What follows belongs to an exercise in optimizing a design on an open flow for small area, a short achievable clock period and few clock cycles; a production flow would make more cautious choices.
Function was checked by simulation only, so behaviour that the tests miss may differ from the original.
The series may have gaps, and a smaller design here may also do less where the tests do not look.

**Run 1: signal metal coverage by tile**

The bar under the picture is 200 um long. 32 x 32 tiles, from black (low) to pale yellow (high), scaled to the fullest tile. Values are wire area over tile area, all layers added.
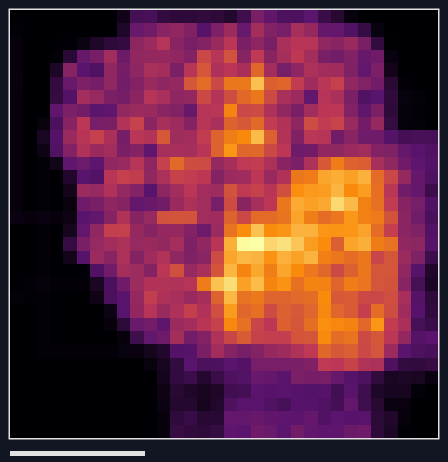
**Run 1: routed clock nets over the placement**

The bar under the picture is 200 um long.
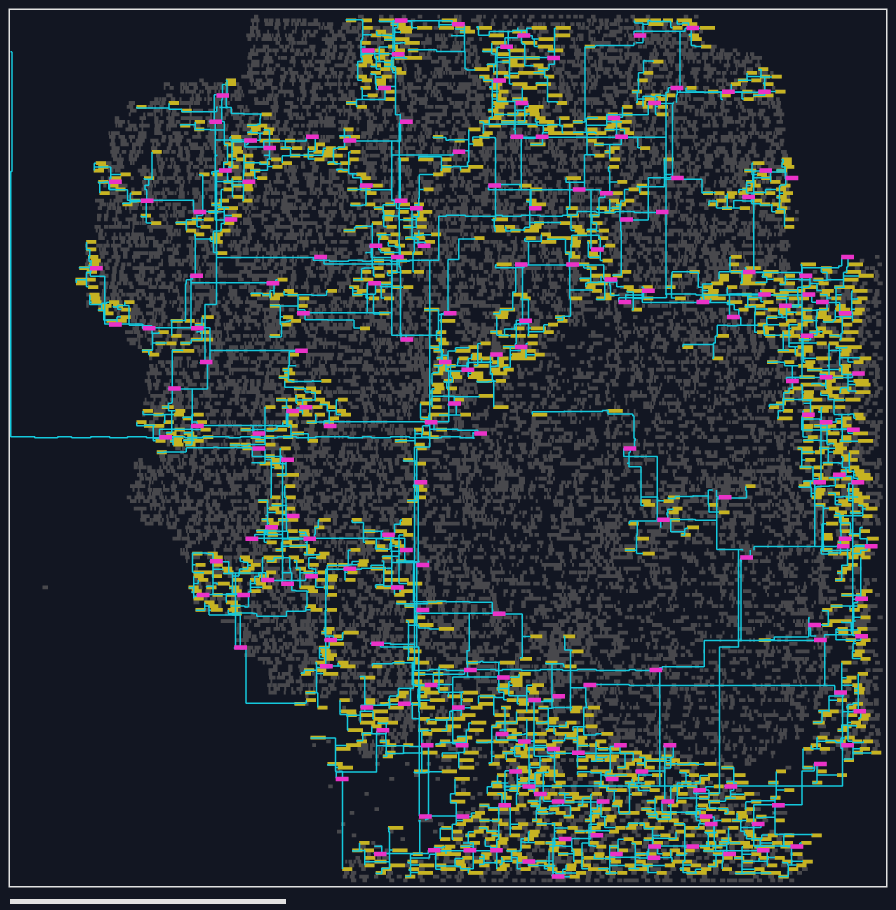
**Run 1: port wiring**

The bar under the picture is 200 um long.
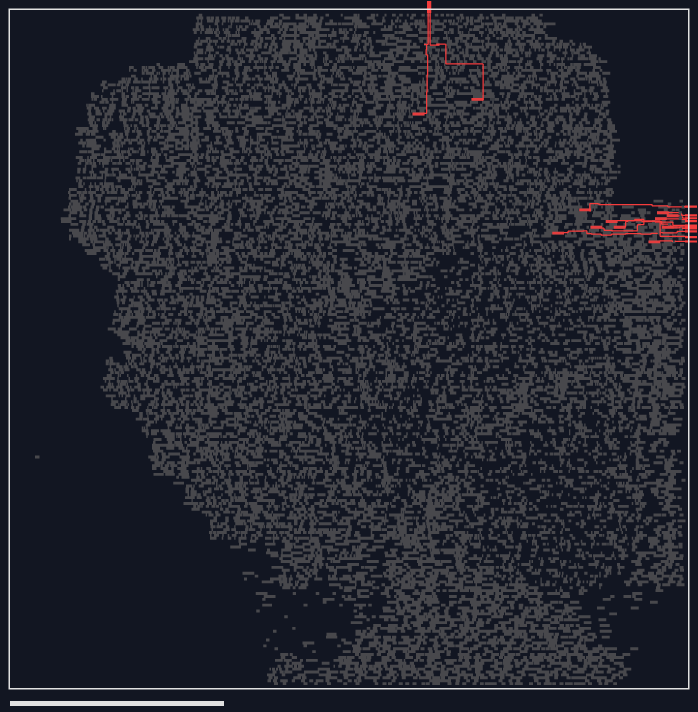
==> flow/design.v, too long to show whole: its modules and the start of the top module <==
// module d_BCH_KES_top: 1089 lines
module d_BCH_KES_top
(
    input  wire         i_clk,
    input  wire         i_RESET,
    input  wire         i_stop_dec,
    input  wire [3:0]   i_channel_sel,
    input  wire         i_execute_kes,
    input  wire         i_data_fowarding,
    input  wire         i_buf_available,
    input  wire         i_chunk_number,
    input  wire         i_buf_sequence_end,
    output reg          o_kes_sequence_end,
    output wire         o_kes_fail,
    output wire         o_kes_available,
    output wire [3:0]   o_channel_sel,
    output wire         o_chunk_number,
    output wire         o_buf_sequence_end,
    output wire [3:0]   o_error_count,
    input  wire [323:0] i_syndromes,
    output wire [11:0]  o_v_2i_000,
    output wire [11:0]  o_v_2i_001,
    output wire [11:0]  o_v_2i_002,
    output wire [11:0]  o_v_2i_003,
    output wire [11:0]  o_v_2i_004,
    output wire [11:0]  o_v_2i_005,
    output wire [11:0]  o_v_2i_006,
    output wire [11:0]  o_v_2i_007,
    output wire [11:0]  o_v_2i_008,
    output wire [11:0]  o_v_2i_009,
    output wire [11:0]  o_v_2i_010,
    output wire [11:0]  o_v_2i_011,
    output wire [11:0]  o_v_2i_012,
    output wire [11:0]  o_v_2i_013,
    output wire [11:0]  o_v_2i_014
);
  // ...
==> flow/run.sh <==
#!/bin/bash
# synth_recipe.tcl (not shown) runs the flow's synth.tcl, then flattens the netlist and writes it again
# the make line also repeats each setting of config.mk as NAME=value (left out here)
make -C /OpenROAD-flow-scripts/flow DESIGN_CONFIG=/design/flow/config.mk WORK_HOME=/design/flow/orfs CLKGATE_MAP_FILE= SYNTH_SCRIPT=/design/flow/synth_recipe.tcl finish
==> flow/config.mk <==
export PLATFORM = sky130hd
export DESIGN_NAME = d_BCH_KES_top
export DESIGN_NICKNAME = d_BCH_KES_top
export VERILOG_FILES = /design/flow/design.v
export SDC_FILE = /design/flow/constraint.sdc
export NUM_CORES = 4
export LEC_CHECK = 0
export ABC_CLOCK_PERIOD_IN_PS = 3000
export CAP_MARGIN = 20
export CORE_MARGIN = 2
export CORE_UTILIZATION = 30
export PLACE_DENSITY = 0.5
export SETUP_SLACK_MARGIN = 5
export SLEW_MARGIN = 20
==> flow/constraint.sdc <==
create_clock -name core_clock -period 8.5 [get_ports {i_clk}]
set_input_delay 1.7000 -clock core_clock [delete_from_list [all_inputs] [get_ports {i_clk}]]
set_output_delay 1.7000 -clock core_clock [all_outputs]
set_load 0.01 [all_outputs]
==> results by group, run 1 <==
Run status
  • Status: finished clean

Final layout
  • Non-clock buffer share: 9.40%
  • Fin cells: 20406
  • Sequential share of cell area: 24.5%
  • Number of non-clock inverters: 13
  • Fillers: 40563
  • Design Area, Final: 146000 um^2
  • Non-Clock Buffer Count: 1303
  • Most frequent cells in the layout: xnor2_1 (4308), nand2_1 (3276), nor2_1 (1574)
  • Multi-In Gates: 11784
  • Fin util: 36.8%
  • Clock buf/inv share: 4.61%
  • Final nets: 15305
  • Most common cell after layout, fill and taps aside: xnor2_1
  • Register area: 35700 um^2

Timing
  • Min Hold Slack: 257 ps
  • Slew at the pin closest to its max-slew limit: 1060 ps
  • Min Tclk post-route: 3750 ps
  • Final hold vios: 0

Clock network
  • Clock sink count: 1658
  • Clk root buf: clkbuf_16
  • Post-CTS sizing: 1096
  • H-tree levels: 4
  • Number of setup buffers added after CTS: 187
  • CTS buffer count: 195

Synth
  • Mapped Area: 119000 um^2
  • Post-synthesis cell count: 14643
  • Synth Area in XOR/XNOR: 43.1%
  • Synth Warn #: 8
  • Combinational family with the most area after synthesis: XOR/XNOR gates
  • Netlist cell types: 48
  • Dominant synthesized flop cell: dfxtp_1
  • Register bit total from synthesis: 1658
  • Fraction of the yosys area taken by sequential cells: 29.4%
  • Simple-gate portion of the synthesized area: 18.1%

Place
  • GP Congestion: 1.04
  • IO Port Bufs: 528
  • Placed instance area: 131000 um^2
  • Pre-CTS setup slack: 3880 ps

Floorplanning
  • Tapcell count: 5242
  • Die area: 403000 um^2
  • Io pins: 529
  • Die height: 634 um

Routing
  • DR WL met3: 64200 um
  • Avg Vias per Cell: 5.04
  • Drt pass-1 iters: 7
  • Via count: 102760
  • WL met1: 255000 um
  • DR top layer: met5

Setup path
  • Critical Path Fanout Max: 6
  • Worst path required time: 9310 ps
  • Flop-to-flop setup slack: 4750 ps

GRT
  • GRT Total Usage: 30.7%
  • GR Layer Usage met1: 39.2%
  • GRT Residual Overflow: 0

Hold path
  • Worst Hold Class: flop to flop
Testbench counts for the RTL of run 1, summed over its fixed seeds: cycles 17,936.
Notes on 'signal metal coverage by tile' above:
tiles over half the peak	23%
fullest tile	0.87
mean over tiles	0.28
emptiest ninth of the die	bottom left
nearly empty tiles	23%

Notes on 'routed clock nets over the placement' above:
[magenta] cells driving clock nets | count: 195
[yellow] flip-flops | count: 1658
[cyan] clock wires | length: 25.7 mm
routed clock nets	196
flops lie	spread over the die

Notes on 'port wiring' above:
colour	port	bits	direction	end cells	buffers	wire
red	o_v_2i_010	12	output	12	12	782 um

**Run 1: the clock network**

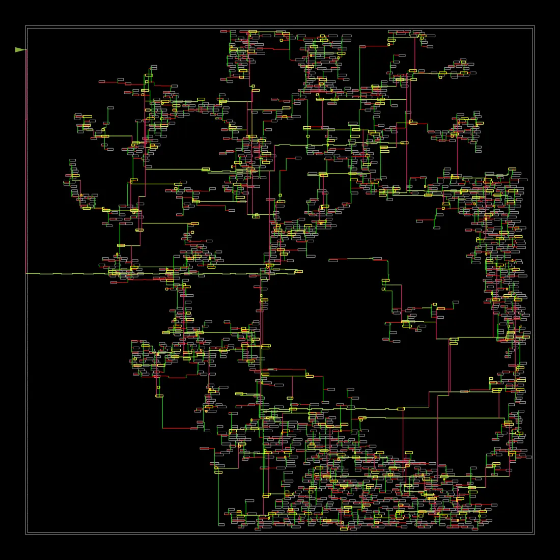

--- run 2: outline of the changes from run 1 ---
flow/design.v: 1090 -> 1119 lines; modules unchanged: 0
  d_BCH_KES_top: edited, 1089 -> 1118 lines
==> flow/flow/run.sh (new file) <==
#!/bin/bash
# Layout flow: the standard ORFS flow (standard.sh, unchanged synthesis), with plain
# buf_2 cells as the port buffers instead of the default delay buffers.
set -euo pipefail
cd "$(dirname "$0")/.."
bash standard.sh "BUFFER_PORTS_ARGS=-buffer_cell sky130_fd_sc_hd__buf_2" finish > run_standard.log 2>&1
==> flow/standard.sh (new file) <==
#!/bin/bash
# synth_recipe.tcl (not shown) runs the flow's synth.tcl, then flattens the netlist and writes it again
# the make line also repeats each setting of config.mk as NAME=value (left out here)
make -C /OpenROAD-flow-scripts/flow DESIGN_CONFIG=/design/flow/config.mk WORK_HOME=/design/flow/orfs CLKGATE_MAP_FILE= SYNTH_SCRIPT=/design/flow/synth_recipe.tcl "${@:-finish}"
--- a/flow/config.mk
+++ b/flow/config.mk
@@ -10,4 +10,6 @@
 export CORE_MARGIN = 2
 export CORE_UTILIZATION = 30
+export CTS_CLUSTER_DIAMETER = 60
+export CTS_CLUSTER_SIZE = 30
 export PLACE_DENSITY = 0.5
 export SETUP_SLACK_MARGIN = 5
removed: flow/run.sh
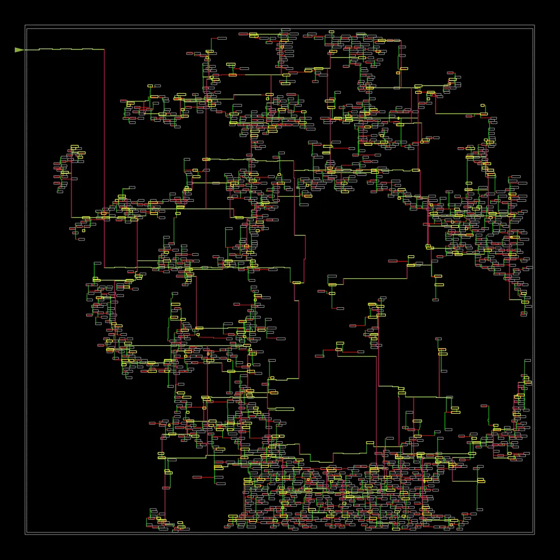
**Above:** run 2 (the clock network).
clock skew: 94.6 ps
final sequential cell count: 1671

==> run 2 against run 1 <==
Effect of this change: setup slack gained 26 ps; die area rose by 2.1%; routed wire length increased by 5.1%; via count up 2.9%; still clean on timing, DRC and antenna.
==> results by group, run 2 <==
Run status
  • Status: finished clean

Routing
  • Drt pass-1 iters: 8 (+1)
  • Initial DRC Count: 14058
  • Via count: 105690 (+2.9%)
  • DRC viols: 0
  • ANT nets after route: 0
  • Avg Vias per Cell: 5.06 (+0.43%)
  • DR top layer: met5
  • DR WL met3: 68900 um (+7.3%)
  • WL met1: 266000 um (+4.2%)

GRT
  • Vias in the first global route: 98256
  • Largest net degree at the start of global routing: 122
  • Initial antenna violation count: 83
  • First-pass GRT wire length: 891000 um
  • GR Layer Usage met1: 40.4% (+1.2 points)
  • GRT Residual Overflow: 0 (unchanged)
  • GRT Total Usage: 31.7% (+0.98 points)

Synth
  • Register bit total from synthesis: 1671 (+0.78%)
  • Post-synthesis cell count: 14867 (+1.5%)
  • Compound-Gate Fraction of Synth Area: 0.332%
  • Adder-cell share of the synthesized area: 0.144%
  • Post-synth top area share: 30.4%
  • Synth Area in XOR/XNOR: 42.9% (-0.24 points)
  • Post-synthesis mux area share: 4.73%
  • Combinational family with the most area after synthesis: XOR/XNOR gates
  • Fraction of the yosys area taken by sequential cells: 29.0% (-0.39 points)
  • Netlist cell types: 56 (+17%)
  • Synth Warn #: 8 (unchanged)
  • Mapped Area: 122000 um^2 (+2.1%)
  • Number of flops mapped to enable cells by yosys: 191
  • Synth area leaders: xnor2_1 (30%), dfxtp_1 (24%), nand2_1 (14%)
  • Ys async rst share: 0%
  • Dominant synthesized flop cell: dfxtp_1
  • Mapped Nets: 15217
  • Dominant cell type by area after synthesis: xnor2_1
  • Simple-gate portion of the synthesized area: 18.5% (+0.40 points)

Floorplanning
  • FP Rows: 233
  • Tapcell count: 5405 (+3.1%)
  • Die area: 411000 um^2 (+2.1%)
  • Core area: 403000 um^2
  • Io pins: 529 (unchanged)

Final layout
  • CLK BUF: 194
  • Sequential share of cell area: 23.7% (-0.79 points)
  • Multi-input logic area: 86800 um^2
  • Antenna diodes: 50
  • Most common cell after layout, fill and taps aside: nand2_1
  • Most frequent cells in the layout: nand2_1 (4618), xnor2_1 (3932), xor2_1 (1324)
  • Number of non-clock inverters: 15 (+2)
  • Register area: 36000 um^2 (+0.80%)
  • Multi-In Gates: 11942 (+1.3%)
  • Final nets: 15639 (+2.2%)
  • Fin util: 37.6% (+0.78 points)
  • Fraction of area in multi-input gates: 57.2%
  • Fillers: 41207 (+1.6%)
  • Non-clock buffer share: 9.68% (+0.29 points)
  • Clock buf/inv share: 4.81% (+0.20 points)
  • Non-Clock Buffer Count: 1476 (+13%)

Clock network
  • Number of setup buffers added after CTS: 355 (+90%)
  • Worst-path clk slew: 90 ps
  • CTS tree: yes
  • Clock latency on the worst-skew pair: 1010 ps
  • Post-CTS sizing: 1352 (+23%)
  • Clk root buf: clkbuf_16
  • Clock sink count: 1671 (+0.78%)
  • H-tree levels: 4 (unchanged)
  • CTS buffer count: 183 (-6.2%)

Setup path
  • Crit path buf inv count: 4
  • Critical Path Fanout Max: 4 (-2)
  • Worst path required time: 9380 ps (+70 ps)
  • Crit path depth: 15
  • Largest delay contributor family on the critical path: simple AND/OR/NAND/NOR gates
  • Worst-path cell chain: buf_12 > buf_12 > buf_4 > buf_4 > nor4_2 > nand3_1 > nor2_2 > nand2_1 > nand2_1 > a21boi_0 > nand2b_1 > ha_1 > nand3_1 > o22ai_1 > o221ai_1
  • Kind of critical path: flop to flop
  • Flop-to-flop setup slack: 4770 ps (+30 ps)
  • Reg2Reg Depth: 15
  • CP Capture Type: flop
  • CP max stage delay: 730 ps

Timing
  • Setup tns final: 0 ps
  • Worst setup margin: 4770 ps
  • Max Clock Freq: 268 MHz
  • Post-route clock period utilization: 43.8%
  • Slew headroom: 11.8%
  • Min Hold Slack: 286 ps (+29.5 ps)
  • Final setup vio count: 0
  • Min Tclk post-route: 3730 ps (-25.6 ps)
  • Final hold vios: 0 (unchanged)
  • Slew at the pin closest to its max-slew limit: 1320 ps (+262 ps)

Hold path
  • Worst Hold Class: flop to flop
  • Hold depth: 0

Place
  • Final HPWL DP: 467000 um
  • IO Port Bufs: 528 (unchanged)
  • GP Congestion: 1.03 (-0.58%)
  • Placed instance area: 130000 um^2 (-0.68%)
  • Pre-CTS setup slack: 3570 ps (-310 ps)

Flow run
  • Max-cap violations: 0
Testbench counts for the RTL of run 2, summed over its fixed seeds: cycles 17,936.
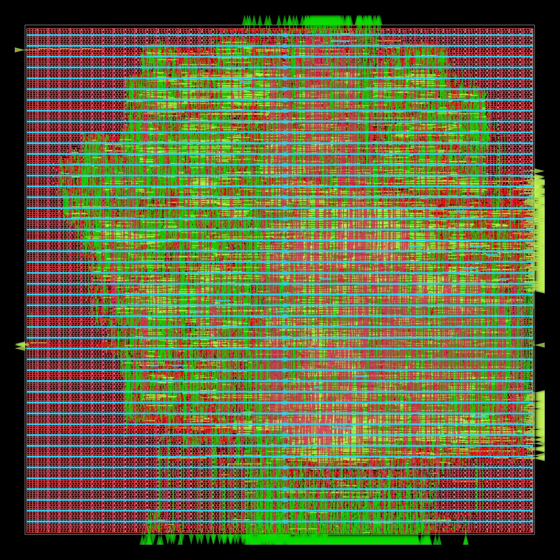
**Above:** run 2 (full-chip view from the flow's report step).
fin cells: 20899
Design Area, Final: 152000 um^2
die height: 641 um
Total Wirelength: 677000 um

## Run 3: what changed since run 2
--- a/flow/design.v
+++ b/flow/design.v
@@ -56,4 +56,46 @@
     reg  [5:0]  r_tag;
     reg  [11:0] r_v [0:14];
+    wire [11:0] w_s1 = i_syndromes[323:312];
+    wire [11:0] w_s2 = i_syndromes[311:300];
+    wire [11:0] w_s3 = i_syndromes[299:288];
+    wire [22:0] w_s12u;
+    assign w_s12u[0] = ^{(w_s1[0] & w_s2[0])};
+    assign w_s12u[1] = ^{(w_s1[0] & w_s2[1]), (w_s1[1] & w_s2[0])};
+    assign w_s12u[2] = ^{(w_s1[0] & w_s2[2]), (w_s1[1] & w_s2[1]), (w_s1[2] & w_s2[0])};
+    assign w_s12u[3] = ^{(w_s1[0] & w_s2[3]), (w_s1[1] & w_s2[2]), (w_s1[2] & w_s2[1]), (w_s1[3] & w_s2[0])};
+    assign w_s12u[4] = ^{(w_s1[0] & w_s2[4]), (w_s1[1] & w_s2[3]), (w_s1[2] & w_s2[2]), (w_s1[3] & w_s2[1]), (w_s1[4] & w_s2[0])};
+    assign w_s12u[5] = ^{(w_s1[0] & w_s2[5]), (w_s1[1] & w_s2[4]), (w_s1[2] & w_s2[3]), (w_s1[3] & w_s2[2]), (w_s1[4] & w_s2[1]), (w_s1[5] & w_s2[0])};
+    assign w_s12u[6] = ^{(w_s1[0] & w_s2[6]), (w_s1[1] & w_s2[5]), (w_s1[2] & w_s2[4]), (w_s1[3] & w_s2[3]), (w_s1[4] & w_s2[2]), (w_s1[5] & w_s2[1]), (w_s1[6] & w_s2[0])};
+    assign w_s12u[7] = ^{(w_s1[0] & w_s2[7]), (w_s1[1] & w_s2[6]), (w_s1[2] & w_s2[5]), (w_s1[3] & w_s2[4]), (w_s1[4] & w_s2[3]), (w_s1[5] & w_s2[2]), (w_s1[6] & w_s2[1]), (w_s1[7] & w_s2[0])};
+    assign w_s12u[8] = ^{(w_s1[0] & w_s2[8]), (w_s1[1] & w_s2[7]), (w_s1[2] & w_s2[6]), (w_s1[3] & w_s2[5]), (w_s1[4] & w_s2[4]), (w_s1[5] & w_s2[3]), (w_s1[6] & w_s2[2]), (w_s1[7] & w_s2[1]), (w_s1[8] & w_s2[0])};
+    assign w_s12u[9] = ^{(w_s1[0] & w_s2[9]), (w_s1[1] & w_s2[8]), (w_s1[2] & w_s2[7]), (w_s1[3] & w_s2[6]), (w_s1[4] & w_s2[5]), (w_s1[5] & w_s2[4]), (w_s1[6] & w_s2[3]), (w_s1[7] & w_s2[2]), (w_s1[8] & w_s2[1]), (w_s1[9] & w_s2[0])};
+    assign w_s12u[10] = ^{(w_s1[0] & w_s2[10]), (w_s1[1] & w_s2[9]), (w_s1[2] & w_s2[8]), (w_s1[3] & w_s2[7]), (w_s1[4] & w_s2[6]), (w_s1[5] & w_s2[5]), (w_s1[6] & w_s2[4]), (w_s1[7] & w_s2[3]), (w_s1[8] & w_s2[2]), (w_s1[9] & w_s2[1]), (w_s1[10] & w_s2[0])};
+    assign w_s12u[11] = ^{(w_s1[0] & w_s2[11]), (w_s1[1] & w_s2[10]), (w_s1[2] & w_s2[9]), (w_s1[3] & w_s2[8]), (w_s1[4] & w_s2[7]), (w_s1[5] & w_s2[6]), (w_s1[6] & w_s2[5]), (w_s1[7] & w_s2[4]), (w_s1[8] & w_s2[3]), (w_s1[9] & w_s2[2]), (w_s1[10] & w_s2[1]), (w_s1[11] & w_s2[0])};
+    assign w_s12u[12] = ^{(w_s1[1] & w_s2[11]), (w_s1[2] & w_s2[10]), (w_s1[3] & w_s2[9]), (w_s1[4] & w_s2[8]), (w_s1[5] & w_s2[7]), (w_s1[6] & w_s2[6]), (w_s1[7] & w_s2[5]), (w_s1[8] & w_s2[4]), (w_s1[9] & w_s2[3]), (w_s1[10] & w_s2[2]), (w_s1[11] & w_s2[1])};
+    assign w_s12u[13] = ^{(w_s1[2] & w_s2[11]), (w_s1[3] & w_s2[10]), (w_s1[4] & w_s2[9]), (w_s1[5] & w_s2[8]), (w_s1[6] & w_s2[7]), (w_s1[7] & w_s2[6]), (w_s1[8] & w_s2[5]), (w_s1[9] & w_s2[4]), (w_s1[10] & w_s2[3]), (w_s1[11] & w_s2[2])};
+    assign w_s12u[14] = ^{(w_s1[3] & w_s2[11]), (w_s1[4] & w_s2[10]), (w_s1[5] & w_s2[9]), (w_s1[6] & w_s2[8]), (w_s1[7] & w_s2[7]), (w_s1[8] & w_s2[6]), (w_s1[9] & w_s2[5]), (w_s1[10] & w_s2[4]), (w_s1[11] & w_s2[3])};
+    assign w_s12u[15] = ^{(w_s1[4] & w_s2[11]), (w_s1[5] & w_s2[10]), (w_s1[6] & w_s2[9]), (w_s1[7] & w_s2[8]), (w_s1[8] & w_s2[7]), (w_s1[9] & w_s2[6]), (w_s1[10] & w_s2[5]), (w_s1[11] & w_s2[4])};
+    assign w_s12u[16] = ^{(w_s1[5] & w_s2[11]), (w_s1[6] & w_s2[10]), (w_s1[7] & w_s2[9]), (w_s1[8] & w_s2[8]), (w_s1[9] & w_s2[7]), (w_s1[10] & w_s2[6]), (w_s1[11] & w_s2[5])};
+    assign w_s12u[17] = ^{(w_s1[6] & w_s2[11]), (w_s1[7] & w_s2[10]), (w_s1[8] & w_s2[9]), (w_s1[9] & w_s2[8]), (w_s1[10] & w_s2[7]), (w_s1[11] & w_s2[6])};
+    assign w_s12u[18] = ^{(w_s1[7] & w_s2[11]), (w_s1[8] & w_s2[10]), (w_s1[9] & w_s2[9]), (w_s1[10] & w_s2[8]), (w_s1[11] & w_s2[7])};
+    assign w_s12u[19] = ^{(w_s1[8] & w_s2[11]), (w_s1[9] & w_s2[10]), (w_s1[10] & w_s2[9]), (w_s1[11] & w_s2[8])};
+    assign w_s12u[20] = ^{(w_s1[9] & w_s2[11]), (w_s1[10] & w_s2[10]), (w_s1[11] & w_s2[9])};
+    assign w_s12u[21] = ^{(w_s1[10] & w_s2[11]), (w_s1[11] & w_s2[10])};
+    assign w_s12u[22] = ^{(w_s1[11] & w_s2[11])};
+    wire [11:0] w_d1;
+    assign w_d1[0] = ^{w_s12u[0], w_s12u[12], w_s12u[17], w_s12u[20], w_s12u[21], w_s12u[22], w_s3[0]};
+    assign w_d1[1] = ^{w_s12u[1], w_s12u[13], w_s12u[18], w_s12u[21], w_s12u[22], w_s3[1]};
+    assign w_d1[2] = ^{w_s12u[2], w_s12u[14], w_s12u[19], w_s12u[22], w_s3[2]};
+    assign w_d1[3] = ^{w_s12u[3], w_s12u[12], w_s12u[15], w_s12u[17], w_s12u[21], w_s12u[22], w_s3[3]};
+    assign w_d1[4] = ^{w_s12u[4], w_s12u[12], w_s12u[13], w_s12u[16], w_s12u[17], w_s12u[18], w_s12u[20], w_s12u[21], w_s3[4]};
+    assign w_d1[5] = ^{w_s12u[5], w_s12u[13], w_s12u[14], w_s12u[17], w_s12u[18], w_s12u[19], w_s12u[21], w_s12u[22], w_s3[5]};
+    assign w_d1[6] = ^{w_s12u[6], w_s12u[14], w_s12u[15], w_s12u[18], w_s12u[19], w_s12u[20], w_s12u[22], w_s3[6]};
+    assign w_d1[7] = ^{w_s12u[7], w_s12u[12], w_s12u[15], w_s12u[16], w_s12u[17], w_s12u[19], w_s12u[22], w_s3[7]};
+    assign w_d1[8] = ^{w_s12u[8], w_s12u[13], w_s12u[16], w_s12u[17], w_s12u[18], w_s12u[20], w_s3[8]};
+    assign w_d1[9] = ^{w_s12u[9], w_s12u[14], w_s12u[17], w_s12u[18], w_s12u[19], w_s12u[21], w_s3[9]};
+    assign w_d1[10] = ^{w_s12u[10], w_s12u[15], w_s12u[18], w_s12u[19], w_s12u[20], w_s12u[22], w_s3[10]};
+    assign w_d1[11] = ^{w_s12u[11], w_s12u[16], w_s12u[19], w_s12u[20], w_s12u[21], w_s3[11]};
+    wire [11:0] w_inj = {12{r_avail & ~i_data_fowarding}} & w_d1;
+    wire w_s1nz = ~i_data_fowarding & (|w_s1);
     wire [5:0] w_avs0 = a_v[0][5:0] ^ a_v[0][11:6];
     wire [11:0] w_w0 = a_t[0] & {12{r_g}};
@@ -137,5 +179,4 @@
     assign w_dH[9] = ^{(a_v[0][10] & w_w0[11]), (a_v[0][11] & w_w0[10]), (a_v[1][10] & w_w1[11]), (a_v[1][11] & w_w1[10]), (a_v[2][10] & w_w2[11]), (a_v[2][11] & w_w2[10]), (a_v[3][10] & w_w3[11]), (a_v[3][11] & w_w3[10]), (a_v[4][10] & w_w4[11]), (a_v[4][11] & w_w4[10]), (a_v[5][10] & w_w5[11]), (a_v[5][11] & w_w5[10]), (a_v[6][10] & w_w6[11]), (a_v[6][11] & w_w6[10]), (a_v[7][10] & w_w7[11]), (a_v[7][11] & w_w7[10]), (a_v[8][10] & w_w8[11]), (a_v[8][11] & w_w8[10]), (a_v[9][10] & w_w9[11]), (a_v[9][11] & w_w9[10]), (a_v[10][10] & w_w10[11]), (a_v[10][11] & w_w10[10]), (a_v[11][10] & w_w11[11]), (a_v[11][11] & w_w11[10]), (a_v[12][10] & w_w12[11]), (a_v[12][11] & w_w12[10]), (a_v[13][10] & w_w13[11]), (a_v[13][11] & w_w13[10]), (a_v[14][10] & w_w14[11]), (a_v[14][11] & w_w14[10])};
     assign w_dH[10] = ^{(a_v[0][11] & w_w0[11]), (a_v[1][11] & w_w1[11]), (a_v[2][11] & w_w2[11]), (a_v[3][11] & w_w3[11]), (a_v[4][11] & w_w4[11]), (a_v[5][11] & w_w5[11]), (a_v[6][11] & w_w6[11]), (a_v[7][11] & w_w7[11]), (a_v[8][11] & w_w8[11]), (a_v[9][11] & w_w9[11]), (a_v[10][11] & w_w10[11]), (a_v[11][11] & w_w11[11]), (a_v[12][11] & w_w12[11]), (a_v[13][11] & w_w13[11]), (a_v[14][11] & w_w14[11])};
-    wire [11:0] w_inj = {12{r_avail & ~i_data_fowarding}} & i_syndromes[323:312];
     wire [11:0] w_d;
     assign w_d[0] = ^{w_dH[0], w_dH[5], w_dH[6], w_dH[8], w_dH[9], w_dH[10], w_dL[0], w_dL[6], w_dM[6], w_inj[0]};
@@ -1056,16 +1097,19 @@
             b_fwd <= i_data_fowarding;
             b_yng <= b_val;
-            b_cnt <= 4'd0;
+            b_cnt <= 4'd1;
             b_tag <= {i_channel_sel, i_chunk_number, i_buf_sequence_end};
-            b_rp  <= 12'd1;
-            b_deg <= 4'd0;
+            b_rp  <= w_s1nz ? w_s1 : 12'd1;
+            b_deg <= {3'd0, w_s1nz};
             b_cd  <= 1'b1;
             b_cbd <= 1'b1;
-            b_dlt <= 12'd1;
-            b_dlts <= 6'd1;
+            b_dlt <= w_s1nz ? w_s1 : 12'd1;
+            b_dlts <= w_s1nz ? (w_s1[5:0] ^ w_s1[11:6]) : 6'd1;
             b_v[0] <= 12'd1;
-            for (i = 1; i < 16; i = i + 1) b_v[i] <= 12'd0;
-            for (i = 1; i < 15; i = i + 1) b_k[i] <= 12'd0;
-            for (i = 0; i < 27; i = i + 1) b_t[i] <= i_syndromes[323 - 12*i -: 12];
+            b_v[1] <= i_data_fowarding ? 12'd0 : w_s1;
+            for (i = 2; i < 16; i = i + 1) b_v[i] <= 12'd0;
+            b_k[1] <= {11'd0, w_s1nz};
+            b_k[2] <= {11'd0, ~w_s1nz};
+            for (i = 3; i < 15; i = i + 1) b_k[i] <= 12'd0;
+            for (i = 0; i < 27; i = i + 1) b_t[i] <= i_syndromes[323 - 12*((i + 2) % 27) -: 12];
         end else begin
             b_val <= a_val & ~w_rst;
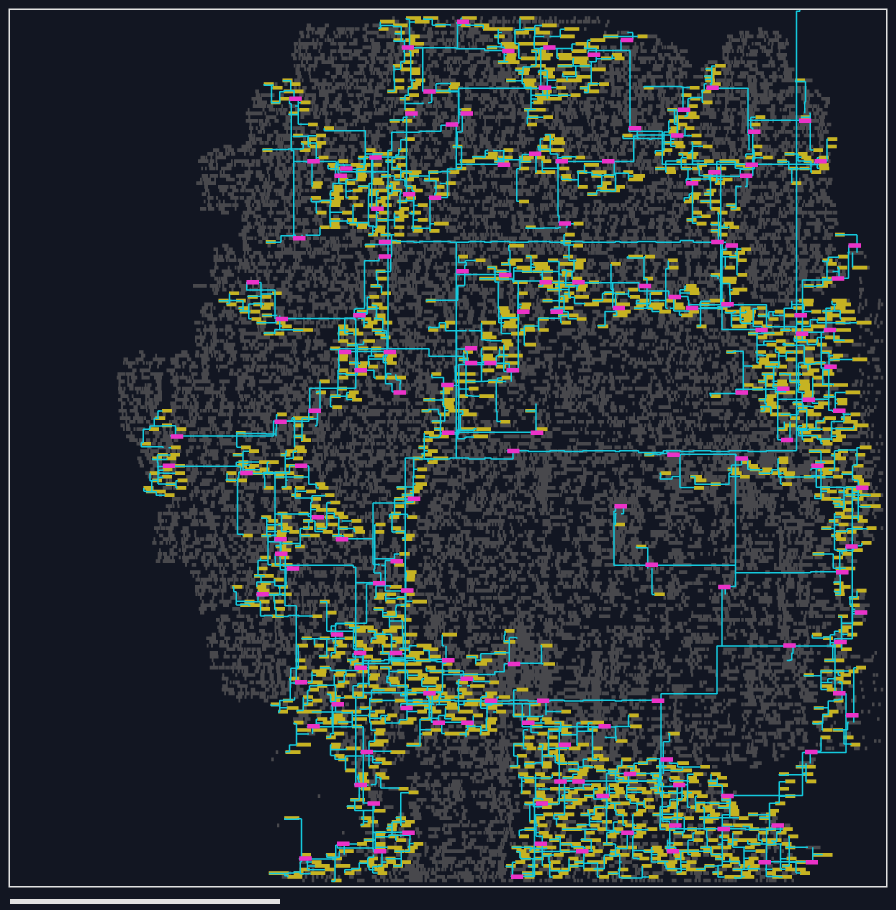
**Above:** run 3 (routed clock nets over the placement).
The bar under the picture is 200 um long.
[yellow] flip-flops | count: 1671
[magenta] cells driving clock nets | count: 154
[cyan] clock wires | length: 23.0 mm
routed clock nets	155

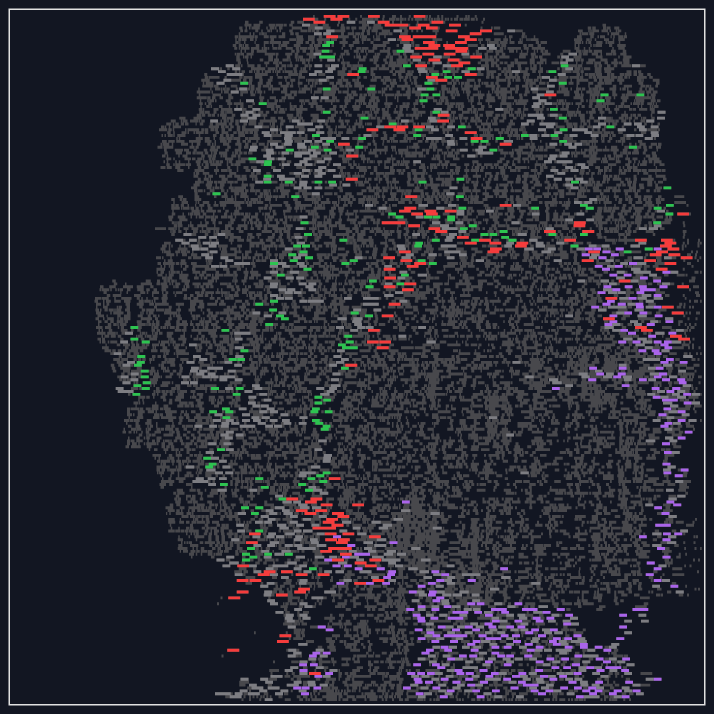
**Above:** run 3 (sequential cells grouped by signal name).
Other sequential cells in the stronger grey, the rest of the logic in the fainter grey.
colour	netlist name	sequential cells
purple	b_t	324
green	b_v	192
red	r_v	180
not coloured	975

==> run 3 against run 2 <==
Effect of this change: largest cell class unchanged; count of clock-buffer cells in the layout fell by 30; routed wire length increased by 1.2%.
==> results by group, run 3 <==
Setup path
  • Largest delay contributor family on the critical path: XOR/XNOR gates
  • Kind of critical path: flop to flop
  • CP Capture Type: flop
  • Critical Path Fanout Max: 8 (+4)
  • Crit path buf inv count: 1 (-3)
  • Worst path required time: 9280 ps (-100 ps)
  • CP max stage delay: 580 ps (-150 ps)
  • Flop-to-flop setup slack: 4700 ps (-70 ps)
  • Crit path depth: 12 (-3)
  • Reg2Reg Depth: 12 (-3)

Clock network
  • Post-CTS sizing: 1145 (-15%)
  • Clock latency on the worst-skew pair: 950 ps (-60 ps)
  • CTS buffer count: 154 (-16%)
  • Clock sink count: 1671 (unchanged)
  • CTS tree: yes
  • Number of setup buffers added after CTS: 408 (+15%)

Timing
  • Max Clock Freq: 263 MHz (-1.8%)
  • Post-route clock period utilization: 44.7% (+0.82 points)
  • Slew headroom: 21.1% (+9.4 points)
  • Min Tclk post-route: 3800 ps (+70.0 ps)
  • Clock skew: 81.9 ps (-12.7 ps)
  • Final setup vio count: 0 (unchanged)
  • Setup tns final: 0 ps (unchanged)
  • Worst setup margin: 4700 ps (-70.0 ps)
  • Slew at the pin closest to its max-slew limit: 1170 ps (-149 ps)

Final layout
  • Register area: 35900 um^2 (-0.25%)
  • Antenna diodes: 51 (+2.0%)
  • Most frequent cells in the layout: nand2_1 (4525), xnor2_1 (4082), xor2_1 (1330)
  • Fin util: 37.3% (-0.31 points)
  • CLK BUF: 164 (-15%)
  • Non-clock buffer share: 10.9% (+1.2 points)
  • Clock buf/inv share: 3.68% (-1.1 points)
  • Most common cell after layout, fill and taps aside: nand2_1
  • Multi-In Gates: 12222 (+2.3%)
  • Fraction of area in multi-input gates: 57.5% (+0.33 points)
  • Final nets: 16112 (+3.0%)
  • Design Area, Final: 154000 um^2 (+1.8%)

Run status
  • Status: finished clean

Synth
  • Dominant cell type by area after synthesis: xnor2_1
  • Mapped Area: 125000 um^2 (+2.6%)
  • Synth Area in XOR/XNOR: 43.4% (+0.54 points)
  • Synth Warn #: 8 (unchanged)
  • Adder-cell share of the synthesized area: 0.140% (-0.0036 points)
  • Compound-Gate Fraction of Synth Area: 0.473% (+0.14 points)
  • Netlist cell types: 51 (-8.9%)
  • Mapped Nets: 15580 (+2.4%)
  • Combinational family with the most area after synthesis: XOR/XNOR gates
  • Post-synthesis cell count: 15230 (+2.4%)
  • Post-synthesis mux area share: 4.58% (-0.15 points)
  • Fraction of the yosys area taken by sequential cells: 28.3% (-0.74 points)
  • Register bit total from synthesis: 1671 (unchanged)
  • Synth area leaders: xnor2_1 (31%), dfxtp_1 (24%), nand2_1 (14%)
  • Simple-gate portion of the synthesized area: 18.3% (-0.13 points)

Hold path
  • Worst Hold Class: flop to flop
  • Hold depth: 0 (unchanged)

Routing
  • Drt pass-1 iters: 10 (+2)
  • Total Wirelength: 685000 um (+1.2%)
  • Initial DRC Count: 14758 (+5.0%)
  • Via count: 109655 (+3.8%)
  • DR WL met3: 71400 um (+3.6%)
  • DRC viols: 0 (unchanged)
  • DR top layer: met5
  • ANT nets after route: 0 (unchanged)

Place
  • GP Congestion: 1.06 (+2.6%)
  • Placed instance area: 133000 um^2 (+2.6%)
  • Final HPWL DP: 467000 um (about the same)
  • IO Port Bufs: 528 (unchanged)

GRT
  • Largest net degree at the start of global routing: 159 (+30%)
  • Initial antenna violation count: 74 (-11%)
  • Vias in the first global route: 102182 (+4.0%)
  • First-pass GRT wire length: 905000 um (+1.6%)
  • GR Layer Usage met1: 38.1% (-2.2 points)

Floorplanning
  • Die height: 649 um (+1.3%)
  • Die area: 422000 um^2 (+2.6%)
  • Io pins: 529 (unchanged)
  • FP Rows: 236 (+1.3%)

Flow run
  • Max-cap violations: 0 (unchanged)
Testbench counts for the RTL of run 3, summed over its fixed seeds: cycles 16,656.
## Run 4: what changed since run 3
--- a/flow/config.mk
+++ b/flow/config.mk
@@ -10,6 +10,4 @@
 export CORE_MARGIN = 2
 export CORE_UTILIZATION = 30
-export CTS_CLUSTER_DIAMETER = 60
-export CTS_CLUSTER_SIZE = 30
 export PLACE_DENSITY = 0.5
 export SETUP_SLACK_MARGIN = 5
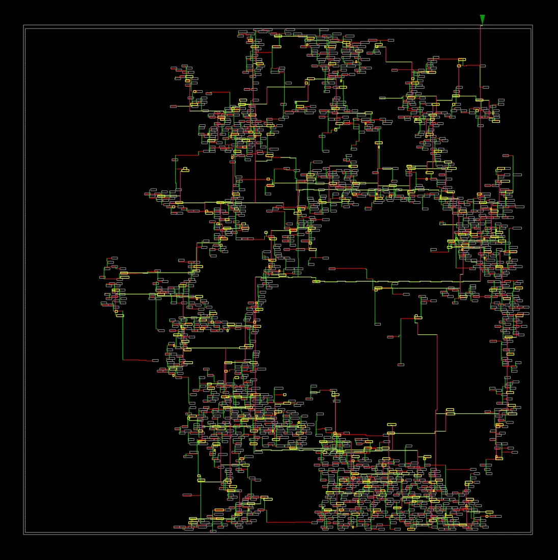
**Above:** run 4 (the clock network).
CTS buffer count: 186
CLK BUF: 254

==> run 4 against run 3 <==
Effect of this change: first-iteration DRC count up 3.3%; routed wire length up 0.36%; largest cell class unchanged; sequential share of layout area up 0.074 points; clock skew up 21 ps.
==> results by group, run 4 <==
Timing
  • Clock skew: 103 ps (+21.3 ps)
  • Max Clock Freq: 260 MHz (-1.3%)
  • Min Tclk post-route: 3850 ps (+51.2 ps)
  • Slew headroom: 27.3% (+6.2 points)
  • Setup tns final: 0 ps (unchanged)
  • Worst setup margin: 4650 ps (-51.2 ps)
  • Final setup vio count: 0 (unchanged)
  • Min Hold Slack: 269 ps
  • Post-route clock period utilization: 45.3% (+0.60 points)
  • RSZ-0062 raised after global routing: true

Synth
  • Avg Cell Area, Syn: 8.20 um^2
  • Mapped Area: 125000 um^2 (unchanged)
  • Post-synthesis mux area share: 4.58% (unchanged)
  • Synth Warn #: 8 (unchanged)
  • Synth Area in XOR/XNOR: 43.4% (unchanged)
  • Dominant cell type by area after synthesis: xnor2_1
  • Simple-gate portion of the synthesized area: 18.3% (unchanged)
  • Mapped Nets: 15580 (unchanged)
  • Number of flops mapped to enable cells by yosys: 191
  • Netlist cell types: 51 (unchanged)
  • Post-synthesis cell count: 15230 (unchanged)
  • Synth area leaders: xnor2_1 (31%), dfxtp_1 (24%), nand2_1 (14%)
  • Fraction of the yosys area taken by sequential cells: 28.3% (unchanged)
  • Adder-cell share of the synthesized area: 0.140% (unchanged)
  • Combinational family with the most area after synthesis: XOR/XNOR gates
  • Register bit total from synthesis: 1671 (unchanged)
  • Compound-Gate Fraction of Synth Area: 0.473% (unchanged)

Floorplanning
  • FP Rows: 236 (unchanged)
  • Initial Utilization: 30.2%
  • Die area: 422000 um^2 (unchanged)
  • Die height: 649 um (unchanged)

Final layout
  • Non-clock buffer share: 10.4% (-0.53 points)
  • Design Area, Final: 154000 um^2 (-0.54%)
  • Layout cells sized above 1: 20.0%
  • Clock buf/inv share: 4.07% (+0.39 points)
  • Fraction of area in multi-input gates: 57.6% (about the same)
  • Register area: 35800 um^2 (-0.22%)
  • Final nets: 16083 (-0.18%)
  • Most common cell after layout, fill and taps aside: nand2_1
  • Fillers: 42220
  • Most frequent cells in the layout: nand2_1 (4540), xnor2_1 (4122), xor2_1 (1348)
  • Fin util: 37.1% (-0.20 points)
  • Multi-In Gates: 12222 (unchanged)
  • Antenna diodes: 63 (+24%)

GRT
  • First-pass GRT wire length: 908000 um (+0.42%)
  • Vias in the first global route: 102278 (+0.094%)
  • Largest net degree at the start of global routing: 159 (unchanged)
  • GR Layer Usage met1: 38.4% (+0.28 points)
  • Initial antenna violation count: 72 (-2.7%)

Clock network
  • Post-CTS sizing: 1010 (-12%)
  • Clock latency on the worst-skew pair: 970 ps (+20 ps)
  • Clock sink count: 1671 (unchanged)
  • CTS tree: yes
  • Number of setup buffers added after CTS: 376 (-7.8%)
  • Worst-path clk slew: 70 ps

Setup path
  • Crit path depth: 16 (+4)
  • Critical Path Fanout Max: 4 (-4)
  • CP max stage delay: 530 ps (-50 ps)
  • Crit path buf inv count: 5 (+4)
  • Kind of critical path: flop to flop
  • Worst path required time: 9300 ps (+20 ps)
  • CP Capture Type: flop
  • Flop-to-flop setup slack: 4650 ps (-50 ps)
  • Reg2Reg Depth: 16 (+4)
  • Largest delay contributor family on the critical path: XOR/XNOR gates

Place
  • GP Congestion: 1.06 (unchanged)
  • Final HPWL DP: 467000 um (unchanged)
  • Placed instance area: 133000 um^2 (unchanged)

Routing
  • DR top layer: met5
  • Initial DRC Count: 15240 (+3.3%)
  • Via count: 110168 (+0.47%)
  • DRC viols: 0 (unchanged)
  • Total Wirelength: 688000 um (+0.36%)
  • WL met1: 262000 um
  • Drt pass-1 iters: 9 (-1)
  • DR WL met3: 74000 um (+3.6%)
  • ANT nets after route: 0 (unchanged)

Hold path
  • Hold depth: 0 (unchanged)
  • Worst Hold Class: flop to flop

Run status
  • Status: finished clean
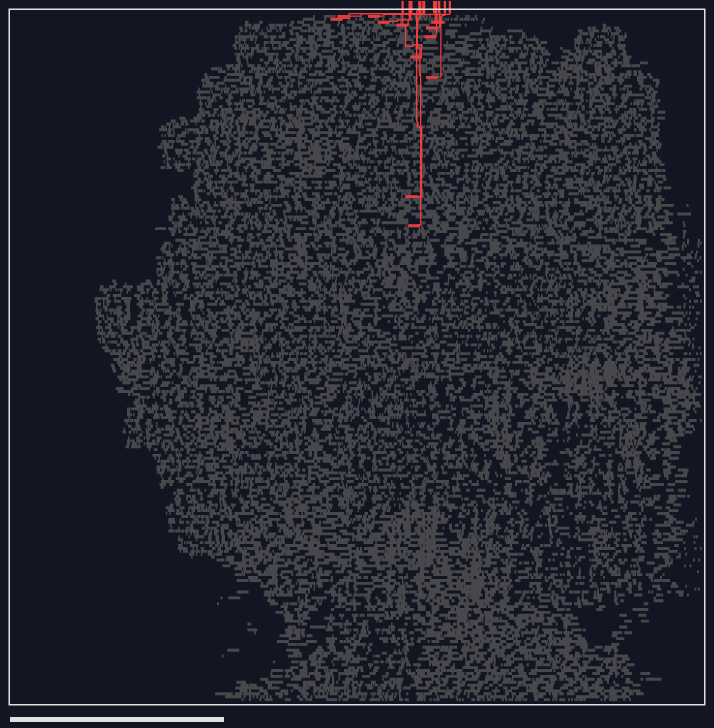
**Above:** run 4 (port wiring).
The bar under the picture is 200 um long.
colour	port	bits	direction	end cells	buffers	wire
red	o_v_2i_010	12	output	12	12	864 um
IO Port Bufs: 528
io pins: 529

## Run 5: what changed since run 4
--- a/flow/design.v
+++ b/flow/design.v
@@ -42,5 +42,5 @@
     reg  [11:0] a_v [0:15];
     reg  [11:0] a_k [1:14];
-    reg  [11:0] a_t [0:26];
+    reg  [11:0] a_t [0:25];
     reg         b_val, b_fwd, b_yng, b_cd, b_cbd;
     reg  [3:0]  b_cnt, b_deg;
@@ -51,5 +51,5 @@
     reg  [11:0] b_v [0:15];
     reg  [11:0] b_k [1:14];
-    reg  [11:0] b_t [0:26];
+    reg  [11:0] b_t [0:25];
     reg         r_pend, r_fail;
     reg  [3:0]  r_ec;
@@ -99,47 +99,47 @@
     wire w_s1nz = ~i_data_fowarding & (|w_s1);
     wire [5:0] w_avs0 = a_v[0][5:0] ^ a_v[0][11:6];
-    wire [11:0] w_w0 = a_t[0] & {12{r_g}};
+    wire [11:0] w_w0 = a_t[25] & {12{r_g}};
     wire [5:0] w_ats0 = w_w0[5:0] ^ w_w0[11:6];
     wire [5:0] w_avs1 = a_v[1][5:0] ^ a_v[1][11:6];
-    wire [11:0] w_w1 = a_t[26] & {12{r_g}};
+    wire [11:0] w_w1 = a_t[24] & {12{r_g}};
     wire [5:0] w_ats1 = w_w1[5:0] ^ w_w1[11:6];
     wire [5:0] w_avs2 = a_v[2][5:0] ^ a_v[2][11:6];
-    wire [11:0] w_w2 = a_t[25] & {12{r_g}};
+    wire [11:0] w_w2 = a_t[23] & {12{r_g}};
     wire [5:0] w_ats2 = w_w2[5:0] ^ w_w2[11:6];
     wire [5:0] w_avs3 = a_v[3][5:0] ^ a_v[3][11:6];
-    wire [11:0] w_w3 = a_t[24] & {12{r_g}};
+    wire [11:0] w_w3 = a_t[22] & {12{r_g}};
     wire [5:0] w_ats3 = w_w3[5:0] ^ w_w3[11:6];
     wire [5:0] w_avs4 = a_v[4][5:0] ^ a_v[4][11:6];
-    wire [11:0] w_w4 = a_t[23] & {12{r_g}};
+    wire [11:0] w_w4 = a_t[21] & {12{r_g}};
     wire [5:0] w_ats4 = w_w4[5:0] ^ w_w4[11:6];
     wire [5:0] w_avs5 = a_v[5][5:0] ^ a_v[5][11:6];
-    wire [11:0] w_w5 = a_t[22] & {12{r_g}};
+    wire [11:0] w_w5 = a_t[20] & {12{r_g}};
     wire [5:0] w_ats5 = w_w5[5:0] ^ w_w5[11:6];
     wire [5:0] w_avs6 = a_v[6][5:0] ^ a_v[6][11:6];
-    wire [11:0] w_w6 = a_t[21] & {12{r_g}};
+    wire [11:0] w_w6 = a_t[19] & {12{r_g}};
     wire [5:0] w_ats6 = w_w6[5:0] ^ w_w6[11:6];
     wire [5:0] w_avs7 = a_v[7][5:0] ^ a_v[7][11:6];
-    wire [11:0] w_w7 = a_t[20] & {12{r_g}};
+    wire [11:0] w_w7 = a_t[18] & {12{r_g}};
     wire [5:0] w_ats7 = w_w7[5:0] ^ w_w7[11:6];
     wire [5:0] w_avs8 = a_v[8][5:0] ^ a_v[8][11:6];
-    wire [11:0] w_w8 = a_t[19] & {12{r_g}};
+    wire [11:0] w_w8 = a_t[17] & {12{r_g}};
     wire [5:0] w_ats8 = w_w8[5:0] ^ w_w8[11:6];
     wire [5:0] w_avs9 = a_v[9][5:0] ^ a_v[9][11:6];
-    wire [11:0] w_w9 = a_t[18] & {12{r_g}};
+    wire [11:0] w_w9 = a_t[16] & {12{r_g}};
     wire [5:0] w_ats9 = w_w9[5:0] ^ w_w9[11:6];
     wire [5:0] w_avs10 = a_v[10][5:0] ^ a_v[10][11:6];
-    wire [11:0] w_w10 = a_t[17] & {12{r_g}};
+    wire [11:0] w_w10 = a_t[15] & {12{r_g}};
     wire [5:0] w_ats10 = w_w10[5:0] ^ w_w10[11:6];
     wire [5:0] w_avs11 = a_v[11][5:0] ^ a_v[11][11:6];
-    wire [11:0] w_w11 = a_t[16] & {12{r_g}};
+    wire [11:0] w_w11 = a_t[14] & {12{r_g}};
     wire [5:0] w_ats11 = w_w11[5:0] ^ w_w11[11:6];
     wire [5:0] w_avs12 = a_v[12][5:0] ^ a_v[12][11:6];
-    wire [11:0] w_w12 = a_t[15] & {12{r_g}};
+    wire [11:0] w_w12 = a_t[13] & {12{r_g}};
     wire [5:0] w_ats12 = w_w12[5:0] ^ w_w12[11:6];
     wire [5:0] w_avs13 = a_v[13][5:0] ^ a_v[13][11:6];
-    wire [11:0] w_w13 = a_t[14] & {12{r_g}};
+    wire [11:0] w_w13 = a_t[12] & {12{r_g}};
     wire [5:0] w_ats13 = w_w13[5:0] ^ w_w13[11:6];
     wire [5:0] w_avs14 = a_v[14][5:0] ^ a_v[14][11:6];
-    wire [11:0] w_w14 = a_t[13] & {12{r_g}};
+    wire [11:0] w_w14 = a_t[11] & {12{r_g}};
     wire [5:0] w_ats14 = w_w14[5:0] ^ w_w14[11:6];
     wire [10:0] w_dL;
@@ -1092,5 +1092,5 @@
         for (i = 0; i < 16; i = i + 1) a_v[i] <= w_nv[i];
         for (i = 1; i < 15; i = i + 1) a_k[i] <= w_nk[i];
-        for (i = 0; i < 27; i = i + 1) a_t[i] <= b_t[(i + 2) % 27];
+        for (i = 0; i < 26; i = i + 1) a_t[i] <= b_t[(i + 2) % 26];
         if (w_free) begin
             b_val <= i_execute_kes & ~w_rst;
@@ -1111,5 +1111,5 @@
             b_k[2] <= {11'd0, ~w_s1nz};
             for (i = 3; i < 15; i = i + 1) b_k[i] <= 12'd0;
-            for (i = 0; i < 27; i = i + 1) b_t[i] <= i_syndromes[323 - 12*((i + 2) % 27) -: 12];
+            for (i = 0; i < 26; i = i + 1) b_t[i] <= i_syndromes[323 - 12*((i + 2) % 26 + 1) -: 12];
         end else begin
             b_val <= a_val & ~w_rst;
@@ -1126,5 +1126,5 @@
             for (i = 0; i < 16; i = i + 1) b_v[i] <= a_v[i];
             for (i = 1; i < 15; i = i + 1) b_k[i] <= a_k[i];
-            for (i = 0; i < 27; i = i + 1) b_t[i] <= a_t[i];
+            for (i = 0; i < 26; i = i + 1) b_t[i] <= a_t[i];
         end
         b_d   <= w_d;
==> run 5 against run 4 <==
Effect of this change: count of clock-buffer cells in the layout fell by 17; synthesized area fell by 1.2%; first-iteration DRC count fell by 2.5%; critical path type unchanged; die area fell by 1.2%; largest cell class unchanged; clock skew fell by 25 ps; flip-flop and latch count fell by 24; hold slack improved by 31 ps; utilization fell by 0.23 points.
==> results by group, run 5 <==
Run status
  • Status: finished clean

Routing
  • DRC viols: 0 (unchanged)
  • DR top layer: met5
  • WL met1: 263000 um (+0.41%)
  • Initial DRC Count: 14852 (-2.5%)
  • ANT nets after route: 0 (unchanged)
  • DR WL met3: 66300 um (-10%)
  • Total Wirelength: 665000 um (-3.3%)

Hold path
  • Hold depth: 0 (unchanged)
  • Worst Hold Class: flop to flop

Final layout
  • Fraction of area in multi-input gates: 58.2% (+0.63 points)
  • Most common cell after layout, fill and taps aside: nand2_1
  • Most frequent cells in the layout: nand2_1 (4653), xnor2_1 (4139), xor2_1 (1370)
  • Design Area, Final: 151000 um^2 (-1.7%)
  • CLK BUF: 237 (-6.7%)
  • Antenna diodes: 51 (-19%)
  • Layout cells sized above 1: 19.2% (-0.84 points)
  • Multi-In Gates: 12211 (-0.090%)
  • Sequential share of cell area: 23.4%
  • Final nets: 15880 (-1.3%)
  • Non-clock buffer share: 9.44% (-0.93 points)

Timing
  • RSZ-0062 raised after global routing: true
  • Min Tclk post-route: 3790 ps (-57.6 ps)
  • Min Hold Slack: 300 ps (+30.8 ps)
  • Slew headroom: 27.0% (-0.31 points)
  • Final setup vio count: 0 (unchanged)
  • Max Clock Freq: 264 MHz (+1.5%)
  • Setup tns final: 0 ps (unchanged)

Clock network
  • Number of setup buffers added after CTS: 337 (-10%)
  • Clock latency on the worst-skew pair: 970 ps (about the same)
  • Clock sink count: 1647 (-1.4%)
  • CTS buffer count: 185 (-0.54%)
  • CTS tree: yes
  • Post-CTS sizing: 1181 (+17%)

Synth
  • Combinational family with the most area after synthesis: XOR/XNOR gates
  • Avg Cell Area, Syn: 8.14 um^2 (-0.79%)
  • Adder-cell share of the synthesized area: 0.142% (+0.0017 points)
  • Post-synthesis cell count: 15171 (-0.39%)
  • Dominant cell type by area after synthesis: xnor2_1
  • Compound-Gate Fraction of Synth Area: 0.433% (-0.040 points)
  • Synth area leaders: xnor2_1 (31%), dfxtp_1 (24%), nand2_1 (14%)
  • Synth Area in XOR/XNOR: 43.6% (+0.22 points)
  • Fraction of the yosys area taken by sequential cells: 28.3% (-0.053 points)
  • Mapped Nets: 15521 (-0.38%)
  • Simple-gate portion of the synthesized area: 18.5% (+0.18 points)
  • Netlist cell types: 53 (+3.9%)

Setup path
  • Worst path required time: 9280 ps (-20 ps)
  • Crit path buf inv count: 2 (-3)
  • Critical Path Fanout Max: 7 (+3)
  • Kind of critical path: flop to flop
  • Crit path depth: 13 (-3)
  • Flop-to-flop setup slack: 4710 ps (+60 ps)
  • CP Capture Type: flop

GRT
  • Vias in the first global route: 100424 (-1.8%)
  • Largest net degree at the start of global routing: 155 (-2.5%)
  • First-pass GRT wire length: 881000 um (-3.0%)
  • Initial antenna violation count: 99 (+38%)

Floorplanning
  • Io pins: 529 (unchanged)
  • FP Rows: 235 (-0.42%)
  • Die area: 417000 um^2 (-1.2%)
  • Initial Utilization: 30.1% (-0.034 points)
  • Die height: 645 um (-0.59%)

Place
  • GP Congestion: 1.06 (+0.22%)
  • IO Port Bufs: 528 (unchanged)
  • Final HPWL DP: 452000 um (-3.2%)
Testbench counts for the RTL of run 5, summed over its fixed seeds: cycles 16,656.
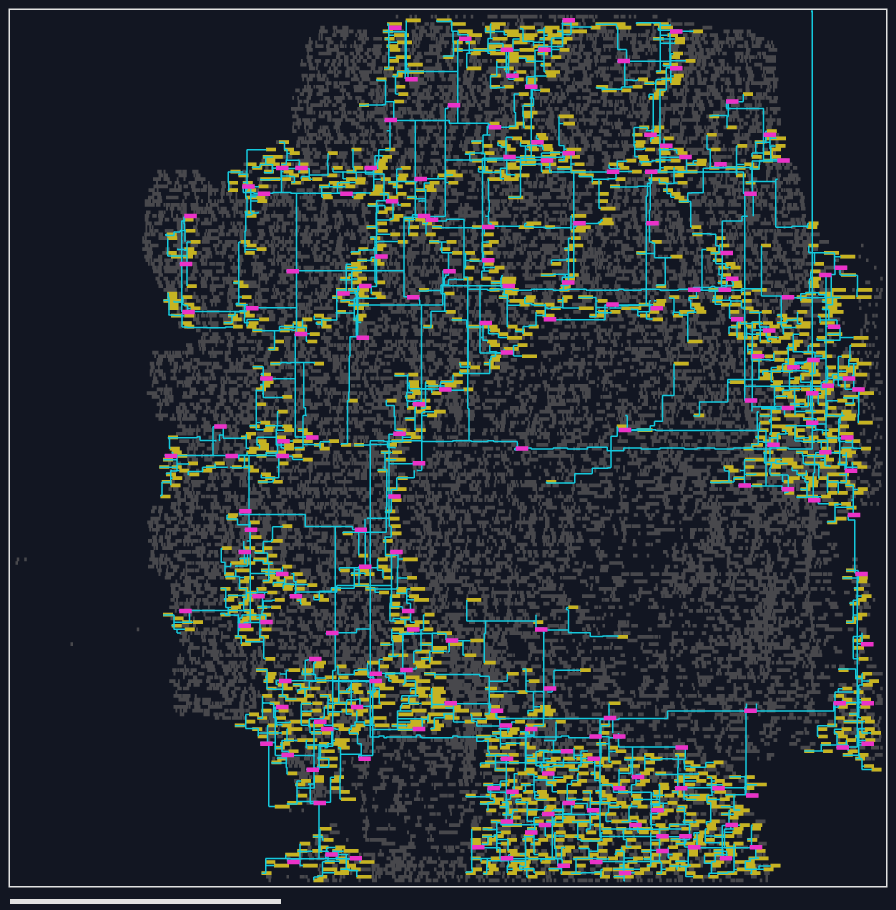
**Above:** run 5 (routed clock nets over the placement).
The bar under the picture is 200 um long.
[magenta] cells driving clock nets | count: 185
[cyan] clock wires | length: 24.1 mm
[yellow] flip-flops | count: 1647
routed clock nets	186
flops lie	spread over the die
clock skew: 77.9 ps

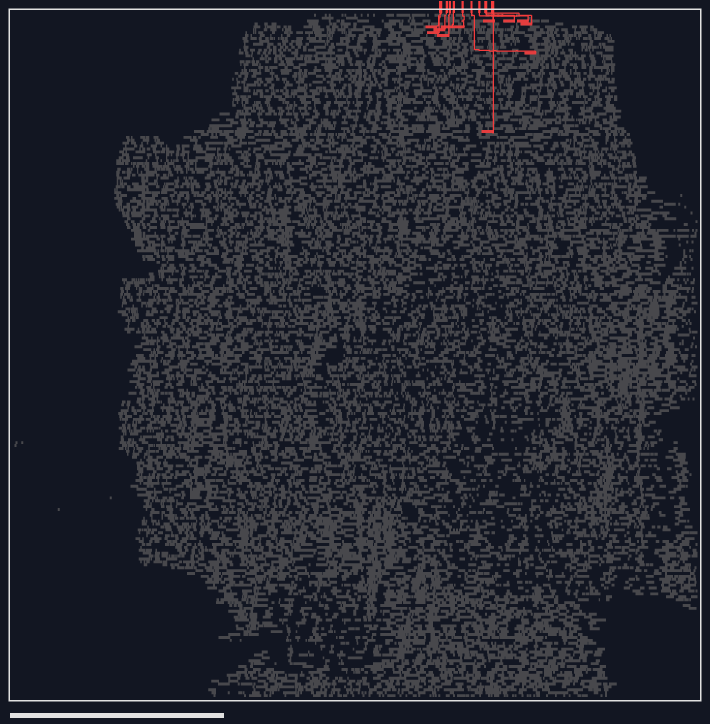
**Above:** run 5 (port wiring).
The bar under the picture is 200 um long.

## Run 6: what changed since run 5
--- a/flow/design.v
+++ b/flow/design.v
@@ -57,44 +57,47 @@
     reg  [11:0] r_v [0:14];
     wire [11:0] w_s1 = i_syndromes[323:312];
+    wire w_ing = r_avail & ~i_data_fowarding;
+    wire [11:0] w_s1g = {12{w_ing}} & w_s1;
+    wire [11:0] w_s3g = {12{w_ing}} & i_syndromes[299:288];
     wire [11:0] w_s2 = i_syndromes[311:300];
     wire [11:0] w_s3 = i_syndromes[299:288];
     wire [22:0] w_s12u;
-    assign w_s12u[0] = ^{(w_s1[0] & w_s2[0])};
-    assign w_s12u[1] = ^{(w_s1[0] & w_s2[1]), (w_s1[1] & w_s2[0])};
-    assign w_s12u[2] = ^{(w_s1[0] & w_s2[2]), (w_s1[1] & w_s2[1]), (w_s1[2] & w_s2[0])};
-    assign w_s12u[3] = ^{(w_s1[0] & w_s2[3]), (w_s1[1] & w_s2[2]), (w_s1[2] & w_s2[1]), (w_s1[3] & w_s2[0])};
-    assign w_s12u[4] = ^{(w_s1[0] & w_s2[4]), (w_s1[1] & w_s2[3]), (w_s1[2] & w_s2[2]), (w_s1[3] & w_s2[1]), (w_s1[4] & w_s2[0])};
-    assign w_s12u[5] = ^{(w_s1[0] & w_s2[5]), (w_s1[1] & w_s2[4]), (w_s1[2] & w_s2[3]), (w_s1[3] & w_s2[2]), (w_s1[4] & w_s2[1]), (w_s1[5] & w_s2[0])};
-    assign w_s12u[6] = ^{(w_s1[0] & w_s2[6]), (w_s1[1] & w_s2[5]), (w_s1[2] & w_s2[4]), (w_s1[3] & w_s2[3]), (w_s1[4] & w_s2[2]), (w_s1[5] & w_s2[1]), (w_s1[6] & w_s2[0])};
-    assign w_s12u[7] = ^{(w_s1[0] & w_s2[7]), (w_s1[1] & w_s2[6]), (w_s1[2] & w_s2[5]), (w_s1[3] & w_s2[4]), (w_s1[4] & w_s2[3]), (w_s1[5] & w_s2[2]), (w_s1[6] & w_s2[1]), (w_s1[7] & w_s2[0])};
-    assign w_s12u[8] = ^{(w_s1[0] & w_s2[8]), (w_s1[1] & w_s2[7]), (w_s1[2] & w_s2[6]), (w_s1[3] & w_s2[5]), (w_s1[4] & w_s2[4]), (w_s1[5] & w_s2[3]), (w_s1[6] & w_s2[2]), (w_s1[7] & w_s2[1]), (w_s1[8] & w_s2[0])};
-    assign w_s12u[9] = ^{(w_s1[0] & w_s2[9]), (w_s1[1] & w_s2[8]), (w_s1[2] & w_s2[7]), (w_s1[3] & w_s2[6]), (w_s1[4] & w_s2[5]), (w_s1[5] & w_s2[4]), (w_s1[6] & w_s2[3]), (w_s1[7] & w_s2[2]), (w_s1[8] & w_s2[1]), (w_s1[9] & w_s2[0])};
-    assign w_s12u[10] = ^{(w_s1[0] & w_s2[10]), (w_s1[1] & w_s2[9]), (w_s1[2] & w_s2[8]), (w_s1[3] & w_s2[7]), (w_s1[4] & w_s2[6]), (w_s1[5] & w_s2[5]), (w_s1[6] & w_s2[4]), (w_s1[7] & w_s2[3]), (w_s1[8] & w_s2[2]), (w_s1[9] & w_s2[1]), (w_s1[10] & w_s2[0])};
-    assign w_s12u[11] = ^{(w_s1[0] & w_s2[11]), (w_s1[1] & w_s2[10]), (w_s1[2] & w_s2[9]), (w_s1[3] & w_s2[8]), (w_s1[4] & w_s2[7]), (w_s1[5] & w_s2[6]), (w_s1[6] & w_s2[5]), (w_s1[7] & w_s2[4]), (w_s1[8] & w_s2[3]), (w_s1[9] & w_s2[2]), (w_s1[10] & w_s2[1]), (w_s1[11] & w_s2[0])};
-    assign w_s12u[12] = ^{(w_s1[1] & w_s2[11]), (w_s1[2] & w_s2[10]), (w_s1[3] & w_s2[9]), (w_s1[4] & w_s2[8]), (w_s1[5] & w_s2[7]), (w_s1[6] & w_s2[6]), (w_s1[7] & w_s2[5]), (w_s1[8] & w_s2[4]), (w_s1[9] & w_s2[3]), (w_s1[10] & w_s2[2]), (w_s1[11] & w_s2[1])};
-    assign w_s12u[13] = ^{(w_s1[2] & w_s2[11]), (w_s1[3] & w_s2[10]), (w_s1[4] & w_s2[9]), (w_s1[5] & w_s2[8]), (w_s1[6] & w_s2[7]), (w_s1[7] & w_s2[6]), (w_s1[8] & w_s2[5]), (w_s1[9] & w_s2[4]), (w_s1[10] & w_s2[3]), (w_s1[11] & w_s2[2])};
-    assign w_s12u[14] = ^{(w_s1[3] & w_s2[11]), (w_s1[4] & w_s2[10]), (w_s1[5] & w_s2[9]), (w_s1[6] & w_s2[8]), (w_s1[7] & w_s2[7]), (w_s1[8] & w_s2[6]), (w_s1[9] & w_s2[5]), (w_s1[10] & w_s2[4]), (w_s1[11] & w_s2[3])};
-    assign w_s12u[15] = ^{(w_s1[4] & w_s2[11]), (w_s1[5] & w_s2[10]), (w_s1[6] & w_s2[9]), (w_s1[7] & w_s2[8]), (w_s1[8] & w_s2[7]), (w_s1[9] & w_s2[6]), (w_s1[10] & w_s2[5]), (w_s1[11] & w_s2[4])};
-    assign w_s12u[16] = ^{(w_s1[5] & w_s2[11]), (w_s1[6] & w_s2[10]), (w_s1[7] & w_s2[9]), (w_s1[8] & w_s2[8]), (w_s1[9] & w_s2[7]), (w_s1[10] & w_s2[6]), (w_s1[11] & w_s2[5])};
-    assign w_s12u[17] = ^{(w_s1[6] & w_s2[11]), (w_s1[7] & w_s2[10]), (w_s1[8] & w_s2[9]), (w_s1[9] & w_s2[8]), (w_s1[10] & w_s2[7]), (w_s1[11] & w_s2[6])};
-    assign w_s12u[18] = ^{(w_s1[7] & w_s2[11]), (w_s1[8] & w_s2[10]), (w_s1[9] & w_s2[9]), (w_s1[10] & w_s2[8]), (w_s1[11] & w_s2[7])};
-    assign w_s12u[19] = ^{(w_s1[8] & w_s2[11]), (w_s1[9] & w_s2[10]), (w_s1[10] & w_s2[9]), (w_s1[11] & w_s2[8])};
-    assign w_s12u[20] = ^{(w_s1[9] & w_s2[11]), (w_s1[10] & w_s2[10]), (w_s1[11] & w_s2[9])};
-    assign w_s12u[21] = ^{(w_s1[10] & w_s2[11]), (w_s1[11] & w_s2[10])};
-    assign w_s12u[22] = ^{(w_s1[11] & w_s2[11])};
+    assign w_s12u[0] = ^{(w_s1g[0] & w_s2[0])};
+    assign w_s12u[1] = ^{(w_s1g[0] & w_s2[1]), (w_s1g[1] & w_s2[0])};
+    assign w_s12u[2] = ^{(w_s1g[0] & w_s2[2]), (w_s1g[1] & w_s2[1]), (w_s1g[2] & w_s2[0])};
+    assign w_s12u[3] = ^{(w_s1g[0] & w_s2[3]), (w_s1g[1] & w_s2[2]), (w_s1g[2] & w_s2[1]), (w_s1g[3] & w_s2[0])};
+    assign w_s12u[4] = ^{(w_s1g[0] & w_s2[4]), (w_s1g[1] & w_s2[3]), (w_s1g[2] & w_s2[2]), (w_s1g[3] & w_s2[1]), (w_s1g[4] & w_s2[0])};
+    assign w_s12u[5] = ^{(w_s1g[0] & w_s2[5]), (w_s1g[1] & w_s2[4]), (w_s1g[2] & w_s2[3]), (w_s1g[3] & w_s2[2]), (w_s1g[4] & w_s2[1]), (w_s1g[5] & w_s2[0])};
+    assign w_s12u[6] = ^{(w_s1g[0] & w_s2[6]), (w_s1g[1] & w_s2[5]), (w_s1g[2] & w_s2[4]), (w_s1g[3] & w_s2[3]), (w_s1g[4] & w_s2[2]), (w_s1g[5] & w_s2[1]), (w_s1g[6] & w_s2[0])};
+    assign w_s12u[7] = ^{(w_s1g[0] & w_s2[7]), (w_s1g[1] & w_s2[6]), (w_s1g[2] & w_s2[5]), (w_s1g[3] & w_s2[4]), (w_s1g[4] & w_s2[3]), (w_s1g[5] & w_s2[2]), (w_s1g[6] & w_s2[1]), (w_s1g[7] & w_s2[0])};
+    assign w_s12u[8] = ^{(w_s1g[0] & w_s2[8]), (w_s1g[1] & w_s2[7]), (w_s1g[2] & w_s2[6]), (w_s1g[3] & w_s2[5]), (w_s1g[4] & w_s2[4]), (w_s1g[5] & w_s2[3]), (w_s1g[6] & w_s2[2]), (w_s1g[7] & w_s2[1]), (w_s1g[8] & w_s2[0])};
+    assign w_s12u[9] = ^{(w_s1g[0] & w_s2[9]), (w_s1g[1] & w_s2[8]), (w_s1g[2] & w_s2[7]), (w_s1g[3] & w_s2[6]), (w_s1g[4] & w_s2[5]), (w_s1g[5] & w_s2[4]), (w_s1g[6] & w_s2[3]), (w_s1g[7] & w_s2[2]), (w_s1g[8] & w_s2[1]), (w_s1g[9] & w_s2[0])};
+    assign w_s12u[10] = ^{(w_s1g[0] & w_s2[10]), (w_s1g[1] & w_s2[9]), (w_s1g[2] & w_s2[8]), (w_s1g[3] & w_s2[7]), (w_s1g[4] & w_s2[6]), (w_s1g[5] & w_s2[5]), (w_s1g[6] & w_s2[4]), (w_s1g[7] & w_s2[3]), (w_s1g[8] & w_s2[2]), (w_s1g[9] & w_s2[1]), (w_s1g[10] & w_s2[0])};
+    assign w_s12u[11] = ^{(w_s1g[0] & w_s2[11]), (w_s1g[1] & w_s2[10]), (w_s1g[2] & w_s2[9]), (w_s1g[3] & w_s2[8]), (w_s1g[4] & w_s2[7]), (w_s1g[5] & w_s2[6]), (w_s1g[6] & w_s2[5]), (w_s1g[7] & w_s2[4]), (w_s1g[8] & w_s2[3]), (w_s1g[9] & w_s2[2]), (w_s1g[10] & w_s2[1]), (w_s1g[11] & w_s2[0])};
+    assign w_s12u[12] = ^{(w_s1g[1] & w_s2[11]), (w_s1g[2] & w_s2[10]), (w_s1g[3] & w_s2[9]), (w_s1g[4] & w_s2[8]), (w_s1g[5] & w_s2[7]), (w_s1g[6] & w_s2[6]), (w_s1g[7] & w_s2[5]), (w_s1g[8] & w_s2[4]), (w_s1g[9] & w_s2[3]), (w_s1g[10] & w_s2[2]), (w_s1g[11] & w_s2[1])};
+    assign w_s12u[13] = ^{(w_s1g[2] & w_s2[11]), (w_s1g[3] & w_s2[10]), (w_s1g[4] & w_s2[9]), (w_s1g[5] & w_s2[8]), (w_s1g[6] & w_s2[7]), (w_s1g[7] & w_s2[6]), (w_s1g[8] & w_s2[5]), (w_s1g[9] & w_s2[4]), (w_s1g[10] & w_s2[3]), (w_s1g[11] & w_s2[2])};
+    assign w_s12u[14] = ^{(w_s1g[3] & w_s2[11]), (w_s1g[4] & w_s2[10]), (w_s1g[5] & w_s2[9]), (w_s1g[6] & w_s2[8]), (w_s1g[7] & w_s2[7]), (w_s1g[8] & w_s2[6]), (w_s1g[9] & w_s2[5]), (w_s1g[10] & w_s2[4]), (w_s1g[11] & w_s2[3])};
+    assign w_s12u[15] = ^{(w_s1g[4] & w_s2[11]), (w_s1g[5] & w_s2[10]), (w_s1g[6] & w_s2[9]), (w_s1g[7] & w_s2[8]), (w_s1g[8] & w_s2[7]), (w_s1g[9] & w_s2[6]), (w_s1g[10] & w_s2[5]), (w_s1g[11] & w_s2[4])};
+    assign w_s12u[16] = ^{(w_s1g[5] & w_s2[11]), (w_s1g[6] & w_s2[10]), (w_s1g[7] & w_s2[9]), (w_s1g[8] & w_s2[8]), (w_s1g[9] & w_s2[7]), (w_s1g[10] & w_s2[6]), (w_s1g[11] & w_s2[5])};
+    assign w_s12u[17] = ^{(w_s1g[6] & w_s2[11]), (w_s1g[7] & w_s2[10]), (w_s1g[8] & w_s2[9]), (w_s1g[9] & w_s2[8]), (w_s1g[10] & w_s2[7]), (w_s1g[11] & w_s2[6])};
+    assign w_s12u[18] = ^{(w_s1g[7] & w_s2[11]), (w_s1g[8] & w_s2[10]), (w_s1g[9] & w_s2[9]), (w_s1g[10] & w_s2[8]), (w_s1g[11] & w_s2[7])};
+    assign w_s12u[19] = ^{(w_s1g[8] & w_s2[11]), (w_s1g[9] & w_s2[10]), (w_s1g[10] & w_s2[9]), (w_s1g[11] & w_s2[8])};
+    assign w_s12u[20] = ^{(w_s1g[9] & w_s2[11]), (w_s1g[10] & w_s2[10]), (w_s1g[11] & w_s2[9])};
+    assign w_s12u[21] = ^{(w_s1g[10] & w_s2[11]), (w_s1g[11] & w_s2[10])};
+    assign w_s12u[22] = ^{(w_s1g[11] & w_s2[11])};
     wire [11:0] w_d1;
-    assign w_d1[0] = ^{w_s12u[0], w_s12u[12], w_s12u[17], w_s12u[20], w_s12u[21], w_s12u[22], w_s3[0]};
-    assign w_d1[1] = ^{w_s12u[1], w_s12u[13], w_s12u[18], w_s12u[21], w_s12u[22], w_s3[1]};
-    assign w_d1[2] = ^{w_s12u[2], w_s12u[14], w_s12u[19], w_s12u[22], w_s3[2]};
-    assign w_d1[3] = ^{w_s12u[3], w_s12u[12], w_s12u[15], w_s12u[17], w_s12u[21], w_s12u[22], w_s3[3]};
-    assign w_d1[4] = ^{w_s12u[4], w_s12u[12], w_s12u[13], w_s12u[16], w_s12u[17], w_s12u[18], w_s12u[20], w_s12u[21], w_s3[4]};
-    assign w_d1[5] = ^{w_s12u[5], w_s12u[13], w_s12u[14], w_s12u[17], w_s12u[18], w_s12u[19], w_s12u[21], w_s12u[22], w_s3[5]};
-    assign w_d1[6] = ^{w_s12u[6], w_s12u[14], w_s12u[15], w_s12u[18], w_s12u[19], w_s12u[20], w_s12u[22], w_s3[6]};
-    assign w_d1[7] = ^{w_s12u[7], w_s12u[12], w_s12u[15], w_s12u[16], w_s12u[17], w_s12u[19], w_s12u[22], w_s3[7]};
-    assign w_d1[8] = ^{w_s12u[8], w_s12u[13], w_s12u[16], w_s12u[17], w_s12u[18], w_s12u[20], w_s3[8]};
-    assign w_d1[9] = ^{w_s12u[9], w_s12u[14], w_s12u[17], w_s12u[18], w_s12u[19], w_s12u[21], w_s3[9]};
-    assign w_d1[10] = ^{w_s12u[10], w_s12u[15], w_s12u[18], w_s12u[19], w_s12u[20], w_s12u[22], w_s3[10]};
-    assign w_d1[11] = ^{w_s12u[11], w_s12u[16], w_s12u[19], w_s12u[20], w_s12u[21], w_s3[11]};
-    wire [11:0] w_inj = {12{r_avail & ~i_data_fowarding}} & w_d1;
+    assign w_d1[0] = ^{w_s12u[0], w_s12u[12], w_s12u[17], w_s12u[20], w_s12u[21], w_s12u[22], w_s3g[0]};
+    assign w_d1[1] = ^{w_s12u[1], w_s12u[13], w_s12u[18], w_s12u[21], w_s12u[22], w_s3g[1]};
+    assign w_d1[2] = ^{w_s12u[2], w_s12u[14], w_s12u[19], w_s12u[22], w_s3g[2]};
+    assign w_d1[3] = ^{w_s12u[3], w_s12u[12], w_s12u[15], w_s12u[17], w_s12u[21], w_s12u[22], w_s3g[3]};
+    assign w_d1[4] = ^{w_s12u[4], w_s12u[12], w_s12u[13], w_s12u[16], w_s12u[17], w_s12u[18], w_s12u[20], w_s12u[21], w_s3g[4]};
+    assign w_d1[5] = ^{w_s12u[5], w_s12u[13], w_s12u[14], w_s12u[17], w_s12u[18], w_s12u[19], w_s12u[21], w_s12u[22], w_s3g[5]};
+    assign w_d1[6] = ^{w_s12u[6], w_s12u[14], w_s12u[15], w_s12u[18], w_s12u[19], w_s12u[20], w_s12u[22], w_s3g[6]};
+    assign w_d1[7] = ^{w_s12u[7], w_s12u[12], w_s12u[15], w_s12u[16], w_s12u[17], w_s12u[19], w_s12u[22], w_s3g[7]};
+    assign w_d1[8] = ^{w_s12u[8], w_s12u[13], w_s12u[16], w_s12u[17], w_s12u[18], w_s12u[20], w_s3g[8]};
+    assign w_d1[9] = ^{w_s12u[9], w_s12u[14], w_s12u[17], w_s12u[18], w_s12u[19], w_s12u[21], w_s3g[9]};
+    assign w_d1[10] = ^{w_s12u[10], w_s12u[15], w_s12u[18], w_s12u[19], w_s12u[20], w_s12u[22], w_s3g[10]};
+    assign w_d1[11] = ^{w_s12u[11], w_s12u[16], w_s12u[19], w_s12u[20], w_s12u[21], w_s3g[11]};
+    wire [11:0] w_inj = w_d1;
     wire w_s1nz = ~i_data_fowarding & (|w_s1);
     wire [5:0] w_avs0 = a_v[0][5:0] ^ a_v[0][11:6];
==> run 6 against run 5 <==
Effect of this change: still clean; routed wire length shrank 0.78%; non-clock buffer count grew 30; critical path depth shrank 1; die area grew 0.36%; global-route usage shrank 0.051 points; maximum frequency shrank 6.6%; critical endpoint is now b_ds[4]$_DFF_P_; largest cell class unchanged.
==> results by group, run 6 <==
Run status
  • Status: finished clean

Routing
  • DR top layer: met5
  • ANT nets after route: 0 (unchanged)
  • Initial DRC Count: 14448 (-2.7%)
  • WL met1: 256000 um (-2.9%)
  • DR WL met3: 71400 um (+7.7%)
  • Via count: 108419
  • DRC viols: 0 (unchanged)
  • Total Wirelength: 659000 um (-0.78%)

Clock network
  • CTS buffer count: 187 (+1.1%)
  • CTS tree: yes
  • Number of setup buffers added after CTS: 374 (+11%)
  • Clock sink count: 1647 (unchanged)
  • Post-CTS sizing: 1125 (-4.7%)
  • Post-CTS Hold Buffers: 0
  • Worst-path clk slew: 70 ps

Setup path
  • Crit path depth: 12 (-1)
  • Worst-path cell chain: buf_8 > nand2_1 > xor2_1 > xnor2_1 > xnor2_1 > xnor2_1 > xnor2_2 > xnor3_2 > nand2_4 > xor2_4 > xnor3_2 > xor3_1
  • Kind of critical path: flop to flop
  • CP Capture Type: flop
  • Crit path buf inv count: 1 (-1)
  • Worst path required time: 9270 ps (about the same)
  • Flop-to-flop setup slack: 4440 ps (-270 ps)
  • Critical Path Fanout Max: 9 (+2)

GRT
  • Largest net degree at the start of global routing: 141 (-9.0%)
  • GRT met2 Usage: 44.7%
  • Initial antenna violation count: 79 (-20%)
  • GRT Residual Overflow: 0
  • M3 GR Usage: 9.35%
  • Vias in the first global route: 101182 (+0.75%)
  • GRT Total Usage: 30.4%
  • First-pass GRT wire length: 883000 um (+0.18%)

Hold path
  • Hold depth: 0 (unchanged)
  • Worst Hold Class: flop to flop

Synth
  • Combinational family with the most area after synthesis: XOR/XNOR gates
  • Synth Warn #: 8
  • Compound-Gate Fraction of Synth Area: 0.447% (+0.015 points)
  • Most numerous cell in the Yosys netlist: nand2_1
  • Register bit total from synthesis: 1647
  • Mapped Nets: 15523 (+0.013%)
  • Dominant cell type by area after synthesis: xnor2_1
  • Number of flops mapped to enable cells by yosys: 191
  • Synth area leaders: xnor2_1 (31%), dfxtp_1 (24%), nand2_1 (14%)
  • Synth Area in XOR/XNOR: 43.5% (-0.12 points)
  • Adder-cell share of the synthesized area: 0.141% (-0.00051 points)
  • Netlist cell types: 54 (+1.9%)
  • Avg Cell Area, Syn: 8.16 um^2 (+0.35%)
  • Simple-gate portion of the synthesized area: 18.5% (about the same)
  • Synth cell count leaders: nand2_1 (4613), xnor2_1 (4375), dfxtp_1 (1456)
  • Dominant synthesized flop cell: dfxtp_1
  • Post-synthesis cell count: 15173 (+0.013%)
  • Fraction of the yosys area taken by sequential cells: 28.2% (-0.10 points)

Final layout
  • Final sequential cell count: 1647
  • Multi-In Gates: 12206 (-0.041%)
  • Antenna diodes: 68 (+33%)
  • Most common cell after layout, fill and taps aside: nand2_1
  • Sequential share of cell area: 23.3% (-0.064 points)
  • Layout cells sized above 1: 19.2% (+0.070 points)
  • Fillers: 42078
  • CLK BUF: 248 (+4.6%)
  • Design Area, Final: 151000 um^2 (+0.23%)
  • Fraction of area in multi-input gates: 58.1% (about the same)
  • Final nets: 15907 (+0.17%)
  • Non-clock buffer share: 9.46% (+0.022 points)
  • Number of non-clock inverters: 40
  • Clock buf/inv share: 4.36%
  • Most frequent cells in the layout: nand2_1 (4551), xnor2_1 (4145), xor2_1 (1327)

Flow run
  • Max-cap violations: 0

Timing
  • Min Tclk post-route: 4060 ps (+267 ps)
  • Max Clock Freq: 247 MHz (-6.6%)
  • Slew headroom: 20.5% (-6.5 points)
  • Worst setup margin: 4440 ps
  • RSZ-0062 raised after global routing: true
  • Setup tns final: 0 ps (unchanged)
  • Slew at the pin closest to its max-slew limit: 1190 ps
  • Final hold vios: 0
  • Min Hold Slack: 276 ps (-24.0 ps)
  • Final setup vio count: 0 (unchanged)

Floorplanning
  • Core area: 410000 um^2
  • Width of the die: 647 um
  • Die height: 647 um (+0.18%)
  • Tapcell count: 5451
  • Io pins: 529 (unchanged)
  • Die area: 418000 um^2 (+0.36%)
  • FP Rows: 235 (unchanged)
  • Initial Utilization: 30.2% (+0.044 points)

Place
  • Placed instance area: 132000 um^2
  • Final HPWL DP: 446000 um (-1.2%)
  • IO Port Bufs: 528 (unchanged)
  • GP Congestion: 1.06 (-0.32%)
Testbench counts for the RTL of run 6, summed over its fixed seeds: cycles 16,656.
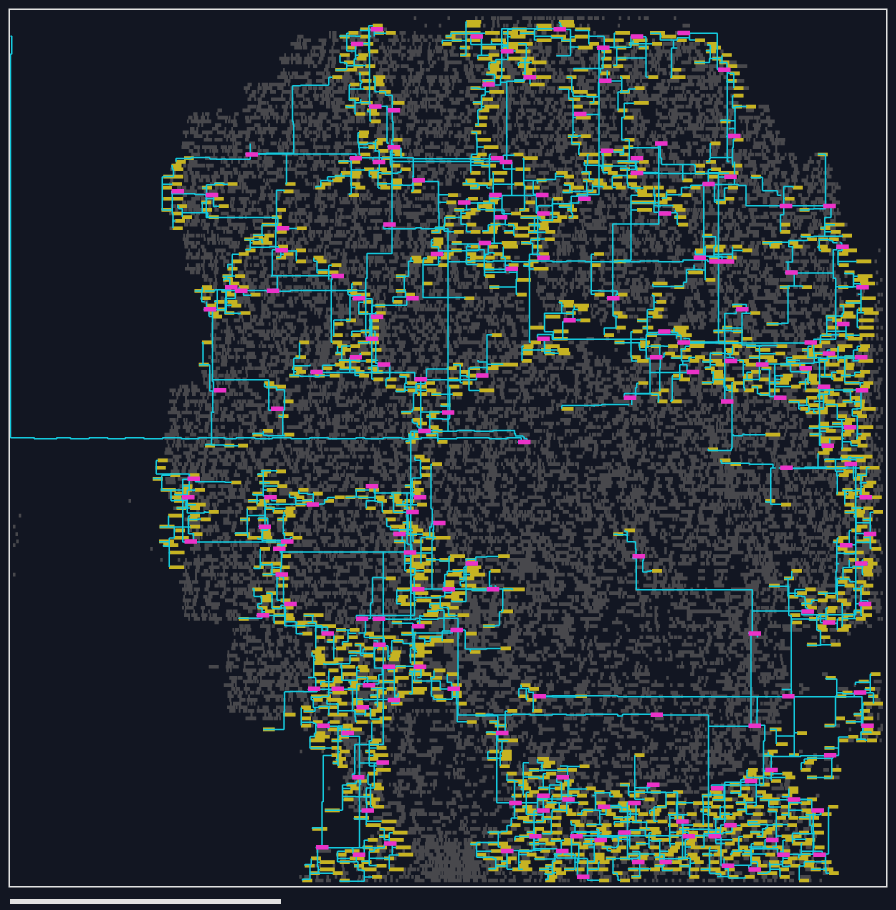
**Above:** run 6 (routed clock nets over the placement).
The bar under the picture is 200 um long.
[magenta] cells driving clock nets | count: 187
[cyan] clock wires | length: 24.5 mm
[yellow] flip-flops | count: 1647
routed clock nets	188
clock skew: 101 ps
clock latency on the worst-skew pair: 970 ps

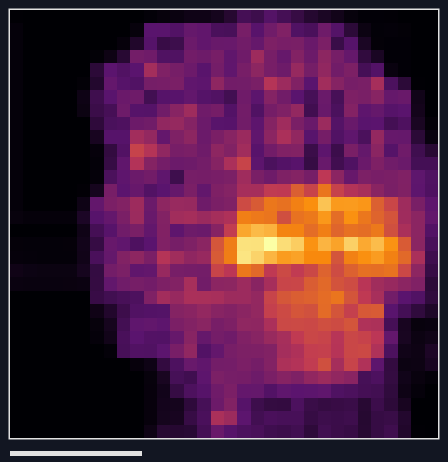
**Above:** run 6 (signal metal coverage by tile).
The bar under the picture is 200 um long. 32 x 32 tiles, from black (low) to pale yellow (high), scaled to the fullest tile. Values are wire area over tile area, all layers added.
fullest tile	1.1
nearly empty tiles	25%
densest ninth of the die	right middle
emptiest ninth of the die	bottom left
tiles over half the peak	13%
mean over tiles	0.28

## Run 7: what changed since run 6
--- a/flow/design.v
+++ b/flow/design.v
@@ -100,4 +100,11 @@
     assign w_d1[11] = ^{w_s12u[11], w_s12u[16], w_s12u[19], w_s12u[20], w_s12u[21], w_s3g[11]};
     wire [11:0] w_inj = w_d1;
+    wire [5:0] w_injs;
+    assign w_injs[0] = ^{w_s12u[0], w_s12u[12], w_s12u[14], w_s12u[15], w_s12u[17], w_s12u[18], w_s12u[19], w_s12u[21], w_s12u[6], w_s3g[0], w_s3g[6]};
+    assign w_injs[1] = ^{w_s12u[12], w_s12u[13], w_s12u[15], w_s12u[16], w_s12u[17], w_s12u[18], w_s12u[19], w_s12u[1], w_s12u[21], w_s12u[7], w_s3g[1], w_s3g[7]};
+    assign w_injs[2] = ^{w_s12u[13], w_s12u[14], w_s12u[16], w_s12u[17], w_s12u[18], w_s12u[19], w_s12u[20], w_s12u[22], w_s12u[2], w_s12u[8], w_s3g[2], w_s3g[8]};
+    assign w_injs[3] = ^{w_s12u[12], w_s12u[14], w_s12u[15], w_s12u[18], w_s12u[19], w_s12u[22], w_s12u[3], w_s12u[9], w_s3g[3], w_s3g[9]};
+    assign w_injs[4] = ^{w_s12u[10], w_s12u[12], w_s12u[13], w_s12u[15], w_s12u[16], w_s12u[17], w_s12u[19], w_s12u[21], w_s12u[22], w_s12u[4], w_s3g[4], w_s3g[10]};
+    assign w_injs[5] = ^{w_s12u[11], w_s12u[13], w_s12u[14], w_s12u[16], w_s12u[17], w_s12u[18], w_s12u[20], w_s12u[22], w_s12u[5], w_s3g[5], w_s3g[11]};
     wire w_s1nz = ~i_data_fowarding & (|w_s1);
     wire [5:0] w_avs0 = a_v[0][5:0] ^ a_v[0][11:6];
@@ -196,10 +203,10 @@
     assign w_d[11] = ^{w_dH[4], w_dH[5], w_dH[7], w_dH[8], w_dH[9], w_dH[10], w_dL[5], w_dL[10], w_dM[5], w_dM[10], w_inj[11]};
     wire [5:0] w_dsx;
-    assign w_dsx[0] = ^{w_dH[2], w_dH[3], w_dH[5], w_dH[7], w_dH[8], w_dL[8], w_dL[9], w_dM[0], w_dM[6], w_dM[8], w_dM[9], w_inj[0], w_inj[6]};
-    assign w_dsx[1] = ^{w_dH[0], w_dH[3], w_dH[4], w_dH[5], w_dH[10], w_dL[6], w_dL[9], w_dL[10], w_dM[1], w_dM[6], w_dM[7], w_dM[9], w_dM[10], w_inj[1], w_inj[7]};
-    assign w_dsx[2] = ^{w_dH[1], w_dH[4], w_dH[5], w_dH[6], w_dL[7], w_dL[10], w_dM[2], w_dM[7], w_dM[8], w_dM[10], w_inj[2], w_inj[8]};
-    assign w_dsx[3] = ^{w_dH[0], w_dH[2], w_dH[7], w_dH[8], w_dH[9], w_dH[10], w_dL[6], w_dL[8], w_dM[3], w_dM[6], w_dM[8], w_dM[9], w_inj[3], w_inj[9]};
-    assign w_dsx[4] = ^{w_dH[0], w_dH[1], w_dH[3], w_dH[5], w_dH[6], w_dL[6], w_dL[7], w_dL[9], w_dM[4], w_dM[6], w_dM[7], w_dM[9], w_dM[10], w_inj[4], w_inj[10]};
-    assign w_dsx[5] = ^{w_dH[1], w_dH[2], w_dH[4], w_dH[6], w_dH[7], w_dL[7], w_dL[8], w_dL[10], w_dM[5], w_dM[7], w_dM[8], w_dM[10], w_inj[5], w_inj[11]};
+    assign w_dsx[0] = ^{w_dH[2], w_dH[3], w_dH[5], w_dH[7], w_dH[8], w_dL[8], w_dL[9], w_dM[0], w_dM[6], w_dM[8], w_dM[9], w_injs[0]};
+    assign w_dsx[1] = ^{w_dH[0], w_dH[3], w_dH[4], w_dH[5], w_dH[10], w_dL[6], w_dL[9], w_dL[10], w_dM[1], w_dM[6], w_dM[7], w_dM[9], w_dM[10], w_injs[1]};
+    assign w_dsx[2] = ^{w_dH[1], w_dH[4], w_dH[5], w_dH[6], w_dL[7], w_dL[10], w_dM[2], w_dM[7], w_dM[8], w_dM[10], w_injs[2]};
+    assign w_dsx[3] = ^{w_dH[0], w_dH[2], w_dH[7], w_dH[8], w_dH[9], w_dH[10], w_dL[6], w_dL[8], w_dM[3], w_dM[6], w_dM[8], w_dM[9], w_injs[3]};
+    assign w_dsx[4] = ^{w_dH[0], w_dH[1], w_dH[3], w_dH[5], w_dH[6], w_dL[6], w_dL[7], w_dL[9], w_dM[4], w_dM[6], w_dM[7], w_dM[9], w_dM[10], w_injs[4]};
+    assign w_dsx[5] = ^{w_dH[1], w_dH[2], w_dH[4], w_dH[6], w_dH[7], w_dL[7], w_dL[8], w_dL[10], w_dM[5], w_dM[7], w_dM[8], w_dM[10], w_injs[5]};
     wire w_frz = a_fwd | (a_cnt == 4'd14);
     wire [15:1] w_anz;
==> run 7 against run 6 <==
Effect of this change: still clean; register-to-register slack improved by 300 ps; clock skew decreased by 36 ps; first-iteration DRC count increased by 2.9%; via count increased by 1.6%; final cell count increased by 1.4%; hold slack got worse by 4.8 ps; utilization increased by 0.93 points; critical path depth unchanged; die area about the same; synthesized cell count increased by 0.59%; non-clock buffer count increased by 221.
==> results by group, run 7 <==
Run status
  • Status: finished clean

Final layout
  • Fillers: 41749 (-0.78%)
  • Number of non-clock inverters: 40 (unchanged)
  • Multi-In Gates: 12300 (+0.77%)
  • Non-clock buffer share: 11.3% (+1.8 points)
  • Antenna diodes: 49 (-28%)
  • Fraction of area in multi-input gates: 57.1% (-1.0 points)
  • Final sequential cell count: 1647 (unchanged)
  • Most frequent cells in the layout: nand2_1 (4698), xnor2_1 (4104), xor2_1 (1391)
  • CLK BUF: 250 (+0.81%)
  • Sequential share of cell area: 22.9% (-0.42 points)
  • Clock buf/inv share: 4.15% (-0.21 points)

Synth
  • Fraction of the yosys area taken by sequential cells: 28.2% (about the same)
  • Post-synthesis cell count: 15262 (+0.59%)
  • Adder-cell share of the synthesized area: 0.141% (about the same)
  • Dominant synthesized flop cell: dfxtp_1
  • Number of flops mapped to enable cells by yosys: 191 (unchanged)
  • Avg Cell Area, Syn: 8.11 um^2 (-0.64%)
  • Combinational family with the most area after synthesis: XOR/XNOR gates
  • Synth Warn #: 8 (unchanged)
  • Most numerous cell in the Yosys netlist: nand2_1
  • Synth cell count leaders: nand2_1 (4744), xnor2_1 (4352), xor2_1 (1555)
  • Synth Area in XOR/XNOR: 43.5% (about the same)
  • Synth area leaders: xnor2_1 (31%), dfxtp_1 (24%), nand2_1 (14%)
  • Compound-Gate Fraction of Synth Area: 0.530% (+0.082 points)

Clock network
  • Clock latency on the worst-skew pair: 960 ps (about the same)
  • Post-CTS Hold Buffers: 0 (unchanged)
  • CTS tree: yes
  • CTS buffer count: 190 (+1.6%)
  • Number of setup buffers added after CTS: 438 (+17%)
  • Clock sink count: 1647 (unchanged)
  • Post-CTS sizing: 1332 (+18%)
  • Worst-path clk slew: 80 ps (about the same)

Hold path
  • Hold depth: 0 (unchanged)

Timing
  • RSZ-0062 raised after global routing: true
  • Slew headroom: 17.5% (-3.0 points)
  • Slew at the pin closest to its max-slew limit: 1230 ps (+36.5 ps)
  • Worst setup margin: 4740 ps (+300 ps)
  • Min Tclk post-route: 3760 ps (-300 ps)
  • Final hold vios: 0 (unchanged)
  • Final setup vio count: 0 (unchanged)

Setup path
  • Crit path depth: 12 (unchanged)
  • Worst path required time: 9280 ps (about the same)
  • Kind of critical path: flop to flop
  • Worst-path cell chain: buf_4 > nand2_1 > xor2_1 > xnor2_2 > xnor2_2 > xnor2_2 > xnor2_2 > xnor3_2 > nand2_4 > xnor3_2 > xnor3_1 > xnor3_1
  • Flop-to-flop setup slack: 4740 ps (+300 ps)
  • CP Capture Type: flop
  • Critical Path Fanout Max: 7 (-2)

GRT
  • Vias in the first global route: 101510 (+0.32%)
  • GRT met2 Usage: 45.4% (+0.67 points)
  • GRT Residual Overflow: 0 (unchanged)
  • First-pass GRT wire length: 903000 um (+2.2%)
  • Largest net degree at the start of global routing: 153 (+8.5%)
  • Initial antenna violation count: 71 (-10%)
  • M3 GR Usage: 8.98% (-0.38 points)

Place
  • GP Congestion: 1.04 (-2.2%)
  • Placed instance area: 132000 um^2 (about the same)
  • IO Port Bufs: 528 (unchanged)
  • Final HPWL DP: 467000 um (+4.6%)

Floorplanning
  • Tapcell count: 5451 (unchanged)
  • FP Rows: 235 (unchanged)
  • Core area: 410000 um^2 (about the same)
  • Io pins: 529 (unchanged)

Routing
  • WL met1: 263000 um (+2.9%)
  • ANT nets after route: 0 (unchanged)
  • DR top layer: met5
  • Initial DRC Count: 14871 (+2.9%)

Flow run
  • Max-cap violations: 0 (unchanged)
Testbench counts for the RTL of run 7, summed over its fixed seeds: cycles 16,656.
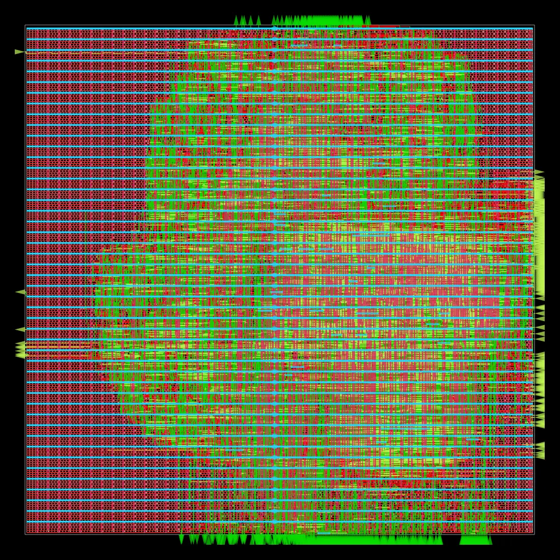
**Above:** run 7 (full-chip view from the flow's report step).
Total Wirelength: 685000 um
width of the die: 646 um
die height: 646 um
fin cells: 21525
Design Area, Final: 155000 um^2

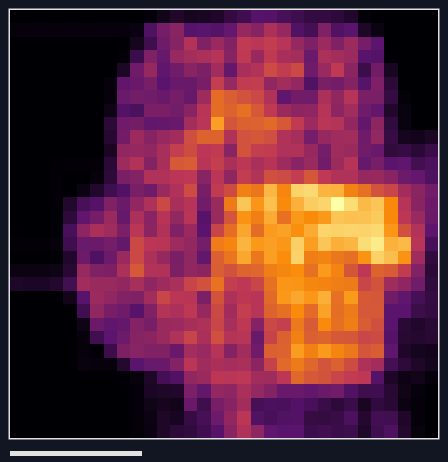
**Above:** run 7 (signal metal coverage by tile).
The bar under the picture is 200 um long. 32 x 32 tiles, from black (low) to pale yellow (high), scaled to the fullest tile. Values are wire area over tile area, all layers added.
emptiest ninth of the die	top left
nearly empty tiles	25%
tiles over half the peak	23%
via count: 110128
Avg WL per Cell: 31.8 um
GRT Total Usage: 31.3%

## static timing again, ports no longer ideal
No port has a modelled driver above. Below, the same layouts with a new extraction and two added sets of constraints. Step 1 (the two cells are an assumption about what drives the block):
set clk [get_ports {i_clk}]
set_driving_cell -lib_cell sky130_fd_sc_hd__clkbuf_16 $clk
set_driving_cell -lib_cell sky130_fd_sc_hd__buf_2 [delete_from_list [all_inputs] $clk]
Step 2 adds t to the input delays and takes it off the output delays; t is the mean of the earliest and latest rising clock arrival at the registers after step 1. Input paths then give back, and output paths get back, about the clock's delay inside the block. a / b / c = ideal / step 1 / step 2; a / b = the first two.
| run | shift t [ns] | setup WS [ns] | hold WS [ns] | pins driven straight from the clock port |
|---|---|---|---|---|
| run 1 | 1.056 | 4.748 / 4.724 / 4.748 | 0.257 / 0.257 / 0.257 | 1 |
| run 2 | 1.090 | 4.774 / 4.774 / 4.774 | 0.286 / 0.286 / 0.286 | 1 |
| run 3 | 1.031 | 4.704 / 4.704 / 3.802 | 0.279 / 0.279 / 0.279 | 1 |
| run 4 | 1.038 | 4.653 / 4.653 / 3.855 | 0.269 / 0.269 / 0.269 | 1 |
| run 5 | 1.048 | 4.710 / 4.710 / 3.743 | 0.300 / 0.300 / 0.300 | 1 |
| run 6 | 1.040 | 4.443 / 4.443 / 3.593 | 0.276 / 0.276 / 0.276 | 1 |
| run 7 | 1.048 | 4.743 / 4.743 / 3.725 | 0.271 / 0.271 / 0.271 | 1 |
After both steps every run listed still meets setup and hold. For run 7, which loses most, drivers alone change the setup slack by 0.000 ns; drivers and shift together by -1.018 ns.
